From an optimization exercise on the open Yosys and OpenROAD flow, aimed at small area and a short achievable clock period; shortcuts taken in it are not production practice.
At most, simulation tests tie the RTL to the original design; equivalence was not proved.
Not every run is shown, and edits may drop behaviour that the tests do not exercise.
Function not checked in runs 2 and 3: the RTL went through the layout flow alone.

==> flow/constraint.sdc <==
create_clock -name core_clock -period 9.0 [get_ports {clk}]
set_input_delay 1.8000 -clock core_clock [delete_from_list [all_inputs] [get_ports {clk}]]
set_output_delay 1.8000 -clock core_clock [all_outputs]
set_load 0.01 [all_outputs]
==> flow/run.sh <==
#!/bin/bash
# synth_recipe.tcl (not shown) runs the flow's synth.tcl, then flattens the netlist and writes it again
# the make line also repeats each setting of config.mk as NAME=value (left out here)
make -C /OpenROAD-flow-scripts/flow DESIGN_CONFIG=/design/flow/config.mk WORK_HOME=/design/flow/orfs CLKGATE_MAP_FILE= SYNTH_SCRIPT=/design/flow/synth_recipe.tcl finish
==> flow/design.v <==
module alu # ( parameter WIDTH = 16, CMD_WIDTH = 4 ) (
	input clk, rst,
	input CE,
	input CIN,
	input mode,
	input [1:0] INP_INVALID,
	input [ CMD_WIDTH-1 :0] CMD,
	input [ WIDTH-1 :0] opa,
	input [ WIDTH-1 :0] opb,
	output reg ERR, OFLOW, g , l, e, cout,
	output reg [ 2 * WIDTH :0] RES
);
    localparam ADD = 4'd0,		 
	             SUB = 4'd1,
	             ADD_CIN = 4'd2,
	             SUB_CIN = 4'd3,
	             INC_A = 4'd4,
	             INC_B = 4'd5,
      	       DEC_A = 4'd6,
	             DEC_B = 4'd7,
      	       CMP = 4'd8,
	             ADD_MUL = 4'd9,
	             SHFTL_MUL = 4'd10,
	             ADD_SIG = 4'd11,
	             SUB_SIG = 4'd12;
    localparam AND = 4'd0,		 
               NAND = 4'd1,
               OR = 4'd2,
               NOR = 4'd3,
               XOR = 4'd4,
               XNOR = 4'd5,
               NOT_A = 4'd6,
               NOT_B = 4'd7,
               SHR1_A = 4'd8,
               SHL1_A = 4'd9,
               SHR1_B = 4'd10,
               SHL1_B = 4'd11,
	             ROL_A_B = 4'd12,
	             ROR_A_B = 4'd13;
    reg [ 2 * WIDTH :0] res;
    reg oflow,G,L,E,COUT,err;
    localparam POW_2_N = $clog2(WIDTH);  
    wire [POW_2_N - 1:0] SH_AMT = opb[POW_2_N - 1:0];
    wire [ 2 * WIDTH :0] sum      = opa + opb;
    wire [ 2 * WIDTH :0] sum_cin  = opa + opb + CIN;
    wire [ 2 * WIDTH :0] diff_cin = opa - opb - CIN;
    wire [ 2 * WIDTH :0] inc_a    = opa + 1;
    wire [ 2 * WIDTH :0] dec_a    = opa - 1;
    wire [ 2 * WIDTH :0] inc_b    = opb + 1;
    wire [ 2 * WIDTH :0] dec_b    = opb - 1;
    wire [ 2 * WIDTH :0] sum_sig  = $signed(opa) + $signed(opb);
    wire [ 2 * WIDTH :0] diff_sig = $signed(opa) - $signed(opb);
    wire sig_zero = ~|sum_sig;
    wire dif_zero = ~|diff_sig;
    wire sum_ovf  = (opa[WIDTH-1] == opb[WIDTH-1]) && (sum_sig[WIDTH-1] != opa[WIDTH-1]);
    wire dif_ovf  = (opa[WIDTH-1] != opb[WIDTH-1]) && (diff_sig[WIDTH-1] != opa[WIDTH-1]);
    wire [ WIDTH-1 :0] rot_l = (opa << SH_AMT) | (opa >> (WIDTH - SH_AMT));
    wire [ WIDTH-1 :0] rot_r = (opa >> SH_AMT) | (opa << (WIDTH - SH_AMT));
    wire rot_err = |opb[WIDTH - 1 : POW_2_N];
    always@( posedge clk or posedge rst ) begin
      if(rst) begin
            res <= {(2*WIDTH+1){1'b0}};
            {G, L, E, err, COUT, oflow} <= 6'b0;
      end
      else if( CE ) begin
		    if( mode ) begin  
		      if( INP_INVALID == 2'b11 ) begin
		          case( CMD )
		              ADD       : begin
		                              res   <= sum;
		                              {G, L, E, err, COUT, oflow} <= {5'b0, 1'b0};
		                              COUT  <= sum[WIDTH];
		                          end
		              SUB       : begin 
		                              res   <= opa - opb;
		                              {G, L, E, err, COUT, oflow} <= 6'b0;
		                              COUT  <= ( opa < opb ) ? 1'b1 : 1'b0;
		                          end
		              ADD_CIN   : begin
		                              res   <= sum_cin;
		                              {G, L, E, err} <= 4'b0;
		                              COUT  <= sum_cin[WIDTH];
		                              oflow <= sum_cin[WIDTH];
		                          end
		              SUB_CIN   : begin
		                              res   <= diff_cin;
		                              {G, L, E, err} <= 4'b0;
		                              COUT  <= diff_cin[WIDTH];
		                              oflow <= diff_cin[WIDTH];
		                          end
		              ADD_MUL   : begin
		                              res   <= ({{WIDTH{1'b0}},opa} + 1 ) * ({{WIDTH{1'b0}},opb} + 1 );
		                              {G, L, E, err, COUT, oflow} <= 6'b0;
		                          end
		              CMP       : begin
		                              res   <= 0;
		                              {err, COUT, oflow} <= 3'b0;
		                              {G,L,E} <= (opa > opb) ? 3'b100 : (opa < opb) ? 3'b010 : 3'b001;
		                          end
		              SHFTL_MUL : begin
		                              res   <= {{WIDTH{1'b0}},opa << 1} * opb;
		                              {G, L, E, err, COUT, oflow} <= 6'b0;
		                          end
		              ADD_SIG   : begin
		                              res   <= sum_sig;
		                              err   <= 1'b0;
		                              COUT  <= sum_sig[WIDTH];
		                              oflow <= sum_ovf;
		                              {G,L,E} <= sig_zero ? 3'b001 : sum_sig[2*WIDTH] ? 3'b010 : 3'b100;
		                          end
		              SUB_SIG   : begin
		                              res   <= diff_sig;
		                              err   <= 1'b0;
		                              COUT  <= diff_sig[WIDTH];
		                              oflow <= dif_ovf;
		                              {G,L,E} <= dif_zero ? 3'b001 : diff_sig[2*WIDTH] ? 3'b010 : 3'b100;
		                          end
		              default   : begin
		                              res <= {(2*WIDTH+1){1'b0}};
                                  {G, L, E, err, COUT, oflow} <= 6'b000100;
		                          end
		          endcase
		      end
		      else if( INP_INVALID == 2'b10 ) begin
		          case( CMD )
		              INC_A     : begin
		                              res   <= inc_a;
		                              {G, L, E, err} <= 4'b0;
		                              COUT  <= inc_a[WIDTH];
		                              oflow <= inc_a[WIDTH];
		                          end
		              DEC_A     : begin
		                              res   <= dec_a;
		                              {G, L, E, err, oflow} <= 5'b0;
		                              COUT  <= dec_a[WIDTH];
		                          end
		              default   : begin
		                              res <= {(2*WIDTH+1){1'b0}};
                                  {G, L, E, err, COUT, oflow} <= 6'b000100;
		                          end
		          endcase
		      end
		      else if( INP_INVALID == 2'b01 ) begin
		          case( CMD )
		              INC_B     : begin
		                              res   <= inc_b;
		                              {G, L, E, err} <= 4'b0;
		                              COUT  <= inc_b[WIDTH];
		                              oflow <= inc_b[WIDTH];
		                          end
		              DEC_B     : begin
		                              res   <= dec_b;
		                              {G, L, E, err, oflow} <= 5'b0;
		                              COUT  <= dec_b[WIDTH];
		                          end
		              default   : begin
		                              res <= {(2*WIDTH+1){1'b0}};
                                  {G, L, E, err, COUT, oflow} <= 6'b000100;
		                          end
		          endcase
		      end
		      else 
                res <= {(2*WIDTH+1){1'b0}};             
          end  
          else begin  
              if( INP_INVALID == 2'b11 ) begin
                  {G, L, E, err, COUT, oflow} <= 6'b0;
		          case( CMD )
		              AND       : res <= {{(WIDTH+1){1'b0}},(opa & opb)};
		              OR        : res <= {{(WIDTH+1){1'b0}},(opa | opb)};
		              NAND      : res <= {{(WIDTH+1){1'b0}},(~(opa & opb))};
		              XOR       : res <= {{(WIDTH+1){1'b0}},(opa ^ opb)};
		              NOR       : res <= {{(WIDTH+1){1'b0}},(~(opa | opb))};
		              XNOR      : res <= {{(WIDTH+1){1'b0}},(~(opa ^ opb))};
		              ROL_A_B   : begin
		                              res <= {{(WIDTH+1){1'b0}},rot_l};
		                              err <= rot_err;
		                          end 
		              ROR_A_B   : begin
		                              res <= {{(WIDTH+1){1'b0}},rot_r};
		                              err <= rot_err;
		                          end
		              default   : begin
		                              res <= {(2*WIDTH+1){1'b0}};
                                  {G, L, E, err, COUT, oflow} <= 6'b000100;
		                          end
		          endcase
		      end
		      else if( INP_INVALID == 2'b10 ) begin                    
		          {G, L, E, err, COUT, oflow} <= 6'b0;
		          case( CMD )
		              NOT_A     : res <= {{(WIDTH+1){1'b0}},(~opa)};
		              SHR1_A    : res <= {{(WIDTH+1){1'b0}},(opa >> 1)};
		              SHL1_A    : res <= {{(WIDTH+1){1'b0}},(opa << 1)};
		              default   : begin
		                              res <= {(2*WIDTH+1){1'b0}};
                                  {G, L, E, err, COUT, oflow} <= 6'b000100;
		                          end
		          endcase
		      end
		      else if( INP_INVALID == 2'b01 ) begin
		          {G, L, E, err, COUT, oflow} <= 6'b0;
		          case( CMD )
		              NOT_B     : res <= {{(WIDTH+1){1'b0}},(~opb)};
		              SHR1_B    : res <= {{(WIDTH+1){1'b0}},(opb >> 1)};
		              SHL1_B    : res <= {{(WIDTH+1){1'b0}},(opb << 1)};
		              default   : begin
		                              res <= {(2*WIDTH+1){1'b0}};
                                  {G, L, E, err, COUT, oflow} <= 6'b000100;
		                          end
		          endcase
		      end
		      else begin
                res <= {(2*WIDTH+1){1'b0}};
                {G, L, E, err, COUT, oflow} <= 6'b000100;
              end  
          end
       end
       end
       always@( * ) begin
          RES = res;
		      cout = COUT;
	        {g,l,e} = {G,L,E};
		      OFLOW = oflow;
		      ERR = err;
       end
endmodule
==> flow/config.mk <==
export PLATFORM = sky130hd
export DESIGN_NAME = alu
export DESIGN_NICKNAME = alu
export VERILOG_FILES = /design/flow/design.v
export SDC_FILE = /design/flow/constraint.sdc
export NUM_CORES = 4
export LEC_CHECK = 0
export CAP_MARGIN = 20
export CORE_MARGIN = 2
export CORE_UTILIZATION = 40
export SLEW_MARGIN = 20
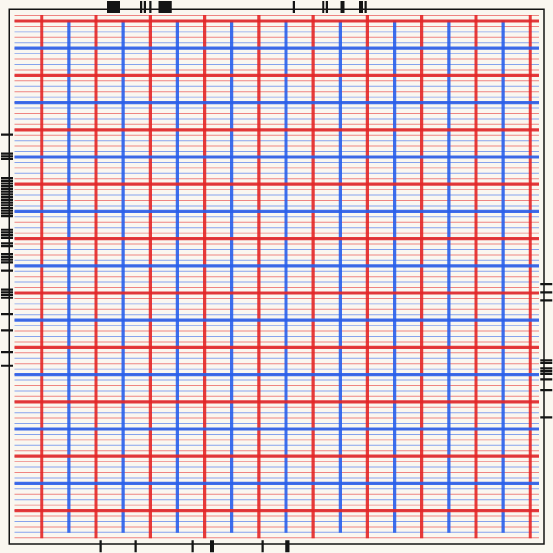
Fig. 1. Power grid (run 1).
(2 px per µm) Pins as bars on the die edge.
legend:
  red:
    net: VSS
  blue:
    net: VDD
met5 straps: 19
met4 straps: 19
chip height: 267 µm
Core ar.: 0.0685 mm²
Die Span X: 267 µm

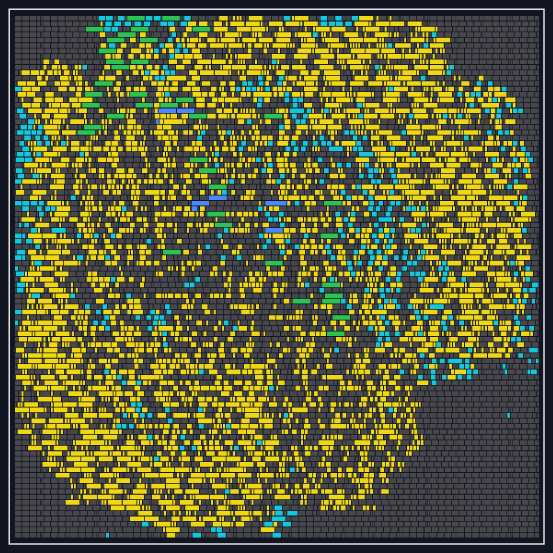
Fig. 2. Cells coloured by class (run 1).
(2 px per µm) Fill, decap, tap and diode cells in grey.
legend:
  green:
    class: flip-flops
    cells: 39
    share_of_their_area: 3.1%
  cyan:
    class: other buffers and delay cells
    cells: 477
    share_of_their_area: 12%
  yellow:
    class: all other logic
    cells: 3330
    share_of_their_area: 84%
  blue:
    class: clock drivers and dummy loads
    cells: 8
    share_of_their_area: 0.54%
row count: 96
final core utilization: 0.470
sequential share of cell area: 0.0303
fin area: 0.0322 mm²

==> flow_metrics.tcl, run 1 <==
set metrics [dict create \
    critPathLaunchType "input pin" \
    synth_top_cells_by_count "inv_1, nand2_1, fa_1" \
    drc_errors 0 \
    synth.distinct_cells 85 \
    start_util 0.403 \
    required_ns 9.17 \
    fmax_mhz 115 \
    synth_edf_count 0 \
    path_common_cell "fa_1" \
    synthCells 3580 \
    synth_top_cell_by_area "fa_1" \
    finalNetCount 4558 \
    hold_class "reg2reg" \
    viasPerCell 5.99 \
    grt_max_degree 57 \
    seq_area_frac_synth 0.0354 \
    slowest_stage "fa_1" \
    wl_per_cell_um 26.5 \
    ctsHoldBuffers 0 \
    first_iter_violations 3133 \
    first_pass_iters 8 \
    wl_um 126000 \
    fin_crit_sh 0.966 \
    area_delta_synth_final_pct 16.7 \
    clk_pin_slew_ns 0.07 \
    htreeDepth 2 \
    slew-limit-headroom 0.233 \
    cp_max_fo 3 \
    critPathCaptureType "flop" \
    drtAntennaViolNets 0 \
    syn_avg_cell_area_um2 7.71 \
    finalWorstSetupSlack_ns 0.305 \
    ys_warn_count 1 \
    async_flop_share 1.00 \
    synth_top_area_frac 0.294 \
    finalSetupViolCount 0 \
    gp_congestion 1.03 \
    criticalPathCategory "in2reg" \
    slew_viol_final 0 \
    synthTopCellsByArea "fa_1, ha_1, inv_1" \
    grt_pass1_vias 28400 \
    detailed_place.area_mm2 0.0317 \
    vias 28400 \
    pre_cts_slack_ns -0.666 \
    cp.arrival_ns 8.86 \
    tightestPinTransition_ns 1.15 \
    cp.buffers_inverters 8 \
    synth_most_common_cell "inv_1" \
    drive_above_1_share 0.135 \
    clock-sinks 39 \
    cts_tree "done" \
    grt_overflow_total 0 \
    slowest_delay_ns 0.55 \
    outcome "timing/DRC/antenna clean" \
    ys_ff_latch 39 \
    track_usage 0.356 \
    grt_pass1_wl_um 187000 \
    synth-main-ff-cell "dfrtp_1" \
    clk_root_buffer_cell "clkbuf_16" \
    critical-path-top-delay-family "adder cells" \
    clk_path_buf_depth 2 \
    cts_buffers 5 \
    setup-tns-final_ns 0 \
    syn_area_mm2 0.0276 \
    fin_crit_ns 8.69 \
    io_pins 82 \
    dp_hpwl_um 103000 \
    io_buffers 81 \
    synthesis.nets 4285 \
    antenna_found_initial 2 \
    dieArea_mm2 0.0711 \
    finalHoldViolCount 0 \
    cap_violations 0 \
]
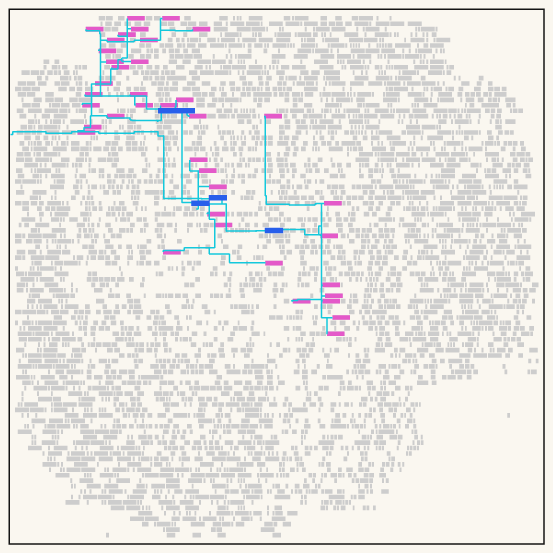
Fig. 3. Clock wires, drivers and flops (run 1).
(2 px per µm)
legend:
  magenta:
    item: flip-flops
    count: 39
  cyan:
    item: clock wires
    length: 905 µm
  blue:
    item: cells driving clock nets
    count: 5
routed clock nets: 6
clock skew: 0 ns
later-pin clock latency in the skew report: 0.30 ns

-- run 1: state kept, by name (all words and copies together) (netlist names) --
register / count
oflow: 1
L: 1
G: 1
E: 1
err: 1
COUT: 1
res: 33
-- run 1: what timing repair did --
item | 4_1_cts | 5_1_grt
resized for setup | 25 | 60
buffers inserted | 4 | 6
pin swaps | 6 | 22
setup endpoints to repair | 16 | 16
-- run 1: layout make-up --
cell class	count	area, µm²
flip-flops and latches	39	976
clock inverters	3	43.8
well taps	882	1100
fillers	7017	36300
clock buffers	5	125
repair buffers	477	3870
multi-input cells	2802	24100
inverters	528	1980
diodes	3	7.51
-- run 1: path summary, 6_finish.rpt --
kind | from | end | slack (ns) | cells past startpoint
setup / recovery | opa[12] | res[27]$_DFFE_PP0P_ | 0.31 | 25
hold / removal | res[22]$_DFFE_PP0P_ | res[22]$_DFFE_PP0P_ | 0.49 | 1
setup reg to reg | res[14]$_DFFE_PP0P_ | res[14]$_DFFE_PP0P_ | 6.81 | 6
hold reg to reg | res[22]$_DFFE_PP0P_ | res[22]$_DFFE_PP0P_ | 0.49 | 1
max in group asynchronous | rst | res[6]$_DFFE_PP0P_ | 6.30 | 2
min in group asynchronous | rst | res[24]$_DFFE_PP0P_ | 2.04 | 2
-- run 1: kinds of logic after synthesis --
family	Yosys count	synth area share
multiplexers	62	0.0266
XOR/XNOR	199	0.0632
flip-flops	39	0.0354
adder cells (fa/ha/maj)	662	0.410
buffers and inverters	739	0.102
AND/OR/NAND/NOR	1167	0.185
AO/OA/AOI/OAI	712	0.178
-- run 1: metrics by stage --
stage	hold slack (ns)	cells
after CTS	0.493	4730
final	0.489	4739
after floorplan	0.516	3580
after global placement	0.475	4718
after detailed placement	0.476	4718
after global routing	0.509	4736
-- run 1: placed cells by master (no fill, tap or decap), types with 15 or more instances in the layout --
cell             instances
or2_2                   16
dfrtp_1                 39
nor2_1                 376
o22ai_1                 73
a21oi_1                146
inv_1                  503
clkdlybuf4s50_1         54
clkinv_1                19
nand4_1                 17
xor2_1                  45
xnor2_1                144
nor4_1                  24
mux2i_1                 43
nand3_1                 50
a211oi_1                33
nor3_1                  53
o221ai_1                37
a221oi_1                19
a22oi_1                 27
o211ai_1                18
and3_1                  16
ha_1                   254
and2_1                  38
buf_4                  383
a21o_1                  39
nand2b_1                23
o21a_1                  15
o21ai_0                108
nand2_1                475
a31oi_1                 33
fa_1                   402
nor2b_1                 22
o2bb2ai_1               20
-- run 1: metal layers --
metal	vias to the layer above	part of all wire	GRT usage	routed length, µm
met4	4	0.070	0.192	8860
met5	-	0.00022	0	28
met2	1632	0.42	0.535	52700
li1	12400	-	-	-
met3	407	0.11	0.0881	14300
met1	13900	0.40	0.470	49900
-- run 1: worst register-to-register path, cell delays in order (launching register included) --
cell and delay (ns):
dfrtp_1 0.47, nand2_1 0.17, nand2_1 0.07, a211oi_1 0.58, o221ai_1 0.26, a211o_1 0.31, o211a_1 0.22
==> run 2: a larger rewrite; changed files in full <==
==> flow/design.v <==
module alu # ( parameter WIDTH = 16, CMD_WIDTH = 4 ) (
	input clk, rst,
	input CE,
	input CIN,
	input mode,
	input [1:0] INP_INVALID,
	input [ CMD_WIDTH-1 :0] CMD,
	input [ WIDTH-1 :0] opa,
	input [ WIDTH-1 :0] opb,
	output reg ERR, OFLOW, g , l, e, cout,
	output reg [ 2 * WIDTH :0] RES
);
    wire [15:0] a = opa;
    wire [15:0] b = opb;
    wire v11 = INP_INVALID == 2'b11;
    wire v10 = INP_INVALID == 2'b10;
    wire v01 = INP_INVALID == 2'b01;
    wire v00 = INP_INVALID == 2'b00;
    wire ar  = mode;
    wire lo  = ~mode;
    wire op_add  = ar & v11 & (CMD == 4'd0);
    wire op_sub  = ar & v11 & (CMD == 4'd1);
    wire op_addc = ar & v11 & (CMD == 4'd2);
    wire op_subc = ar & v11 & (CMD == 4'd3);
    wire op_cmp  = ar & v11 & (CMD == 4'd8);
    wire op_amul = ar & v11 & (CMD == 4'd9);
    wire op_smul = ar & v11 & (CMD == 4'd10);
    wire op_adds = ar & v11 & (CMD == 4'd11);
    wire op_subs = ar & v11 & (CMD == 4'd12);
    wire op_inca = ar & v10 & (CMD == 4'd4);
    wire op_deca = ar & v10 & (CMD == 4'd6);
    wire op_incb = ar & v01 & (CMD == 4'd5);
    wire op_decb = ar & v01 & (CMD == 4'd7);
    wire op_nop  = ar & v00;                
    wire op_and  = lo & v11 & (CMD == 4'd0);
    wire op_nand = lo & v11 & (CMD == 4'd1);
    wire op_or   = lo & v11 & (CMD == 4'd2);
    wire op_nor  = lo & v11 & (CMD == 4'd3);
    wire op_xor  = lo & v11 & (CMD == 4'd4);
    wire op_xnor = lo & v11 & (CMD == 4'd5);
    wire op_rol  = lo & v11 & (CMD == 4'd12);
    wire op_ror  = lo & v11 & (CMD == 4'd13);
    wire op_nota = lo & v10 & (CMD == 4'd6);
    wire op_shra = lo & v10 & (CMD == 4'd8);
    wire op_shla = lo & v10 & (CMD == 4'd9);
    wire op_notb = lo & v01 & (CMD == 4'd7);
    wire op_shrb = lo & v01 & (CMD == 4'd10);
    wire op_shlb = lo & v01 & (CMD == 4'd11);
    wire op_sig  = op_adds | op_subs;
    wire op_mul  = op_amul | op_smul;
    wire op_shq  = op_rol | op_ror | op_shla | op_shra;
    wire op_addt = op_add | op_sub | op_addc | op_subc | op_inca | op_deca |
                   op_incb | op_decb | op_sig;
    wire op_ext  = op_sub | op_subc | op_deca | op_decb | op_sig;
    wire op_lut  = op_and | op_nand | op_or | op_nor | op_xor | op_xnor | op_nota | op_notb;
    wire op_ok   = op_addt | op_cmp | op_mul | op_nop | op_lut | op_shq | op_shrb | op_shlb;
    wire op_err  = ~op_ok;
    wire [15:0] m  = (op_smul ? {a[14:0], 1'b0} : a) | {16{op_decb}};
    wire [15:0] q  = b;
    wire ben   = op_mul;
    wire ym1   = op_amul;
    wire one0f = (op_addt & ~op_incb) | op_cmp;
    wire enb  = op_add | op_sub | op_addc | op_subc | op_cmp | op_amul | op_sig | op_incb | op_decb;
    wire inv  = op_sub | op_subc | op_cmp | op_subs | op_deca;
    wire [15:0] r1 = ({16{enb}} & b) ^ {16{inv}};
    wire cin = op_sub | op_cmp | op_subs | op_amul | op_inca | op_incb |
               (op_addc & CIN) | (op_subc & ~CIN);
    wire op_neg = op_sub | op_subc | op_cmp | op_deca | op_decb;
    wire ext16 = op_neg | (op_sig & (m[15] ^ r1[15]));
    wire exthi = op_neg | (op_sig & (m[15] | r1[15]));
    wire [3:0] rk = b[3:0] ^ {4{op_ror}};
    wire [15:0] rt0 = op_ror ? {a[14:0], a[15]} : a;        
    wire [15:0] rt1 = rk[0] ? {rt0[14:0], rt0[15]}    : rt0;
    wire [15:0] rt2 = rk[1] ? {rt1[13:0], rt1[15:14]} : rt1;
    wire [15:0] rt3 = rk[2] ? {rt2[11:0], rt2[15:12]} : rt2;
    wire [15:0] rot = rk[3] ? {rt3[7:0],  rt3[15:8]}  : rt3;
    wire [32:0] p;
  wire one0 = (ben & (q[0] ^ ym1)) | one0f;
  wire two0 = ben & ((q[1] & ~q[0] & ~ym1) | (~q[1] & q[0] & ym1));
  wire neg0 = ben & q[1];
  wire pp0_0 = ((one0 & m[0])) ^ neg0;
  wire pp0_1 = ((one0 & m[1]) | (two0 & m[0])) ^ neg0;
  wire pp0_2 = ((one0 & m[2]) | (two0 & m[1])) ^ neg0;
  wire pp0_3 = ((one0 & m[3]) | (two0 & m[2])) ^ neg0;
  wire pp0_4 = ((one0 & m[4]) | (two0 & m[3])) ^ neg0;
  wire pp0_5 = ((one0 & m[5]) | (two0 & m[4])) ^ neg0;
  wire pp0_6 = ((one0 & m[6]) | (two0 & m[5])) ^ neg0;
  wire pp0_7 = ((one0 & m[7]) | (two0 & m[6])) ^ neg0;
  wire pp0_8 = ((one0 & m[8]) | (two0 & m[7])) ^ neg0;
  wire pp0_9 = ((one0 & m[9]) | (two0 & m[8])) ^ neg0;
  wire pp0_10 = ((one0 & m[10]) | (two0 & m[9])) ^ neg0;
  wire pp0_11 = ((one0 & m[11]) | (two0 & m[10])) ^ neg0;
  wire pp0_12 = ((one0 & m[12]) | (two0 & m[11])) ^ neg0;
  wire pp0_13 = ((one0 & m[13]) | (two0 & m[12])) ^ neg0;
  wire pp0_14 = ((one0 & m[14]) | (two0 & m[13])) ^ neg0;
  wire pp0_15 = ((one0 & m[15]) | (two0 & m[14])) ^ neg0;
  wire pp0_16 = ((two0 & m[15])) ^ neg0;
  wire ns0 = ~neg0;
  wire one1 = ben & (q[2] ^ q[1]);
  wire two1 = ben & ((q[3] & ~q[2] & ~q[1]) | (~q[3] & q[2] & q[1]));
  wire neg1 = ben & q[3];
  wire pp1_0 = ((one1 & m[0])) ^ neg1;
  wire pp1_1 = ((one1 & m[1]) | (two1 & m[0])) ^ neg1;
  wire pp1_2 = ((one1 & m[2]) | (two1 & m[1])) ^ neg1;
  wire pp1_3 = ((one1 & m[3]) | (two1 & m[2])) ^ neg1;
  wire pp1_4 = ((one1 & m[4]) | (two1 & m[3])) ^ neg1;
  wire pp1_5 = ((one1 & m[5]) | (two1 & m[4])) ^ neg1;
  wire pp1_6 = ((one1 & m[6]) | (two1 & m[5])) ^ neg1;
  wire pp1_7 = ((one1 & m[7]) | (two1 & m[6])) ^ neg1;
  wire pp1_8 = ((one1 & m[8]) | (two1 & m[7])) ^ neg1;
  wire pp1_9 = ((one1 & m[9]) | (two1 & m[8])) ^ neg1;
  wire pp1_10 = ((one1 & m[10]) | (two1 & m[9])) ^ neg1;
  wire pp1_11 = ((one1 & m[11]) | (two1 & m[10])) ^ neg1;
  wire pp1_12 = ((one1 & m[12]) | (two1 & m[11])) ^ neg1;
  wire pp1_13 = ((one1 & m[13]) | (two1 & m[12])) ^ neg1;
  wire pp1_14 = ((one1 & m[14]) | (two1 & m[13])) ^ neg1;
  wire pp1_15 = ((one1 & m[15]) | (two1 & m[14])) ^ neg1;
  wire pp1_16 = ((two1 & m[15])) ^ neg1;
  wire ns1 = ~neg1;
  wire one2 = ben & (q[4] ^ q[3]);
  wire two2 = ben & ((q[5] & ~q[4] & ~q[3]) | (~q[5] & q[4] & q[3]));
  wire neg2 = ben & q[5];
  wire pp2_0 = ((one2 & m[0])) ^ neg2;
  wire pp2_1 = ((one2 & m[1]) | (two2 & m[0])) ^ neg2;
  wire pp2_2 = ((one2 & m[2]) | (two2 & m[1])) ^ neg2;
  wire pp2_3 = ((one2 & m[3]) | (two2 & m[2])) ^ neg2;
  wire pp2_4 = ((one2 & m[4]) | (two2 & m[3])) ^ neg2;
  wire pp2_5 = ((one2 & m[5]) | (two2 & m[4])) ^ neg2;
  wire pp2_6 = ((one2 & m[6]) | (two2 & m[5])) ^ neg2;
  wire pp2_7 = ((one2 & m[7]) | (two2 & m[6])) ^ neg2;
  wire pp2_8 = ((one2 & m[8]) | (two2 & m[7])) ^ neg2;
  wire pp2_9 = ((one2 & m[9]) | (two2 & m[8])) ^ neg2;
  wire pp2_10 = ((one2 & m[10]) | (two2 & m[9])) ^ neg2;
  wire pp2_11 = ((one2 & m[11]) | (two2 & m[10])) ^ neg2;
  wire pp2_12 = ((one2 & m[12]) | (two2 & m[11])) ^ neg2;
  wire pp2_13 = ((one2 & m[13]) | (two2 & m[12])) ^ neg2;
  wire pp2_14 = ((one2 & m[14]) | (two2 & m[13])) ^ neg2;
  wire pp2_15 = ((one2 & m[15]) | (two2 & m[14])) ^ neg2;
  wire pp2_16 = ((two2 & m[15])) ^ neg2;
  wire ns2 = ~neg2;
  wire one3 = ben & (q[6] ^ q[5]);
  wire two3 = ben & ((q[7] & ~q[6] & ~q[5]) | (~q[7] & q[6] & q[5]));
  wire neg3 = ben & q[7];
  wire pp3_0 = ((one3 & m[0])) ^ neg3;
  wire pp3_1 = ((one3 & m[1]) | (two3 & m[0])) ^ neg3;
  wire pp3_2 = ((one3 & m[2]) | (two3 & m[1])) ^ neg3;
  wire pp3_3 = ((one3 & m[3]) | (two3 & m[2])) ^ neg3;
  wire pp3_4 = ((one3 & m[4]) | (two3 & m[3])) ^ neg3;
  wire pp3_5 = ((one3 & m[5]) | (two3 & m[4])) ^ neg3;
  wire pp3_6 = ((one3 & m[6]) | (two3 & m[5])) ^ neg3;
  wire pp3_7 = ((one3 & m[7]) | (two3 & m[6])) ^ neg3;
  wire pp3_8 = ((one3 & m[8]) | (two3 & m[7])) ^ neg3;
  wire pp3_9 = ((one3 & m[9]) | (two3 & m[8])) ^ neg3;
  wire pp3_10 = ((one3 & m[10]) | (two3 & m[9])) ^ neg3;
  wire pp3_11 = ((one3 & m[11]) | (two3 & m[10])) ^ neg3;
  wire pp3_12 = ((one3 & m[12]) | (two3 & m[11])) ^ neg3;
  wire pp3_13 = ((one3 & m[13]) | (two3 & m[12])) ^ neg3;
  wire pp3_14 = ((one3 & m[14]) | (two3 & m[13])) ^ neg3;
  wire pp3_15 = ((one3 & m[15]) | (two3 & m[14])) ^ neg3;
  wire pp3_16 = ((two3 & m[15])) ^ neg3;
  wire ns3 = ~neg3;
  wire one4 = ben & (q[8] ^ q[7]);
  wire two4 = ben & ((q[9] & ~q[8] & ~q[7]) | (~q[9] & q[8] & q[7]));
  wire neg4 = ben & q[9];
  wire pp4_0 = ((one4 & m[0])) ^ neg4;
  wire pp4_1 = ((one4 & m[1]) | (two4 & m[0])) ^ neg4;
  wire pp4_2 = ((one4 & m[2]) | (two4 & m[1])) ^ neg4;
  wire pp4_3 = ((one4 & m[3]) | (two4 & m[2])) ^ neg4;
  wire pp4_4 = ((one4 & m[4]) | (two4 & m[3])) ^ neg4;
  wire pp4_5 = ((one4 & m[5]) | (two4 & m[4])) ^ neg4;
  wire pp4_6 = ((one4 & m[6]) | (two4 & m[5])) ^ neg4;
  wire pp4_7 = ((one4 & m[7]) | (two4 & m[6])) ^ neg4;
  wire pp4_8 = ((one4 & m[8]) | (two4 & m[7])) ^ neg4;
  wire pp4_9 = ((one4 & m[9]) | (two4 & m[8])) ^ neg4;
  wire pp4_10 = ((one4 & m[10]) | (two4 & m[9])) ^ neg4;
  wire pp4_11 = ((one4 & m[11]) | (two4 & m[10])) ^ neg4;
  wire pp4_12 = ((one4 & m[12]) | (two4 & m[11])) ^ neg4;
  wire pp4_13 = ((one4 & m[13]) | (two4 & m[12])) ^ neg4;
  wire pp4_14 = ((one4 & m[14]) | (two4 & m[13])) ^ neg4;
  wire pp4_15 = ((one4 & m[15]) | (two4 & m[14])) ^ neg4;
  wire pp4_16 = ((two4 & m[15])) ^ neg4;
  wire ns4 = ~neg4;
  wire one5 = ben & (q[10] ^ q[9]);
  wire two5 = ben & ((q[11] & ~q[10] & ~q[9]) | (~q[11] & q[10] & q[9]));
  wire neg5 = ben & q[11];
  wire pp5_0 = ((one5 & m[0])) ^ neg5;
  wire pp5_1 = ((one5 & m[1]) | (two5 & m[0])) ^ neg5;
  wire pp5_2 = ((one5 & m[2]) | (two5 & m[1])) ^ neg5;
  wire pp5_3 = ((one5 & m[3]) | (two5 & m[2])) ^ neg5;
  wire pp5_4 = ((one5 & m[4]) | (two5 & m[3])) ^ neg5;
  wire pp5_5 = ((one5 & m[5]) | (two5 & m[4])) ^ neg5;
  wire pp5_6 = ((one5 & m[6]) | (two5 & m[5])) ^ neg5;
  wire pp5_7 = ((one5 & m[7]) | (two5 & m[6])) ^ neg5;
  wire pp5_8 = ((one5 & m[8]) | (two5 & m[7])) ^ neg5;
  wire pp5_9 = ((one5 & m[9]) | (two5 & m[8])) ^ neg5;
  wire pp5_10 = ((one5 & m[10]) | (two5 & m[9])) ^ neg5;
  wire pp5_11 = ((one5 & m[11]) | (two5 & m[10])) ^ neg5;
  wire pp5_12 = ((one5 & m[12]) | (two5 & m[11])) ^ neg5;
  wire pp5_13 = ((one5 & m[13]) | (two5 & m[12])) ^ neg5;
  wire pp5_14 = ((one5 & m[14]) | (two5 & m[13])) ^ neg5;
  wire pp5_15 = ((one5 & m[15]) | (two5 & m[14])) ^ neg5;
  wire pp5_16 = ((two5 & m[15])) ^ neg5;
  wire ns5 = ~neg5;
  wire one6 = ben & (q[12] ^ q[11]);
  wire two6 = ben & ((q[13] & ~q[12] & ~q[11]) | (~q[13] & q[12] & q[11]));
  wire neg6 = ben & q[13];
  wire pp6_0 = ((one6 & m[0])) ^ neg6;
  wire pp6_1 = ((one6 & m[1]) | (two6 & m[0])) ^ neg6;
  wire pp6_2 = ((one6 & m[2]) | (two6 & m[1])) ^ neg6;
  wire pp6_3 = ((one6 & m[3]) | (two6 & m[2])) ^ neg6;
  wire pp6_4 = ((one6 & m[4]) | (two6 & m[3])) ^ neg6;
  wire pp6_5 = ((one6 & m[5]) | (two6 & m[4])) ^ neg6;
  wire pp6_6 = ((one6 & m[6]) | (two6 & m[5])) ^ neg6;
  wire pp6_7 = ((one6 & m[7]) | (two6 & m[6])) ^ neg6;
  wire pp6_8 = ((one6 & m[8]) | (two6 & m[7])) ^ neg6;
  wire pp6_9 = ((one6 & m[9]) | (two6 & m[8])) ^ neg6;
  wire pp6_10 = ((one6 & m[10]) | (two6 & m[9])) ^ neg6;
  wire pp6_11 = ((one6 & m[11]) | (two6 & m[10])) ^ neg6;
  wire pp6_12 = ((one6 & m[12]) | (two6 & m[11])) ^ neg6;
  wire pp6_13 = ((one6 & m[13]) | (two6 & m[12])) ^ neg6;
  wire pp6_14 = ((one6 & m[14]) | (two6 & m[13])) ^ neg6;
  wire pp6_15 = ((one6 & m[15]) | (two6 & m[14])) ^ neg6;
  wire pp6_16 = ((two6 & m[15])) ^ neg6;
  wire ns6 = ~neg6;
  wire one7 = ben & (q[14] ^ q[13]);
  wire two7 = ben & ((q[15] & ~q[14] & ~q[13]) | (~q[15] & q[14] & q[13]));
  wire neg7 = ben & q[15];
  wire pp7_0 = ((one7 & m[0])) ^ neg7;
  wire pp7_1 = ((one7 & m[1]) | (two7 & m[0])) ^ neg7;
  wire pp7_2 = ((one7 & m[2]) | (two7 & m[1])) ^ neg7;
  wire pp7_3 = ((one7 & m[3]) | (two7 & m[2])) ^ neg7;
  wire pp7_4 = ((one7 & m[4]) | (two7 & m[3])) ^ neg7;
  wire pp7_5 = ((one7 & m[5]) | (two7 & m[4])) ^ neg7;
  wire pp7_6 = ((one7 & m[6]) | (two7 & m[5])) ^ neg7;
  wire pp7_7 = ((one7 & m[7]) | (two7 & m[6])) ^ neg7;
  wire pp7_8 = ((one7 & m[8]) | (two7 & m[7])) ^ neg7;
  wire pp7_9 = ((one7 & m[9]) | (two7 & m[8])) ^ neg7;
  wire pp7_10 = ((one7 & m[10]) | (two7 & m[9])) ^ neg7;
  wire pp7_11 = ((one7 & m[11]) | (two7 & m[10])) ^ neg7;
  wire pp7_12 = ((one7 & m[12]) | (two7 & m[11])) ^ neg7;
  wire pp7_13 = ((one7 & m[13]) | (two7 & m[12])) ^ neg7;
  wire pp7_14 = ((one7 & m[14]) | (two7 & m[13])) ^ neg7;
  wire pp7_15 = ((one7 & m[15]) | (two7 & m[14])) ^ neg7;
  wire pp7_16 = ((two7 & m[15])) ^ neg7;
  wire ns7 = ~neg7;
  wire pp8_0 = ben & q[15] & m[0];
  wire pp8_1 = ben & q[15] & m[1];
  wire pp8_2 = ben & q[15] & m[2];
  wire pp8_3 = ben & q[15] & m[3];
  wire pp8_4 = ben & q[15] & m[4];
  wire pp8_5 = ben & q[15] & m[5];
  wire pp8_6 = ben & q[15] & m[6];
  wire pp8_7 = ben & q[15] & m[7];
  wire pp8_8 = ben & q[15] & m[8];
  wire pp8_9 = ben & q[15] & m[9];
  wire pp8_10 = ben & q[15] & m[10];
  wire pp8_11 = ben & q[15] & m[11];
  wire pp8_12 = ben & q[15] & m[12];
  wire pp8_13 = ben & q[15] & m[13];
  wire pp8_14 = ben & q[15] & m[14];
  wire pp8_15 = ben & q[15] & m[15];
  wire s1 = neg7 ^ r1[14];
  wire c2 = neg7 & r1[14];
  wire s3 = r1[15] ^ pp0_15;
  wire c4 = r1[15] & pp0_15;
  wire s5 = ext16 ^ pp8_0 ^ pp0_16;
  wire c6 = (ext16 & pp8_0) | (ext16 & pp0_16) | (pp8_0 & pp0_16);
  wire s7 = ~(exthi ^ ns0);
  wire c8 = exthi | ns0;
  wire s9 = pp8_1 ^ pp1_15;
  wire c10 = pp8_1 & pp1_15;
  wire s11 = ~(exthi ^ pp8_2);
  wire c12 = exthi | pp8_2;
  wire s13 = pp1_16 ^ pp2_14;
  wire c14 = pp1_16 & pp2_14;
  wire s15 = exthi ^ ns1 ^ pp8_3;
  wire c16 = (exthi & ns1) | (exthi & pp8_3) | (ns1 & pp8_3);
  wire s17 = ~exthi;
  wire s19 = neg4 ^ r1[8];
  wire c20 = neg4 & r1[8];
  wire s21 = r1[9] ^ pp0_9;
  wire c22 = r1[9] & pp0_9;
  wire s23 = neg5 ^ r1[10] ^ pp0_10;
  wire c24 = (neg5 & r1[10]) | (neg5 & pp0_10) | (r1[10] & pp0_10);
  wire s25 = pp1_8 ^ pp2_6;
  wire c26 = pp1_8 & pp2_6;
  wire s27 = r1[11] ^ pp0_11 ^ pp1_9;
  wire c28 = (r1[11] & pp0_11) | (r1[11] & pp1_9) | (pp0_11 & pp1_9);
  wire s29 = pp2_7 ^ pp3_5;
  wire c30 = pp2_7 & pp3_5;
  wire s31 = neg6 ^ r1[12] ^ pp0_12;
  wire c32 = (neg6 & r1[12]) | (neg6 & pp0_12) | (r1[12] & pp0_12);
  wire s33 = pp1_10 ^ pp2_8 ^ pp3_6;
  wire c34 = (pp1_10 & pp2_8) | (pp1_10 & pp3_6) | (pp2_8 & pp3_6);
  wire s35 = pp4_4 ^ pp5_2;
  wire c36 = pp4_4 & pp5_2;
  wire s37 = r1[13] ^ pp0_13 ^ pp1_11;
  wire c38 = (r1[13] & pp0_13) | (r1[13] & pp1_11) | (pp0_13 & pp1_11);
  wire s39 = pp2_9 ^ pp3_7 ^ pp4_5;
  wire c40 = (pp2_9 & pp3_7) | (pp2_9 & pp4_5) | (pp3_7 & pp4_5);
  wire s41 = pp5_3 ^ pp6_1;
  wire c42 = pp5_3 & pp6_1;
  wire s43 = s1 ^ pp0_14 ^ pp1_12;
  wire c44 = (s1 & pp0_14) | (s1 & pp1_12) | (pp0_14 & pp1_12);
  wire s45 = pp2_10 ^ pp3_8 ^ pp4_6;
  wire c46 = (pp2_10 & pp3_8) | (pp2_10 & pp4_6) | (pp3_8 & pp4_6);
  wire s47 = pp5_4 ^ pp6_2 ^ pp7_0;
  wire c48 = (pp5_4 & pp6_2) | (pp5_4 & pp7_0) | (pp6_2 & pp7_0);
  wire s49 = c2 ^ pp1_13 ^ pp2_11;
  wire c50 = (c2 & pp1_13) | (c2 & pp2_11) | (pp1_13 & pp2_11);
  wire s51 = pp3_9 ^ pp4_7 ^ pp5_5;
  wire c52 = (pp3_9 & pp4_7) | (pp3_9 & pp5_5) | (pp4_7 & pp5_5);
  wire s53 = pp6_3 ^ pp7_1 ^ s3;
  wire c54 = (pp6_3 & pp7_1) | (pp6_3 & s3) | (pp7_1 & s3);
  wire s55 = pp1_14 ^ pp2_12 ^ pp3_10;
  wire c56 = (pp1_14 & pp2_12) | (pp1_14 & pp3_10) | (pp2_12 & pp3_10);
  wire s57 = pp4_8 ^ pp5_6 ^ pp6_4;
  wire c58 = (pp4_8 & pp5_6) | (pp4_8 & pp6_4) | (pp5_6 & pp6_4);
  wire s59 = pp7_2 ^ c4 ^ s5;
  wire c60 = (pp7_2 & c4) | (pp7_2 & s5) | (c4 & s5);
  wire s61 = s7 ^ pp2_13 ^ pp3_11;
  wire c62 = (s7 & pp2_13) | (s7 & pp3_11) | (pp2_13 & pp3_11);
  wire s63 = pp4_9 ^ pp5_7 ^ pp6_5;
  wire c64 = (pp4_9 & pp5_7) | (pp4_9 & pp6_5) | (pp5_7 & pp6_5);
  wire s65 = pp7_3 ^ s9 ^ c6;
  wire c66 = (pp7_3 & s9) | (pp7_3 & c6) | (s9 & c6);
  wire s67 = c8 ^ s11 ^ pp3_12;
  wire c68 = (c8 & s11) | (c8 & pp3_12) | (s11 & pp3_12);
  wire s69 = pp4_10 ^ pp5_8 ^ pp6_6;
  wire c70 = (pp4_10 & pp5_8) | (pp4_10 & pp6_6) | (pp5_8 & pp6_6);
  wire s71 = pp7_4 ^ c10 ^ s13;
  wire c72 = (pp7_4 & c10) | (pp7_4 & s13) | (c10 & s13);
  wire s73 = c12 ^ pp2_15 ^ pp3_13;
  wire c74 = (c12 & pp2_15) | (c12 & pp3_13) | (pp2_15 & pp3_13);
  wire s75 = pp4_11 ^ pp5_9 ^ pp6_7;
  wire c76 = (pp4_11 & pp5_9) | (pp4_11 & pp6_7) | (pp5_9 & pp6_7);
  wire s77 = pp7_5 ^ s15 ^ c14;
  wire c78 = (pp7_5 & s15) | (pp7_5 & c14) | (s15 & c14);
  wire s79 = s17 ^ pp8_4 ^ c16;
  wire c80 = (s17 & pp8_4) | (s17 & c16) | (pp8_4 & c16);
  wire s81 = pp2_16 ^ pp3_14 ^ pp4_12;
  wire c82 = (pp2_16 & pp3_14) | (pp2_16 & pp4_12) | (pp3_14 & pp4_12);
  wire s83 = pp5_10 ^ pp6_8 ^ pp7_6;
  wire c84 = (pp5_10 & pp6_8) | (pp5_10 & pp7_6) | (pp6_8 & pp7_6);
  wire s85 = exthi ^ exthi ^ ns2;
  wire c86 = (exthi & exthi) | (exthi & ns2) | (exthi & ns2);
  wire s87 = pp8_5 ^ pp3_15 ^ pp4_13;
  wire c88 = (pp8_5 & pp3_15) | (pp8_5 & pp4_13) | (pp3_15 & pp4_13);
  wire s89 = pp5_11 ^ pp6_9 ^ pp7_7;
  wire c90 = (pp5_11 & pp6_9) | (pp5_11 & pp7_7) | (pp6_9 & pp7_7);
  wire s91 = ~(exthi ^ pp8_6);
  wire c92 = exthi | pp8_6;
  wire s93 = pp3_16 ^ pp4_14 ^ pp5_12;
  wire c94 = (pp3_16 & pp4_14) | (pp3_16 & pp5_12) | (pp4_14 & pp5_12);
  wire s95 = pp6_10 ^ pp7_8;
  wire c96 = pp6_10 & pp7_8;
  wire s97 = exthi ^ ns3 ^ pp8_7;
  wire c98 = (exthi & ns3) | (exthi & pp8_7) | (ns3 & pp8_7);
  wire s99 = pp4_15 ^ pp5_13 ^ pp6_11;
  wire c100 = (pp4_15 & pp5_13) | (pp4_15 & pp6_11) | (pp5_13 & pp6_11);
  wire s101 = ~(exthi ^ pp8_8);
  wire c102 = exthi | pp8_8;
  wire s103 = pp4_16 ^ pp5_14;
  wire c104 = pp4_16 & pp5_14;
  wire s105 = exthi ^ ns4 ^ pp8_9;
  wire c106 = (exthi & ns4) | (exthi & pp8_9) | (ns4 & pp8_9);
  wire s107 = ~exthi;
  wire s109 = neg2 ^ r1[4];
  wire c110 = neg2 & r1[4];
  wire s111 = r1[5] ^ pp0_5;
  wire c112 = r1[5] & pp0_5;
  wire s113 = neg3 ^ r1[6] ^ pp0_6;
  wire c114 = (neg3 & r1[6]) | (neg3 & pp0_6) | (r1[6] & pp0_6);
  wire s115 = pp1_4 ^ pp2_2;
  wire c116 = pp1_4 & pp2_2;
  wire s117 = r1[7] ^ pp0_7 ^ pp1_5;
  wire c118 = (r1[7] & pp0_7) | (r1[7] & pp1_5) | (pp0_7 & pp1_5);
  wire s119 = pp2_3 ^ pp3_1;
  wire c120 = pp2_3 & pp3_1;
  wire s121 = s19 ^ pp0_8 ^ pp1_6;
  wire c122 = (s19 & pp0_8) | (s19 & pp1_6) | (pp0_8 & pp1_6);
  wire s123 = pp2_4 ^ pp3_2 ^ pp4_0;
  wire c124 = (pp2_4 & pp3_2) | (pp2_4 & pp4_0) | (pp3_2 & pp4_0);
  wire s125 = c20 ^ pp1_7 ^ pp2_5;
  wire c126 = (c20 & pp1_7) | (c20 & pp2_5) | (pp1_7 & pp2_5);
  wire s127 = pp3_3 ^ pp4_1 ^ s21;
  wire c128 = (pp3_3 & pp4_1) | (pp3_3 & s21) | (pp4_1 & s21);
  wire s129 = pp3_4 ^ pp4_2 ^ pp5_0;
  wire c130 = (pp3_4 & pp4_2) | (pp3_4 & pp5_0) | (pp4_2 & pp5_0);
  wire s131 = c22 ^ s25 ^ s23;
  wire c132 = (c22 & s25) | (c22 & s23) | (s25 & s23);
  wire s133 = pp4_3 ^ pp5_1 ^ c26;
  wire c134 = (pp4_3 & pp5_1) | (pp4_3 & c26) | (pp5_1 & c26);
  wire s135 = s29 ^ c24 ^ s27;
  wire c136 = (s29 & c24) | (s29 & s27) | (c24 & s27);
  wire s137 = pp6_0 ^ c30 ^ s35;
  wire c138 = (pp6_0 & c30) | (pp6_0 & s35) | (c30 & s35);
  wire s139 = c28 ^ s31 ^ s33;
  wire c140 = (c28 & s31) | (c28 & s33) | (s31 & s33);
  wire s141 = c36 ^ s41 ^ c32;
  wire c142 = (c36 & s41) | (c36 & c32) | (s41 & c32);
  wire s143 = c34 ^ s37 ^ s39;
  wire c144 = (c34 & s37) | (c34 & s39) | (s37 & s39);
  wire s145 = c42 ^ c38 ^ c40;
  wire c146 = (c42 & c38) | (c42 & c40) | (c38 & c40);
  wire s147 = s43 ^ s45 ^ s47;
  wire c148 = (s43 & s45) | (s43 & s47) | (s45 & s47);
  wire s149 = c44 ^ c46 ^ c48;
  wire c150 = (c44 & c46) | (c44 & c48) | (c46 & c48);
  wire s151 = s49 ^ s51 ^ s53;
  wire c152 = (s49 & s51) | (s49 & s53) | (s51 & s53);
  wire s153 = c50 ^ c52 ^ s55;
  wire c154 = (c50 & c52) | (c50 & s55) | (c52 & s55);
  wire s155 = s57 ^ c54 ^ s59;
  wire c156 = (s57 & c54) | (s57 & s59) | (c54 & s59);
  wire s157 = c56 ^ c58 ^ s61;
  wire c158 = (c56 & c58) | (c56 & s61) | (c58 & s61);
  wire s159 = s63 ^ c60 ^ s65;
  wire c160 = (s63 & c60) | (s63 & s65) | (c60 & s65);
  wire s161 = c62 ^ c64 ^ s67;
  wire c162 = (c62 & c64) | (c62 & s67) | (c64 & s67);
  wire s163 = s69 ^ c66 ^ s71;
  wire c164 = (s69 & c66) | (s69 & s71) | (c66 & s71);
  wire s165 = c68 ^ c70 ^ s73;
  wire c166 = (c68 & c70) | (c68 & s73) | (c70 & s73);
  wire s167 = s75 ^ c72 ^ s77;
  wire c168 = (s75 & c72) | (s75 & s77) | (c72 & s77);
  wire s169 = c74 ^ c76 ^ s79;
  wire c170 = (c74 & c76) | (c74 & s79) | (c76 & s79);
  wire s171 = s81 ^ s83 ^ c78;
  wire c172 = (s81 & s83) | (s81 & c78) | (s83 & c78);
  wire s173 = s85 ^ c80 ^ c82;
  wire c174 = (s85 & c80) | (s85 & c82) | (c80 & c82);
  wire s175 = c84 ^ s87 ^ s89;
  wire c176 = (c84 & s87) | (c84 & s89) | (s87 & s89);
  wire s177 = c86 ^ s91 ^ s95;
  wire c178 = (c86 & s91) | (c86 & s95) | (s91 & s95);
  wire s179 = c88 ^ c90 ^ s93;
  wire c180 = (c88 & c90) | (c88 & s93) | (c90 & s93);
  wire s181 = c92 ^ pp7_9 ^ s97;
  wire c182 = (c92 & pp7_9) | (c92 & s97) | (pp7_9 & s97);
  wire s183 = c96 ^ c94 ^ s99;
  wire c184 = (c96 & c94) | (c96 & s99) | (c94 & s99);
  wire s185 = s101 ^ c98 ^ pp6_12;
  wire c186 = (s101 & c98) | (s101 & pp6_12) | (c98 & pp6_12);
  wire s187 = pp7_10 ^ s103 ^ c100;
  wire c188 = (pp7_10 & s103) | (pp7_10 & c100) | (s103 & c100);
  wire s189 = c102 ^ pp5_15 ^ pp6_13;
  wire c190 = (c102 & pp5_15) | (c102 & pp6_13) | (pp5_15 & pp6_13);
  wire s191 = pp7_11 ^ s105 ^ c104;
  wire c192 = (pp7_11 & s105) | (pp7_11 & c104) | (s105 & c104);
  wire s193 = s107 ^ pp8_10 ^ c106;
  wire c194 = (s107 & pp8_10) | (s107 & c106) | (pp8_10 & c106);
  wire s195 = pp5_16 ^ pp6_14 ^ pp7_12;
  wire c196 = (pp5_16 & pp6_14) | (pp5_16 & pp7_12) | (pp6_14 & pp7_12);
  wire s197 = exthi ^ exthi ^ ns5;
  wire c198 = (exthi & exthi) | (exthi & ns5) | (exthi & ns5);
  wire s199 = pp8_11 ^ pp6_15 ^ pp7_13;
  wire c200 = (pp8_11 & pp6_15) | (pp8_11 & pp7_13) | (pp6_15 & pp7_13);
  wire s201 = ~(exthi ^ pp8_12);
  wire c202 = exthi | pp8_12;
  wire s203 = pp6_16 ^ pp7_14;
  wire c204 = pp6_16 & pp7_14;
  wire s205 = exthi ^ ns6 ^ pp8_13;
  wire c206 = (exthi & ns6) | (exthi & pp8_13) | (ns6 & pp8_13);
  wire s207 = ~exthi;
  wire s209 = neg0 ^ cin;
  wire c210 = neg0 & cin;
  wire s211 = neg1 ^ r1[2];
  wire c212 = neg1 & r1[2];
  wire s213 = r1[3] ^ pp0_3;
  wire c214 = r1[3] & pp0_3;
  wire s215 = s109 ^ pp0_4 ^ pp1_2;
  wire c216 = (s109 & pp0_4) | (s109 & pp1_2) | (pp0_4 & pp1_2);
  wire s217 = c110 ^ pp1_3 ^ pp2_1;
  wire c218 = (c110 & pp1_3) | (c110 & pp2_1) | (pp1_3 & pp2_1);
  wire s219 = pp3_0 ^ c112 ^ s115;
  wire c220 = (pp3_0 & c112) | (pp3_0 & s115) | (c112 & s115);
  wire s221 = c116 ^ s119 ^ c114;
  wire c222 = (c116 & s119) | (c116 & c114) | (s119 & c114);
  wire s223 = c120 ^ c118 ^ s121;
  wire c224 = (c120 & c118) | (c120 & s121) | (c118 & s121);
  wire s225 = c122 ^ c124 ^ s125;
  wire c226 = (c122 & c124) | (c122 & s125) | (c124 & s125);
  wire s227 = c126 ^ s129 ^ c128;
  wire c228 = (c126 & s129) | (c126 & c128) | (s129 & c128);
  wire s229 = c130 ^ s133 ^ c132;
  wire c230 = (c130 & s133) | (c130 & c132) | (s133 & c132);
  wire s231 = c134 ^ s137 ^ c136;
  wire c232 = (c134 & s137) | (c134 & c136) | (s137 & c136);
  wire s233 = c138 ^ c140 ^ s141;
  wire c234 = (c138 & c140) | (c138 & s141) | (c140 & s141);
  wire s235 = c142 ^ c144 ^ s145;
  wire c236 = (c142 & c144) | (c142 & s145) | (c144 & s145);
  wire s237 = c146 ^ c148 ^ s149;
  wire c238 = (c146 & c148) | (c146 & s149) | (c148 & s149);
  wire s239 = c150 ^ s153 ^ c152;
  wire c240 = (c150 & s153) | (c150 & c152) | (s153 & c152);
  wire s241 = c154 ^ s157 ^ c156;
  wire c242 = (c154 & s157) | (c154 & c156) | (s157 & c156);
  wire s243 = c158 ^ s161 ^ c160;
  wire c244 = (c158 & s161) | (c158 & c160) | (s161 & c160);
  wire s245 = c162 ^ s165 ^ c164;
  wire c246 = (c162 & s165) | (c162 & c164) | (s165 & c164);
  wire s247 = c166 ^ s169 ^ c168;
  wire c248 = (c166 & s169) | (c166 & c168) | (s169 & c168);
  wire s249 = c170 ^ s173 ^ c172;
  wire c250 = (c170 & s173) | (c170 & c172) | (s173 & c172);
  wire s251 = c174 ^ s177 ^ c176;
  wire c252 = (c174 & s177) | (c174 & c176) | (s177 & c176);
  wire s253 = s181 ^ c178 ^ c180;
  wire c254 = (s181 & c178) | (s181 & c180) | (c178 & c180);
  wire s255 = c182 ^ s185 ^ c184;
  wire c256 = (c182 & s185) | (c182 & c184) | (s185 & c184);
  wire s257 = c186 ^ s189 ^ s191;
  wire c258 = (c186 & s189) | (c186 & s191) | (s189 & s191);
  wire s259 = c190 ^ s193 ^ s195;
  wire c260 = (c190 & s193) | (c190 & s195) | (s193 & s195);
  wire s261 = s197 ^ c194 ^ c196;
  wire c262 = (s197 & c194) | (s197 & c196) | (c194 & c196);
  wire s263 = c198 ^ s201 ^ s203;
  wire c264 = (c198 & s201) | (c198 & s203) | (s201 & s203);
  wire s265 = c202 ^ pp7_15 ^ s205;
  wire c266 = (c202 & pp7_15) | (c202 & s205) | (pp7_15 & s205);
  wire s267 = s207 ^ pp8_14 ^ c206;
  wire c268 = (s207 & pp8_14) | (s207 & c206) | (pp8_14 & c206);
  wire s269 = exthi ^ exthi ^ ns7;
  wire c270 = (exthi & exthi) | (exthi & ns7) | (exthi & ns7);
  wire s271 = r1[0] ^ s209;
  wire c272 = r1[0] & s209;
  wire s273 = r1[1] ^ c210 ^ pp0_1;
  wire c274 = (r1[1] & c210) | (r1[1] & pp0_1) | (c210 & pp0_1);
  wire s275 = s211 ^ pp0_2 ^ pp1_0;
  wire c276 = (s211 & pp0_2) | (s211 & pp1_0) | (pp0_2 & pp1_0);
  wire s277 = c212 ^ pp1_1 ^ s213;
  wire c278 = (c212 & pp1_1) | (c212 & s213) | (pp1_1 & s213);
  wire s279 = pp2_0 ^ c214 ^ s215;
  wire c280 = (pp2_0 & c214) | (pp2_0 & s215) | (c214 & s215);
  wire s281 = s111 ^ c216 ^ s217;
  wire c282 = (s111 & c216) | (s111 & s217) | (c216 & s217);
  wire s283 = c218 ^ s113 ^ s219;
  wire c284 = (c218 & s113) | (c218 & s219) | (s113 & s219);
  wire s285 = s117 ^ c220 ^ s221;
  wire c286 = (s117 & c220) | (s117 & s221) | (c220 & s221);
  wire s287 = s123 ^ c222 ^ s223;
  wire c288 = (s123 & c222) | (s123 & s223) | (c222 & s223);
  wire s289 = s127 ^ c224 ^ s225;
  wire c290 = (s127 & c224) | (s127 & s225) | (c224 & s225);
  wire s291 = c226 ^ s131 ^ s227;
  wire c292 = (c226 & s131) | (c226 & s227) | (s131 & s227);
  wire s293 = s135 ^ c228 ^ s229;
  wire c294 = (s135 & c228) | (s135 & s229) | (c228 & s229);
  wire s295 = s139 ^ c230 ^ s231;
  wire c296 = (s139 & c230) | (s139 & s231) | (c230 & s231);
  wire s297 = s143 ^ c232 ^ s233;
  wire c298 = (s143 & c232) | (s143 & s233) | (c232 & s233);
  wire s299 = s147 ^ c234 ^ s235;
  wire c300 = (s147 & c234) | (s147 & s235) | (c234 & s235);
  wire s301 = c236 ^ s151 ^ s237;
  wire c302 = (c236 & s151) | (c236 & s237) | (s151 & s237);
  wire s303 = c238 ^ s155 ^ s239;
  wire c304 = (c238 & s155) | (c238 & s239) | (s155 & s239);
  wire s305 = s159 ^ c240 ^ s241;
  wire c306 = (s159 & c240) | (s159 & s241) | (c240 & s241);
  wire s307 = s163 ^ c242 ^ s243;
  wire c308 = (s163 & c242) | (s163 & s243) | (c242 & s243);
  wire s309 = s167 ^ c244 ^ s245;
  wire c310 = (s167 & c244) | (s167 & s245) | (c244 & s245);
  wire s311 = s171 ^ c246 ^ s247;
  wire c312 = (s171 & c246) | (s171 & s247) | (c246 & s247);
  wire s313 = s175 ^ c248 ^ s249;
  wire c314 = (s175 & c248) | (s175 & s249) | (c248 & s249);
  wire s315 = s179 ^ c250 ^ s251;
  wire c316 = (s179 & c250) | (s179 & s251) | (c250 & s251);
  wire s317 = s183 ^ c252 ^ s253;
  wire c318 = (s183 & c252) | (s183 & s253) | (c252 & s253);
  wire s319 = s187 ^ c254 ^ s255;
  wire c320 = (s187 & c254) | (s187 & s255) | (c254 & s255);
  wire s321 = c188 ^ s257 ^ c256;
  wire c322 = (c188 & s257) | (c188 & c256) | (s257 & c256);
  wire s323 = c192 ^ s259 ^ c258;
  wire c324 = (c192 & s259) | (c192 & c258) | (s259 & c258);
  wire s325 = s199 ^ c260 ^ s261;
  wire c326 = (s199 & c260) | (s199 & s261) | (c260 & s261);
  wire s327 = c200 ^ c262 ^ s263;
  wire c328 = (c200 & c262) | (c200 & s263) | (c262 & s263);
  wire s329 = c204 ^ s265 ^ c264;
  wire c330 = (c204 & s265) | (c204 & c264) | (s265 & c264);
  wire s331 = pp7_16 ^ c266 ^ s267;
  wire c332 = (pp7_16 & c266) | (pp7_16 & s267) | (c266 & s267);
  wire s333 = pp8_15 ^ s269 ^ c268;
  wire c334 = (pp8_15 & s269) | (pp8_15 & c268) | (s269 & c268);
  wire s335 = ~(exthi ^ c270);
  wire c336 = exthi | c270;
  wire [32:0] fa_x = {c334, c332, c330, c328, c326, c324, c322, c320, c318, c316, c314, c312, c310, c308, c306, c304, c302, c300, c298, c296, c294, c292, c290, c288, c286, c284, c282, c280, c278, c276, c274, c272, s271};
  wire [32:0] fa_y = {s335, s333, s331, s329, s327, s325, s323, s321, s319, s317, s315, s313, s311, s309, s307, s305, s303, s301, s299, s297, s295, s293, s291, s289, s287, s285, s283, s281, s279, s277, s275, s273, pp0_0};
  wire [32:0] gg0 = fa_x & fa_y;
  wire [32:0] pp0 = fa_x ^ fa_y;
  wire g337 = gg0[1] | (pp0[1] & gg0[0]);
  wire p338 = pp0[1] & pp0[0];
  wire g339 = gg0[3] | (pp0[3] & gg0[2]);
  wire p340 = pp0[3] & pp0[2];
  wire g341 = gg0[5] | (pp0[5] & gg0[4]);
  wire p342 = pp0[5] & pp0[4];
  wire g343 = gg0[7] | (pp0[7] & gg0[6]);
  wire p344 = pp0[7] & pp0[6];
  wire g345 = gg0[9] | (pp0[9] & gg0[8]);
  wire p346 = pp0[9] & pp0[8];
  wire g347 = gg0[11] | (pp0[11] & gg0[10]);
  wire p348 = pp0[11] & pp0[10];
  wire g349 = gg0[13] | (pp0[13] & gg0[12]);
  wire p350 = pp0[13] & pp0[12];
  wire g351 = gg0[15] | (pp0[15] & gg0[14]);
  wire p352 = pp0[15] & pp0[14];
  wire g353 = gg0[17] | (pp0[17] & gg0[16]);
  wire p354 = pp0[17] & pp0[16];
  wire g355 = gg0[19] | (pp0[19] & gg0[18]);
  wire p356 = pp0[19] & pp0[18];
  wire g357 = gg0[21] | (pp0[21] & gg0[20]);
  wire p358 = pp0[21] & pp0[20];
  wire g359 = gg0[23] | (pp0[23] & gg0[22]);
  wire p360 = pp0[23] & pp0[22];
  wire g361 = gg0[25] | (pp0[25] & gg0[24]);
  wire p362 = pp0[25] & pp0[24];
  wire g363 = gg0[27] | (pp0[27] & gg0[26]);
  wire p364 = pp0[27] & pp0[26];
  wire g365 = gg0[29] | (pp0[29] & gg0[28]);
  wire p366 = pp0[29] & pp0[28];
  wire g367 = gg0[31] | (pp0[31] & gg0[30]);
  wire p368 = pp0[31] & pp0[30];
  wire g369 = gg0[2] | (pp0[2] & g337);
  wire p370 = pp0[2] & p338;
  wire g371 = g339 | (p340 & g337);
  wire p372 = p340 & p338;
  wire g373 = gg0[6] | (pp0[6] & g341);
  wire p374 = pp0[6] & p342;
  wire g375 = g343 | (p344 & g341);
  wire p376 = p344 & p342;
  wire g377 = gg0[10] | (pp0[10] & g345);
  wire p378 = pp0[10] & p346;
  wire g379 = g347 | (p348 & g345);
  wire p380 = p348 & p346;
  wire g381 = gg0[14] | (pp0[14] & g349);
  wire p382 = pp0[14] & p350;
  wire g383 = g351 | (p352 & g349);
  wire p384 = p352 & p350;
  wire g385 = gg0[18] | (pp0[18] & g353);
  wire p386 = pp0[18] & p354;
  wire g387 = g355 | (p356 & g353);
  wire p388 = p356 & p354;
  wire g389 = gg0[22] | (pp0[22] & g357);
  wire p390 = pp0[22] & p358;
  wire g391 = g359 | (p360 & g357);
  wire p392 = p360 & p358;
  wire g393 = gg0[26] | (pp0[26] & g361);
  wire p394 = pp0[26] & p362;
  wire g395 = g363 | (p364 & g361);
  wire p396 = p364 & p362;
  wire g397 = gg0[30] | (pp0[30] & g365);
  wire p398 = pp0[30] & p366;
  wire g399 = g367 | (p368 & g365);
  wire p400 = p368 & p366;
  wire g401 = gg0[4] | (pp0[4] & g371);
  wire p402 = pp0[4] & p372;
  wire g403 = g341 | (p342 & g371);
  wire p404 = p342 & p372;
  wire g405 = g373 | (p374 & g371);
  wire p406 = p374 & p372;
  wire g407 = g375 | (p376 & g371);
  wire p408 = p376 & p372;
  wire g409 = gg0[12] | (pp0[12] & g379);
  wire p410 = pp0[12] & p380;
  wire g411 = g349 | (p350 & g379);
  wire p412 = p350 & p380;
  wire g413 = g381 | (p382 & g379);
  wire p414 = p382 & p380;
  wire g415 = g383 | (p384 & g379);
  wire p416 = p384 & p380;
  wire g417 = gg0[20] | (pp0[20] & g387);
  wire p418 = pp0[20] & p388;
  wire g419 = g357 | (p358 & g387);
  wire p420 = p358 & p388;
  wire g421 = g389 | (p390 & g387);
  wire p422 = p390 & p388;
  wire g423 = g391 | (p392 & g387);
  wire p424 = p392 & p388;
  wire g425 = gg0[28] | (pp0[28] & g395);
  wire p426 = pp0[28] & p396;
  wire g427 = g365 | (p366 & g395);
  wire p428 = p366 & p396;
  wire g429 = g397 | (p398 & g395);
  wire p430 = p398 & p396;
  wire g431 = g399 | (p400 & g395);
  wire p432 = p400 & p396;
  wire g433 = gg0[8] | (pp0[8] & g407);
  wire p434 = pp0[8] & p408;
  wire g435 = g345 | (p346 & g407);
  wire p436 = p346 & p408;
  wire g437 = g377 | (p378 & g407);
  wire p438 = p378 & p408;
  wire g439 = g379 | (p380 & g407);
  wire p440 = p380 & p408;
  wire g441 = g409 | (p410 & g407);
  wire p442 = p410 & p408;
  wire g443 = g411 | (p412 & g407);
  wire p444 = p412 & p408;
  wire g445 = g413 | (p414 & g407);
  wire p446 = p414 & p408;
  wire g447 = g415 | (p416 & g407);
  wire p448 = p416 & p408;
  wire g449 = gg0[24] | (pp0[24] & g423);
  wire p450 = pp0[24] & p424;
  wire g451 = g361 | (p362 & g423);
  wire p452 = p362 & p424;
  wire g453 = g393 | (p394 & g423);
  wire p454 = p394 & p424;
  wire g455 = g395 | (p396 & g423);
  wire p456 = p396 & p424;
  wire g457 = g425 | (p426 & g423);
  wire p458 = p426 & p424;
  wire g459 = g427 | (p428 & g423);
  wire p460 = p428 & p424;
  wire g461 = g429 | (p430 & g423);
  wire p462 = p430 & p424;
  wire g463 = g431 | (p432 & g423);
  wire p464 = p432 & p424;
  wire g465 = gg0[16] | (pp0[16] & g447);
  wire p466 = pp0[16] & p448;
  wire g467 = g353 | (p354 & g447);
  wire p468 = p354 & p448;
  wire g469 = g385 | (p386 & g447);
  wire p470 = p386 & p448;
  wire g471 = g387 | (p388 & g447);
  wire p472 = p388 & p448;
  wire g473 = g417 | (p418 & g447);
  wire p474 = p418 & p448;
  wire g475 = g419 | (p420 & g447);
  wire p476 = p420 & p448;
  wire g477 = g421 | (p422 & g447);
  wire p478 = p422 & p448;
  wire g479 = g423 | (p424 & g447);
  wire p480 = p424 & p448;
  wire g481 = g449 | (p450 & g447);
  wire p482 = p450 & p448;
  wire g483 = g451 | (p452 & g447);
  wire p484 = p452 & p448;
  wire g485 = g453 | (p454 & g447);
  wire p486 = p454 & p448;
  wire g487 = g455 | (p456 & g447);
  wire p488 = p456 & p448;
  wire g489 = g457 | (p458 & g447);
  wire p490 = p458 & p448;
  wire g491 = g459 | (p460 & g447);
  wire p492 = p460 & p448;
  wire g493 = g461 | (p462 & g447);
  wire p494 = p462 & p448;
  wire g495 = g463 | (p464 & g447);
  wire p496 = p464 & p448;
  wire g497 = gg0[32] | (pp0[32] & g495);
  wire p498 = pp0[32] & p496;
  assign p[0] = pp0[0];
  assign p[1] = pp0[1] ^ gg0[0];
  assign p[2] = pp0[2] ^ g337;
  assign p[3] = pp0[3] ^ g369;
  assign p[4] = pp0[4] ^ g371;
  assign p[5] = pp0[5] ^ g401;
  assign p[6] = pp0[6] ^ g403;
  assign p[7] = pp0[7] ^ g405;
  assign p[8] = pp0[8] ^ g407;
  assign p[9] = pp0[9] ^ g433;
  assign p[10] = pp0[10] ^ g435;
  assign p[11] = pp0[11] ^ g437;
  assign p[12] = pp0[12] ^ g439;
  assign p[13] = pp0[13] ^ g441;
  assign p[14] = pp0[14] ^ g443;
  assign p[15] = pp0[15] ^ g445;
  assign p[16] = pp0[16] ^ g447;
  assign p[17] = pp0[17] ^ g465;
  assign p[18] = pp0[18] ^ g467;
  assign p[19] = pp0[19] ^ g469;
  assign p[20] = pp0[20] ^ g471;
  assign p[21] = pp0[21] ^ g473;
  assign p[22] = pp0[22] ^ g475;
  assign p[23] = pp0[23] ^ g477;
  assign p[24] = pp0[24] ^ g479;
  assign p[25] = pp0[25] ^ g481;
  assign p[26] = pp0[26] ^ g483;
  assign p[27] = pp0[27] ^ g485;
  assign p[28] = pp0[28] ^ g487;
  assign p[29] = pp0[29] ^ g489;
  assign p[30] = pp0[30] ^ g491;
  assign p[31] = pp0[31] ^ g493;
  assign p[32] = pp0[32] ^ g495;
    wire [15:0] zt = {m[14:0] | r1[14:0], cin};
    wire z = &(~(m ^ r1 ^ zt));
    wire t00 = op_nand | op_nor | op_xnor | op_nota | op_notb;
    wire t01 = op_nand | op_or  | op_xor  | op_nota;
    wire t10 = op_nand | op_or  | op_xor  | op_notb;
    wire t11 = op_and  | op_or  | op_xnor;
    wire [15:0] lut = ({16{t00}} & ~a & ~b) | ({16{t01}} & ~a & b) |
                      ({16{t10}} & a & ~b) | ({16{t11}} & a & b);
    wire sel_p  = op_addt | op_mul;
    wire sel_r  = op_rol | op_ror;
    wire [15:0] res_lo = ({16{sel_p}} & p[15:0]) | ({16{sel_r}} & rot) | lut |
                         ({16{op_shla}} & {a[14:0], 1'b0}) | ({16{op_shra}} & {1'b0, a[15:1]}) |
                         ({16{op_shlb}} & {b[14:0], 1'b0}) | ({16{op_shrb}} & {1'b0, b[15:1]});
    wire [32:0] res_n = {{17{sel_p}} & p[32:16], res_lo};
    wire op_fl   = op_cmp | op_sig;
    wire cout_n  = op_addt & p[16];
    wire oflow_n = ((op_addc | op_subc | op_inca | op_incb) & p[16]) | (op_sig & (p[16] ^ p[15]));
    wire g_n     = op_fl & ~p[16] & ~z;
    wire l_n     = op_fl & p[16];
    wire e_n     = op_fl & ~p[16] & z;
    wire err_n   = op_err | ((op_rol | op_ror) & (|b[15:4]));
    always @(posedge clk or posedge rst) begin
        if (rst) begin
            RES <= 33'd0;
            {g, l, e, ERR, cout, OFLOW} <= 6'b0;
        end else if (CE) begin
            RES <= res_n;
            if (!op_nop)
                {g, l, e, ERR, cout, OFLOW} <= {g_n, l_n, e_n, err_n, cout_n, oflow_n};
        end
    end
endmodule
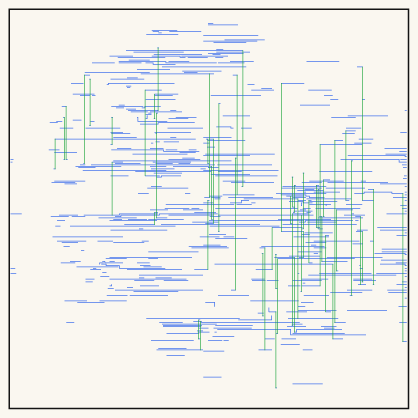
Fig. 4. Wiring by layer (run 2).
(2 px per µm) Only two layers are drawn.
legend:
  blue:
    layer: met3
    wire_length: 5740 µm
  green:
    layer: met4
    wire_length: 2050 µm
via count: 16000
drt wl/cell: 24.3 µm
gr usage total: 0.317
final wirelength: 62200 µm

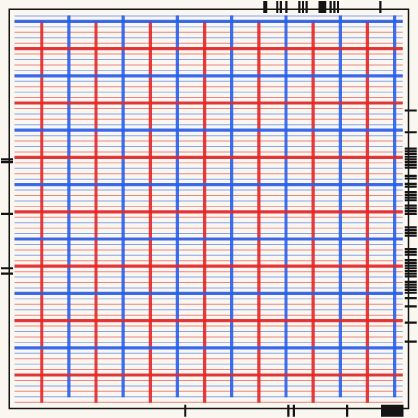
Fig. 5. Power grid (run 2).
(2 px per µm) Pins as bars on the die edge.
Core ar.: 0.0375 mm²
chip height: 199 µm

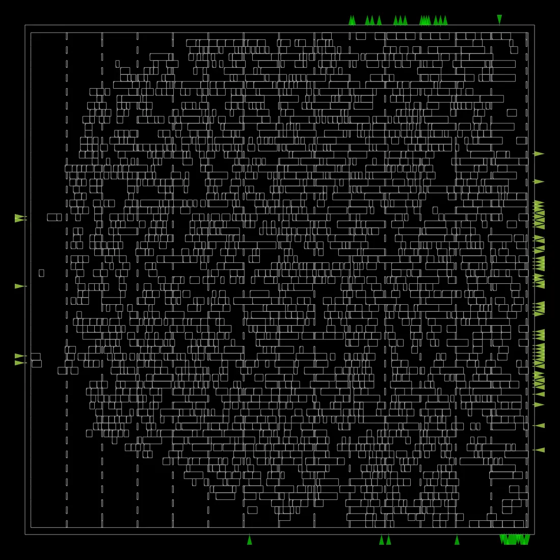
Fig. 6. Cell outlines without signal wires (run 2).
sequential share of cell area: 0.0570
# fillers: 3794

==> run 2 against run 1 <==
  * Synthesized area shrank 45%
  * Critical path depth unchanged
  * First-iteration DRC count is 35% lower
  * Largest cell class unchanged
  * Highest routed layer is now met4
==> flow_metrics.tcl, run 2 <==
set metrics [dict create \
    outcome "timing/DRC/antenna clean" \
    cp.arrival_ns 8.76 \
    synth_top_cells_by_count "nand2_1, inv_1, clkbuf_1" \
    fin_cells 2555 \
    ys_ff_latch 39 \
    gp_congestion 0.966 \
    cts_buffers 5 \
    hold_ws_ns 0.475 \
    cts_tree "done" \
    synth_most_common_cell "nand2_1" \
    slew-limit-headroom 0.276 \
    synth_top_cell_by_area "fa_1" \
    finClkSkew_ns 0 \
    fin_crit_ns 8.58 \
    dp_hpwl_um 48000 \
    io_buffers 81 \
    drtAntennaViolNets 0 \
    num_rows 71 \
    clk_pin_slew_ns 0.06 \
    clk_root_buffer_cell "clkbuf_16" \
    mostFrequentLayoutCells "nand2_1, inv_1, buf_4" \
    syn_avg_cell_area_um2 7.53 \
    drc_errors 0 \
    dieArea_mm2 0.0395 \
    grt_max_degree 55 \
    seq_area_frac_synth 0.0643 \
    hold_class "reg2reg" \
    synthTopCellsByArea "fa_1, dfrtp_1, ha_1" \
    grt_pass1_wl_um 96000 \
    synth_edf_count 0 \
    critPathCaptureType "flop" \
    placedCellCount 2547 \
    register_area_um2 976 \
    die_x_um 199 \
    clock-sinks 39 \
    first_iter_violations 2037 \
    setup-tns-final_ns 0 \
    htreeDepth 2 \
    largest_reg_flops 33 \
    finalHoldViolCount 0 \
    viasPerCell 6.27 \
    fin_crit_sh 0.953 \
    critPathLaunchType "input pin" \
    synth.distinct_cells 78 \
    start_util 0.405 \
    async_flop_share 1.00 \
    grt_pass1_vias 15200 \
    ctsHoldBuffers 0 \
    syn_area_mm2 0.0152 \
    multi_input_area_mm2 0.0126 \
    finish.utilization 0.457 \
    final_common_cell "nand2_1" \
    first_pass_iters 10 \
    cap_violations 0 \
    fmax_mhz 117 \
    cts_setup_buffers 0 \
    synthesis.nets 2270 \
    drive_above_1_share 0.123 \
    synth_top_area_frac 0.181 \
    num_antenna_cells 0 \
    cp_max_fo 18 \
    clock_latency_ns 0.29 \
    finalSetupViolCount 0 \
    clk_path_buf_depth 2 \
]
[run 2: cell types whose count changed after synthesis, sizes merged, moves of 79 or more]
cell and change:
inv -330, nor2 -278, fa -268, nand2 -223, ha -184, xnor2 -85, o21ai +79
[run 2: layer usage]
layer / GRT usage / wire length (µm) / vias to the layer above
met4: 0.0970 / 2050 / 0
met1: 0.454 / 27100 / 7745
li1: - / - / 7214
met2: 0.498 / 27300 / 931
met3: 0.0366 / 5740 / 120
met5: 0 / 0 / -
[run 2: kinds of logic (layout without fill, tap and decap cells)]
| group | after synthesis | count (layout) | share of synthesized area |
|---|---|---|---|
| muxes | 75 | 75 | 0.0676 |
| DFF | 39 | 39 | 0.0643 |
| and+or+nand+nor | 476 | 476 | 0.141 |
| AOI/OAI and AO/OA | 678 | 678 | 0.291 |
| adders and majority gates | 255 | 255 | 0.270 |
| buffers and inverters | 398 | 425 | 0.108 |
| xor gates and xnor gates | 96 | 96 | 0.0578 |
[run 2: worst max-delay path, cell delays in order]
cell and delay, ns:
clkdlybuf4s50_1 0.47, nand2b_1 0.21, or4_1 0.51, buf_4 0.23, nand2_4 0.13, inv_4 0.07
buf_4 0.22, o211ai_1 0.19, o21ai_1 0.09, a21o_1 0.22, fa_1 0.50, fa_1 0.53
fa_1 0.55, inv_1 0.05, fa_1 0.51, ha_1 0.40, nand4_1 0.18, a2111oi_4 0.42
o31ai_1 0.12, buf_4 0.16, and2_1 0.16, inv_1 0.09, fa_1 0.39, buf_4 0.18
o41ai_1 0.35
[run 2: per-stage QoR]
stage / cell area [µm²] / worst slack, ns
4_1_cts: 17100 / 0.212
2_1_floorplan: 15200 / 0.179
6_report: 17100 / 0.425
3_3_place_gp: 16900 / -0.00743
3_5_place_dp: 16900 / -0.0809
5_1_grt: 17100 / 0.0609
[run 2: final timing paths]
path,from,endpoint,slack [ns],cells past startpoint
hold / removal,RES[5]$_DFFE_PP0P_,RES[5]$_DFFE_PP0P_,0.47,1
min in group asynchronous,rst,RES[26]$_DFFE_PP0P_,1.93,3
setup / recovery,CMD[3],e$_DFFE_PP0P_,0.42,25
max in group asynchronous,rst,ERR$_DFFE_PP0P_,6.71,3
setup reg to reg,RES[13]$_DFFE_PP0P_,RES[13]$_DFFE_PP0P_,7.94,3
hold reg to reg,RES[5]$_DFFE_PP0P_,RES[5]$_DFFE_PP0P_,0.47,1
[run 2: cell type report]
type	instances	area share
clock buffers	5	0.00731
inverters	179	0.0400
well taps	511	0.0373
clock inverters	3	0.00256
repair buffers	238	0.118
multi-input cells	1580	0.738
flip-flops and latches	39	0.0570
[run 2: timing repair]
item,in CTS,in global routing
endpoints found under the hold margin,0,0
gates resized for setup,0,11
setup endpoints to repair,0,5
## Run 3: large edit since run 2, in outline
flow/design.v: 825 -> 823 lines; modules unchanged: 0
  alu: edited, 825 -> 823 lines
==> flow/flow/run.sh (new file) <==
#!/bin/bash
# The standard layout (standard.sh, all of its steps), with two changes:
#  - synthesis: Yosys's synth command also gets -noabc, so its quick generic
#    ABC pass does not rewrite the full adders before extract_fa maps them (that
#    pass leaves an inverter between most pairs of adder cells).  The rest of
#    the synthesis script is synth_recipe.tcl unchanged (-nofsm -noshare,
#    flatten, renames), and ORFS's own ABC mapping still runs afterwards.
#  - placement: buffer_ports uses sky130_fd_sc_hd__buf_1 for the port buffers
#    instead of the delay cell it picks by default; every input and output port
#    still gets its own buffer.
# The make output is kept in standard.log.
set -euo pipefail
{
  echo 'proc synth {args} { yosys synth -nofsm -noshare -noabc {*}$args }'
  tail -n +2 synth_recipe.tcl
} > synth_noabc.tcl
bash standard.sh SYNTH_SCRIPT="$PWD/synth_noabc.tcl" \
  BUFFER_PORTS_ARGS="-buffer_cell sky130_fd_sc_hd__buf_1" finish > standard.log 2>&1
==> flow/standard.sh (new file) <==
#!/bin/bash
# synth_recipe.tcl (not shown) runs the flow's synth.tcl, then flattens the netlist and writes it again
# the make line also repeats each setting of config.mk as NAME=value (left out here)
make -C /OpenROAD-flow-scripts/flow DESIGN_CONFIG=/design/flow/config.mk WORK_HOME=/design/flow/orfs CLKGATE_MAP_FILE= SYNTH_SCRIPT=/design/flow/synth_recipe.tcl "${@:-finish}"
--- a/flow/config.mk
+++ b/flow/config.mk
@@ -6,6 +6,8 @@
 export NUM_CORES = 4
 export LEC_CHECK = 0
+export ABC_AREA = 1
 export CAP_MARGIN = 20
 export CORE_MARGIN = 2
 export CORE_UTILIZATION = 40
+export GPL_TIMING_DRIVEN = 0
 export SLEW_MARGIN = 20
removed: flow/run.sh
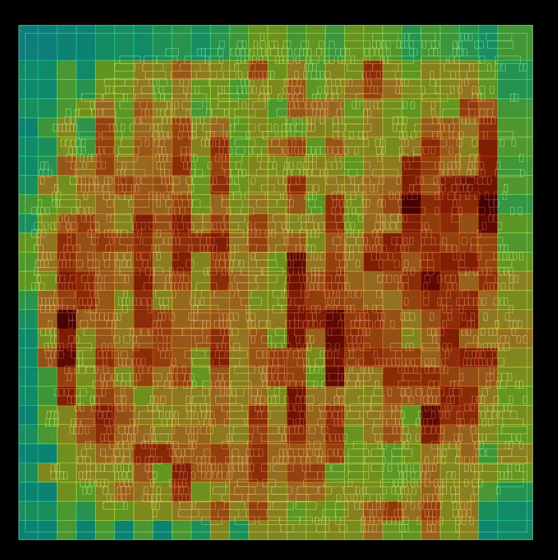
Fig. 7. Routing congestion map (run 3).
Most Crowded Layer GR: met2
met1 global-route usage: 0.457

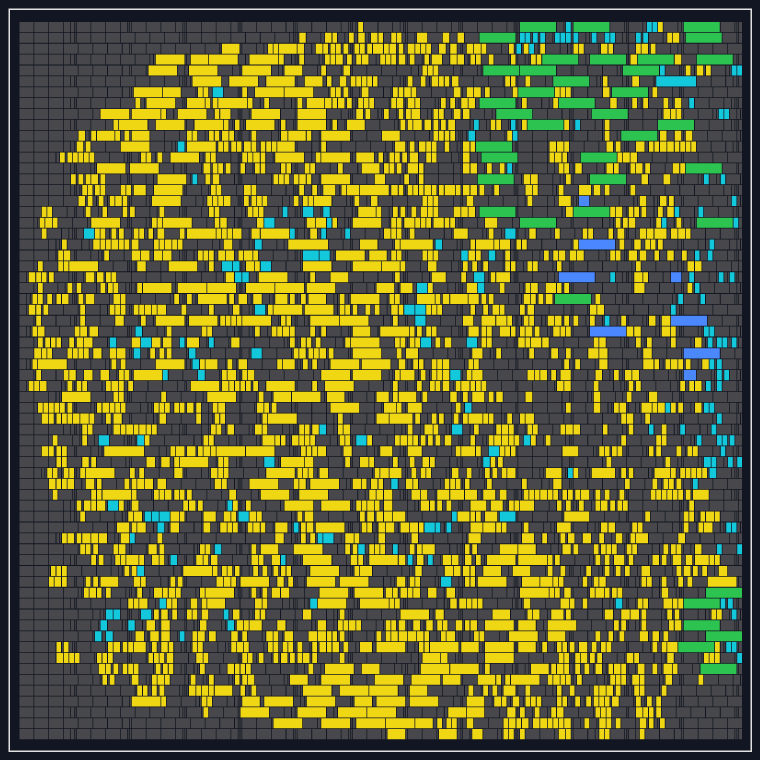
Fig. 8. Cells coloured by class (run 3).
(4 px per µm) Fill, decap, tap and diode cells in grey.
legend:
  green:
    class: flip-flops
    cells: 39
    share_of_their_area: 7.1%
  cyan:
    class: other buffers and delay cells
    cells: 185
    share_of_their_area: 6.6%
  blue:
    class: clock drivers and dummy loads
    cells: 8
    share_of_their_area: 1.1%
  yellow:
    class: all other logic
    cells: 2007
    share_of_their_area: 85%
fin area: 0.0143 mm²
sequential share of cell area: 0.0682

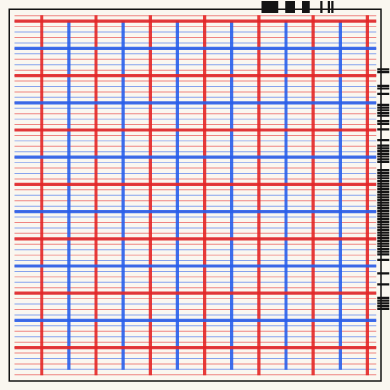
Fig. 9. Power grid (run 3).
(2 px per µm) Pins as bars on the die edge.
Die Span X: 185 µm
Core ar.: 0.0325 mm²
chip height: 185 µm

==> run 3 against run 2 <==
  * Routed wire length is 10% lower
  * Hold slack better by 0.010 ns
  * Global-route usage is 1.3 points higher
  * Final cell count is 4.9% higher
  * Setup slack worse by 0.059 ns
  * Non-clock buffer count is 53 lower
  * Final area is 16% lower
  * Critical path depth is 6 higher
  * Synthesized cell count is 6.0% higher
  * Die area is 13% lower
  * Critical endpoint is now RES[1]$_DFFE_PP0P_
==> flow_metrics.tcl, run 3 <==
set metrics [dict create \
    grt_max_degree 25 \
    first_pass_iters 6 \
    gp_congestion 1.05 \
    vias 14900 \
    detailed_place.area_mm2 0.0140 \
    track_usage 0.330 \
    ys_ff_latch 39 \
    cts_buffers 5 \
    slew-limit-headroom 0.417 \
    syn_area_mm2 0.0131 \
    synth.distinct_cells 47 \
    syn_avg_cell_area_um2 6.14 \
    wl_per_cell_um 20.9 \
    dp_hpwl_um 45500 \
    synthesis.nets 2382 \
    placedCellCount 2665 \
    path_common_cell "nand2_1" \
    synth_most_common_cell "nand2_1" \
    first_iter_violations 1463 \
    largest_reg_flops 33 \
    clk_path_buf_depth 2 \
    ff2ff_path_depth 3 \
    outcome "timing/DRC/antenna clean" \
    io_buffers 78 \
    async_flop_share 1.00 \
    grt_pass1_wl_um 84800 \
    drc_errors 0 \
    htreeDepth 2 \
    mostFrequentLayoutCells "nand2_1, nand3_1, inv_1" \
    clock_latency_ns 0.29 \
    grt_pass1_vias 14200 \
    fmax_mhz 116 \
    final_common_cell "nand2_1" \
    min_path_cells 2 \
    critPathCaptureType "flop" \
    drtAntennaViolNets 0 \
    synth_top_cells_by_count "nand2_1, nand3_1, inv_1" \
    pre_cts_slack_ns -0.657 \
    synth_top_cell_by_area "nand2_1" \
    clock-sinks 39 \
    dieArea_mm2 0.0343 \
    num_rows 66 \
    cp.arrival_ns 8.82 \
    clk_pin_slew_ns 0.07 \
    cap_violations 0 \
    finClkSkew_ns 0 \
    start_util 0.404 \
    fin_crit_ns 8.63 \
    ctsHoldBuffers 0 \
    fin_crit_sh 0.959 \
    rsz0062_at_grt "false" \
    synthTopCellsByArea "nand2_1, fa_1, nand3_1" \
    hold_class "reg2reg" \
    clk_root_buffer_cell "clkbuf_16" \
    required_ns 9.19 \
    fin_cells 2681 \
    slowest_delay_ns 0.57 \
    viasPerCell 5.57 \
    nFillCells 3575 \
    finalSetupViolCount 0 \
    io_pins 82 \
    finalWorstSetupSlack_ns 0.365 \
    cp_max_fo 10 \
    slowest_stage "fa_1" \
    cts_tree "done" \
    hold_ws_ns 0.485 \
    synth_edf_count 0 \
    num_antenna_cells 0 \
    finalHoldViolCount 0 \
    seq_area_frac_synth 0.0744 \
    drive_above_1_share 0.0648 \
    synth_top_area_frac 0.261 \
    critPathLaunchType "input pin" \
    wl_um 56000 \
]
[run 3: cell type report]
type	instances	area [µm²]	share of cell area
Tap cell	442	553	0.0386
Clock inverter	3	23.8	0.00166
Sequential cell	39	976	0.0682
Inverter	182	687	0.0480
Multi-Input combinational cell	1825	11000	0.772
Clock buffer	5	125	0.00874
Timing Repair Buffer	94	433	0.0303
Buffer	91	469	0.0328
[run 3: worst paths after layout]
check | endpoint | start | slack (ns)
setup / recovery | RES[1]$_DFFE_PP0P_ | CMD[1] | 0.37
hold / removal | l$_DFFE_PP0P_ | l$_DFFE_PP0P_ | 0.48
setup reg to reg | RES[0]$_DFFE_PP0P_ | RES[0]$_DFFE_PP0P_ | 8.22
hold reg to reg | l$_DFFE_PP0P_ | l$_DFFE_PP0P_ | 0.48
max in group asynchronous | RES[5]$_DFFE_PP0P_ | rst | 7.05
min in group asynchronous | RES[12]$_DFFE_PP0P_ | rst | 1.48
[run 3: critical path, delay by kind of cell]
kind                       cells  cell delay [ns]
and+or+nand+nor               12             1.54
buffers and inverters          8             1.59
xor gates and xnor gates       1             0.18
AOI/OAI and AO/OA              4             0.94
adders and majority gates      6             2.75
[run 3: cells by family (layout without fill, tap and decap cells)]
family,after synthesis,after routing,synth area share
flip-flops,39,39,0.0744
AND/OR/NAND/NOR,1434,1434,0.469
AO/OA/AOI/OAI,150,150,0.0653
XOR/XNOR,40,40,0.0301
adder cells (fa/ha/maj),201,201,0.273
buffers and inverters,274,375,0.0877
[run 3: timing repair]
action,4_1_cts,5_1_grt
setup endpoints to repair,24,28
pin swaps,2,2
gates resized for setup,2,19
endpoints found under the hold margin,0,0
buffers inserted,6,3
[run 3: metal layers]
layer	routed length, µm	track usage	vias to the layer above
met5	0	0	-
met4	2500	0.139	0
met3	4600	0.0429	110
met2	24100	0.517	686
met1	24800	0.457	7041
li1	-	-	7104
[run 3: through the flow]
| stage | util | setup TNS, ns |
|---|---|---|
| after floorplan | - | 0 |
| after global routing | 0.441 | 0 |
| after detailed placement | 0.433 | -12.68 |
| final | 0.441 | 0 |
| after global placement | 0.430 | -12.72 |
| after CTS | 0.439 | 0 |
## Run 4: large edit since run 3, in outline
flow/design.v: 823 -> 823 lines; modules unchanged: 0
  alu: edited, 823 -> 823 lines
==> flow/run.sh (new file) <==
#!/bin/bash
# synth_recipe.tcl (not shown) runs the flow's synth.tcl, then flattens the netlist and writes it again
# the make line also repeats each setting of config.mk as NAME=value (left out here)
make -C /OpenROAD-flow-scripts/flow DESIGN_CONFIG=/design/flow/config.mk WORK_HOME=/design/flow/orfs CLKGATE_MAP_FILE= SYNTH_SCRIPT=/design/flow/synth_recipe.tcl finish
--- a/flow/config.mk
+++ b/flow/config.mk
@@ -6,8 +6,6 @@
 export NUM_CORES = 4
 export LEC_CHECK = 0
-export ABC_AREA = 1
 export CAP_MARGIN = 20
 export CORE_MARGIN = 2
 export CORE_UTILIZATION = 40
-export GPL_TIMING_DRIVEN = 0
 export SLEW_MARGIN = 20
removed: flow/flow/run.sh
removed: flow/standard.sh
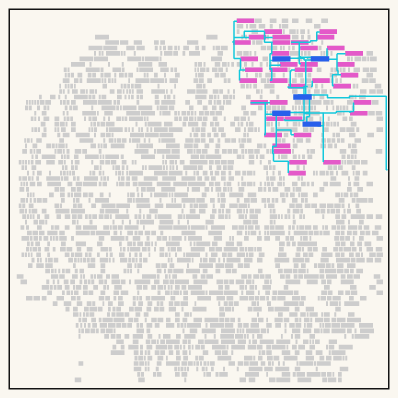
Fig. 10. Clock wires, drivers and flops (run 4).
(2 px per µm)
legend:
  magenta:
    item: flip-flops
    count: 39
  cyan:
    item: clock wires
    length: 547 µm
  blue:
    item: cells driving clock nets
    count: 5
flops lie: top right

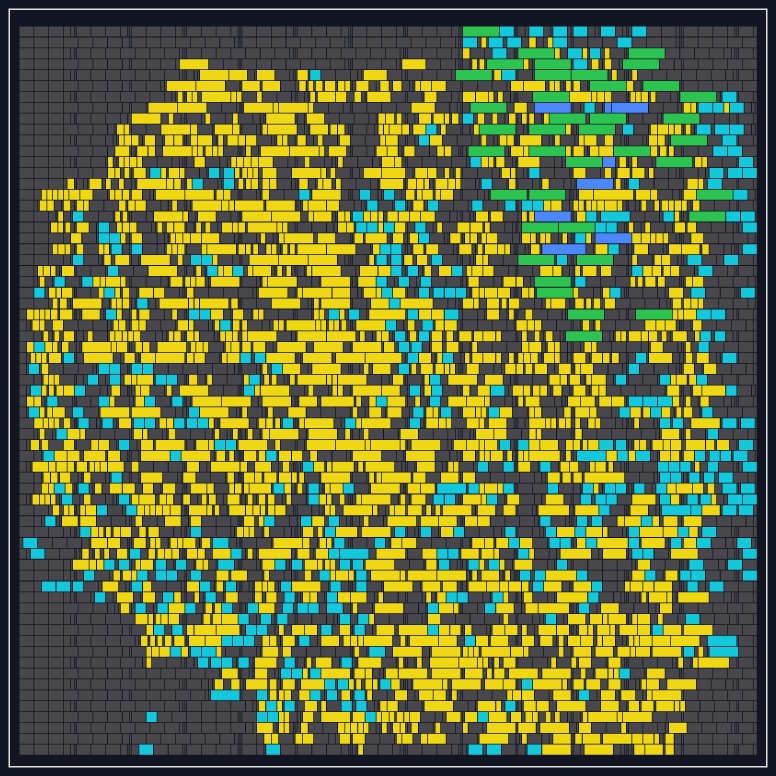
Fig. 11. Cells coloured by class (run 4).
(4 px per µm) Fill, decap, tap and diode cells in grey.
legend:
  cyan:
    class: other buffers and delay cells
    cells: 440
    share_of_their_area: 21%
  blue:
    class: clock drivers and dummy loads
    cells: 8
    share_of_their_area: 1.0%
  green:
    class: flip-flops
    cells: 39
    share_of_their_area: 5.7%
  yellow:
    class: all other logic
    cells: 1591
    share_of_their_area: 72%
sequential share of cell area: 0.0556
fin area: 0.0175 mm²
final core utilization: 0.522

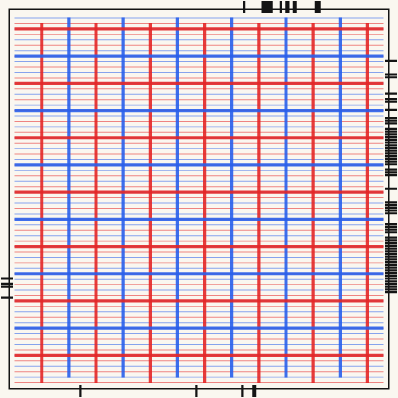
Fig. 12. Power grid (run 4).
(2 px per µm) Pins as bars on the die edge.
legend:
  blue:
    net: VDD
  red:
    net: VSS
met5 straps: 13
met4 straps: 13
met1 rails: 68
rows: 67
Die Span X: 189 µm
chip height: 189 µm

==> run 4 against run 3 <==
  * Clock skew did not move
  * First-iteration DRC count rose by 3.3%
  * Hold slack got worse by 0.0046 ns
  * Sequential cell count did not move
  * Largest cell class unchanged
  * Setup slack got worse by 0.20 ns
  * Highest routed layer unchanged
  * Critical path depth rose by 2
==> flow_metrics.tcl, run 4 <==
set metrics [dict create \
    outcome "timing/DRC/antenna clean" \
    hold_ws_ns 0.480 \
    synth_top_area_frac 0.211 \
    drc_errors 0 \
    num_rows 67 \
    syn_area_mm2 0.0137 \
    drtAntennaViolNets 0 \
    dieArea_mm2 0.0357 \
    finalHoldViolCount 0 \
    critPathLaunchType "input pin" \
    clock_latency_ns 0.28 \
    synthTopCellsByArea "fa_1, ha_1, dfrtp_1" \
    finalNetCount 2344 \
    path_common_cell "buf_4" \
    drive_above_1_share 0.231 \
    slowest_stage "fa_1" \
    hold_class "reg2reg" \
    htreeDepth 2 \
    wl_per_cell_um 21.2 \
    start_util 0.407 \
    antenna_found_initial 3 \
    ys_ff_latch 39 \
    viasPerCell 5.75 \
    first_pass_iters 7 \
    grt_pass1_vias 14100 \
    placedCellCount 2507 \
    largest_reg_flops 33 \
    slew-limit-headroom 0.253 \
    fin_crit_ns 8.84 \
    synthCells 1806 \
    synth_top_cell_by_area "fa_1" \
    cts_tree "done" \
    ys_warn_count 1 \
    cp_max_fo 6 \
    syn_avg_cell_area_um2 7.58 \
    fmax_mhz 113 \
    clock-sinks 39 \
    synth_most_common_cell "inv_1" \
    io_pins 82 \
    first_iter_violations 1512 \
    required_ns 9.17 \
    coreArea_mm2 0.0336 \
    synth-main-ff-cell "dfrtp_1" \
    gp_congestion 0.944 \
    fin_crit_sh 0.982 \
    synth_edf_count 0 \
    synth.distinct_cells 90 \
    synth_top_cells_by_count "inv_1, nor2_1, nand2_1" \
    synthesis.nets 2073 \
    fin_cells 2529 \
    mostFrequentLayoutCells "buf_4, inv_1, nor2_1" \
    wl_um 53600 \
    tightestPinTransition_ns 1.12 \
    criticalPathCategory "in2reg" \
    io_buffers 81 \
    finalSetupViolCount 0 \
    vias 14500 \
    slew_viol_final 0 \
    dp_hpwl_um 43500 \
    clk_root_buffer_cell "clkbuf_16" \
    top_register "RES" \
    cts_buffers 5 \
    critPathCaptureType "flop" \
    cap_violations 0 \
    grt_overflow_total 0 \
    final_common_cell "buf_4" \
    grt_pass1_wl_um 81600 \
    grt_max_degree 40 \
    slowest_delay_ns 0.55 \
    finClkSkew_ns 0 \
    cp.arrival_ns 9.00 \
    clk_path_buf_depth 2 \
    seq_area_frac_synth 0.0713 \
    async_flop_share 1.00 \
    area_delta_synth_final_pct 28.2 \
    clk_pin_slew_ns 0.06 \
    track_usage 0.293 \
]
==> run 4: changes by cell type in the layout (fill, tap and decap cells not counted), sizes merged, moves of 65 or more <==
cell,delta
nand3,-236
o21ai,+111
nand2,-760
nand4,-96
a22oi,+76
buf,+204
a221oi,+65
clkdlybuf4s50,+81
==> run 4: cells by family (layout without fill, tap and decap cells) <==
family | count (synthesis) | in the layout | synth area share
AOI/OAI and AO/OA | 588 | 588 | 0.298
xor gates and xnor gates | 75 | 75 | 0.0485
adders and majority gates | 224 | 224 | 0.284
buffers and inverters | 368 | 640 | 0.111
DFF | 39 | 39 | 0.0713
muxes | 40 | 40 | 0.0319
other | 0 | 3 | 0
and+or+nand+nor | 472 | 472 | 0.156
==> run 4: final cells by class <==
type | count | area (µm²)
diodes | 3 | 7.51
clock buffers | 5 | 125
clock inverters | 3 | 43.8
fillers | 3247 | 16100
inverters | 192 | 721
multi-input cells | 1399 | 11500
flip-flops and latches | 39 | 976
well taps | 448 | 561
repair buffers | 440 | 3620
==> run 4: per-layer routing <==
layer	up-vias	track usage	routed length, µm
li1	6775	-	-
met1	7064	0.393	22900
met2	597	0.475	24400
met3	103	0.0410	4020
met4	0	0.116	2300
met5	-	0	0
==> run 4: timing repair <==
| item | CTS | global route |
|---|---|---|
| setup endpoints to repair | 5 | 36 |
| hold buffers | 0 | 0 |
| resized for setup | 2 | 60 |
| pin swaps | 0 | 23 |
| buffers inserted | 0 | 11 |
==> run 4: metrics by stage <==
stage | TNS, ns | setup slack (ns) | util | area, µm²
final | 0 | 0.165 | 0.522 | 17500
after global routing | -1.24 | -0.148 | 0.522 | 17500
after CTS | 0 | 0.000339 | 0.510 | 17100
after detailed placement | -5.69 | -0.345 | 0.505 | 17000
after global placement | -3.51 | -0.241 | 0.505 | 17000
after floorplan | 0 | 0.135 | - | 13700
==> run 4: final timing paths <==
| check | from | slack, ns | cells past startpoint | to |
|---|---|---|---|---|
| min | e$_DFFE_PP0P_ | 0.48 | 2 | e$_DFFE_PP0P_ |
| max reg2reg | RES[32]$_DFFE_PP0P_ | 8.20 | 2 | RES[32]$_DFFE_PP0P_ |
| max | opb[0] | 0.16 | 33 | RES[27]$_DFFE_PP0P_ |
| max in group asynchronous | rst | 6.69 | 3 | RES[4]$_DFFE_PP0P_ |
| min in group asynchronous | rst | 1.95 | 3 | RES[16]$_DFFE_PP0P_ |
| min reg2reg | e$_DFFE_PP0P_ | 0.48 | 2 | e$_DFFE_PP0P_ |
==> run 4: critical path, delay by kind of cell <==
family / cells / cell delay, ns
AO/OA/AOI/OAI: 7 / 1.21
XOR/XNOR: 1 / 0.14
adder cells (fa/ha/maj): 6 / 2.47
buffers and inverters: 10 / 1.61
multiplexers: 1 / 0.35
AND/OR/NAND/NOR: 8 / 1.42

==> layout pictures side by side <==
Routing congestion map.
Plate I
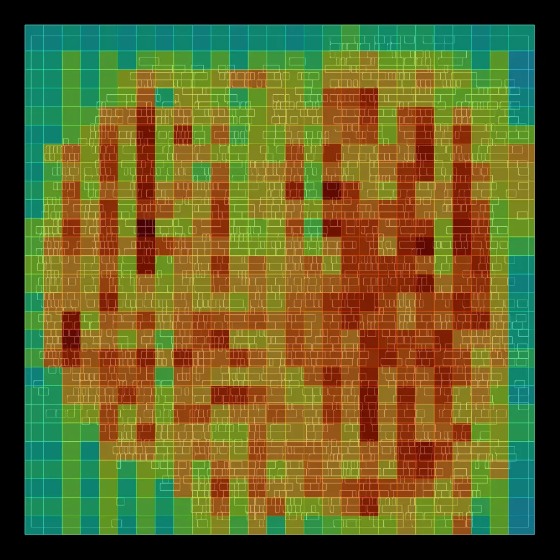
Plate II
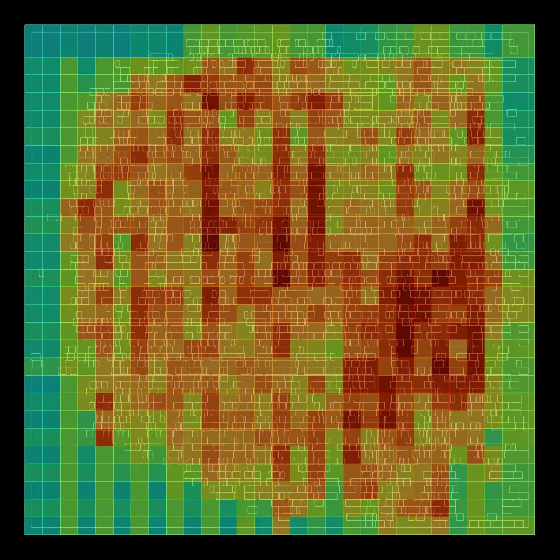
Plate III
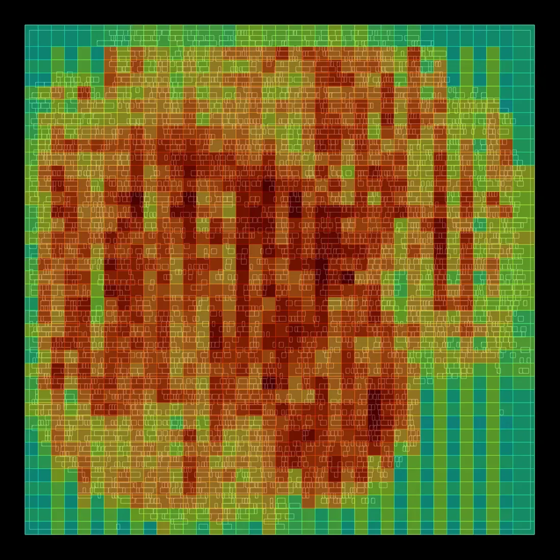
Run 1 is Plate III.
Run 2 is Plate II.
Run 4 is Plate I.


==> notes/layouts.md <==
Pictures saved along the way, in no particular order.

Wiring by layer.
(2 px per µm) Only two layers are drawn.
image #1
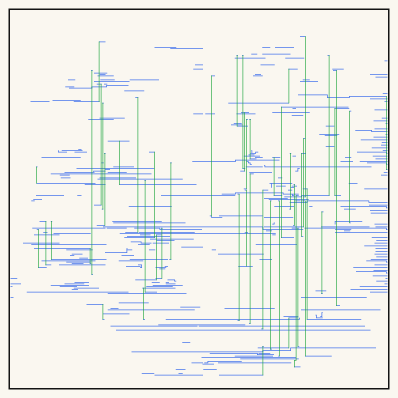
image #2
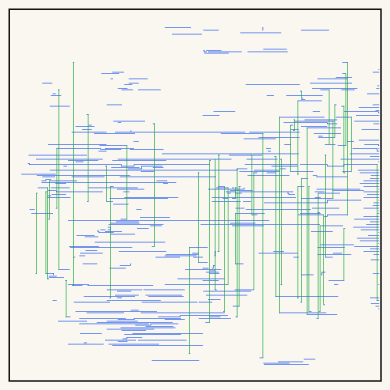
image #3
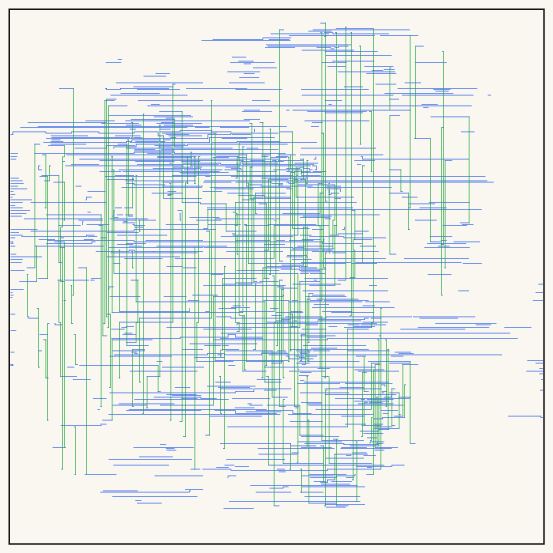
run 4 -> image #1
run 1 -> image #3
run 3 -> image #2
Of these, most wire: image #3

Key to image #3:
legend:
  green:
    layer: met4
    wire_length: 8860 µm
  blue:
    layer: met3
    wire_length: 14300 µm

## afterwards: timing with drivers on the ports
In the flow no input, the clock included, has a driving cell. The finished layouts below were timed again as built, in two steps. Step 1 sets driving cells, clkbuf_16 on the clock port and buf_2 on the other inputs (assumed; they add their load-dependent delay and slew). Step 2 times the ports against the registers' clock, not the clock port: input delays grow and output delays shrink by t, the midpoint of the rising clock arrivals with the driver on. a / b / c = ideal / step 1 / step 2; a / b = the first two.
| run | t, ns | setup slack, ns | pins driven straight from the clock port |
|---|---|---|---|
| run 1 | 0.350 | 0.305 / 0.318 / -0.032 | 1 |
| run 2 | 0.330 | 0.425 / 0.440 / 0.110 | 1 |
| run 3 | 0.331 | 0.365 / 0.378 / 0.047 | 1 |
| run 4 | 0.316 | 0.165 / 0.172 / -0.144 | 1 |
Met with ideal ports but missed after step 2: setup timing in run 1 and run 4. The setup slack of run 1, which loses most, moves by +0.013 ns with the drivers and by -0.337 ns with both steps.
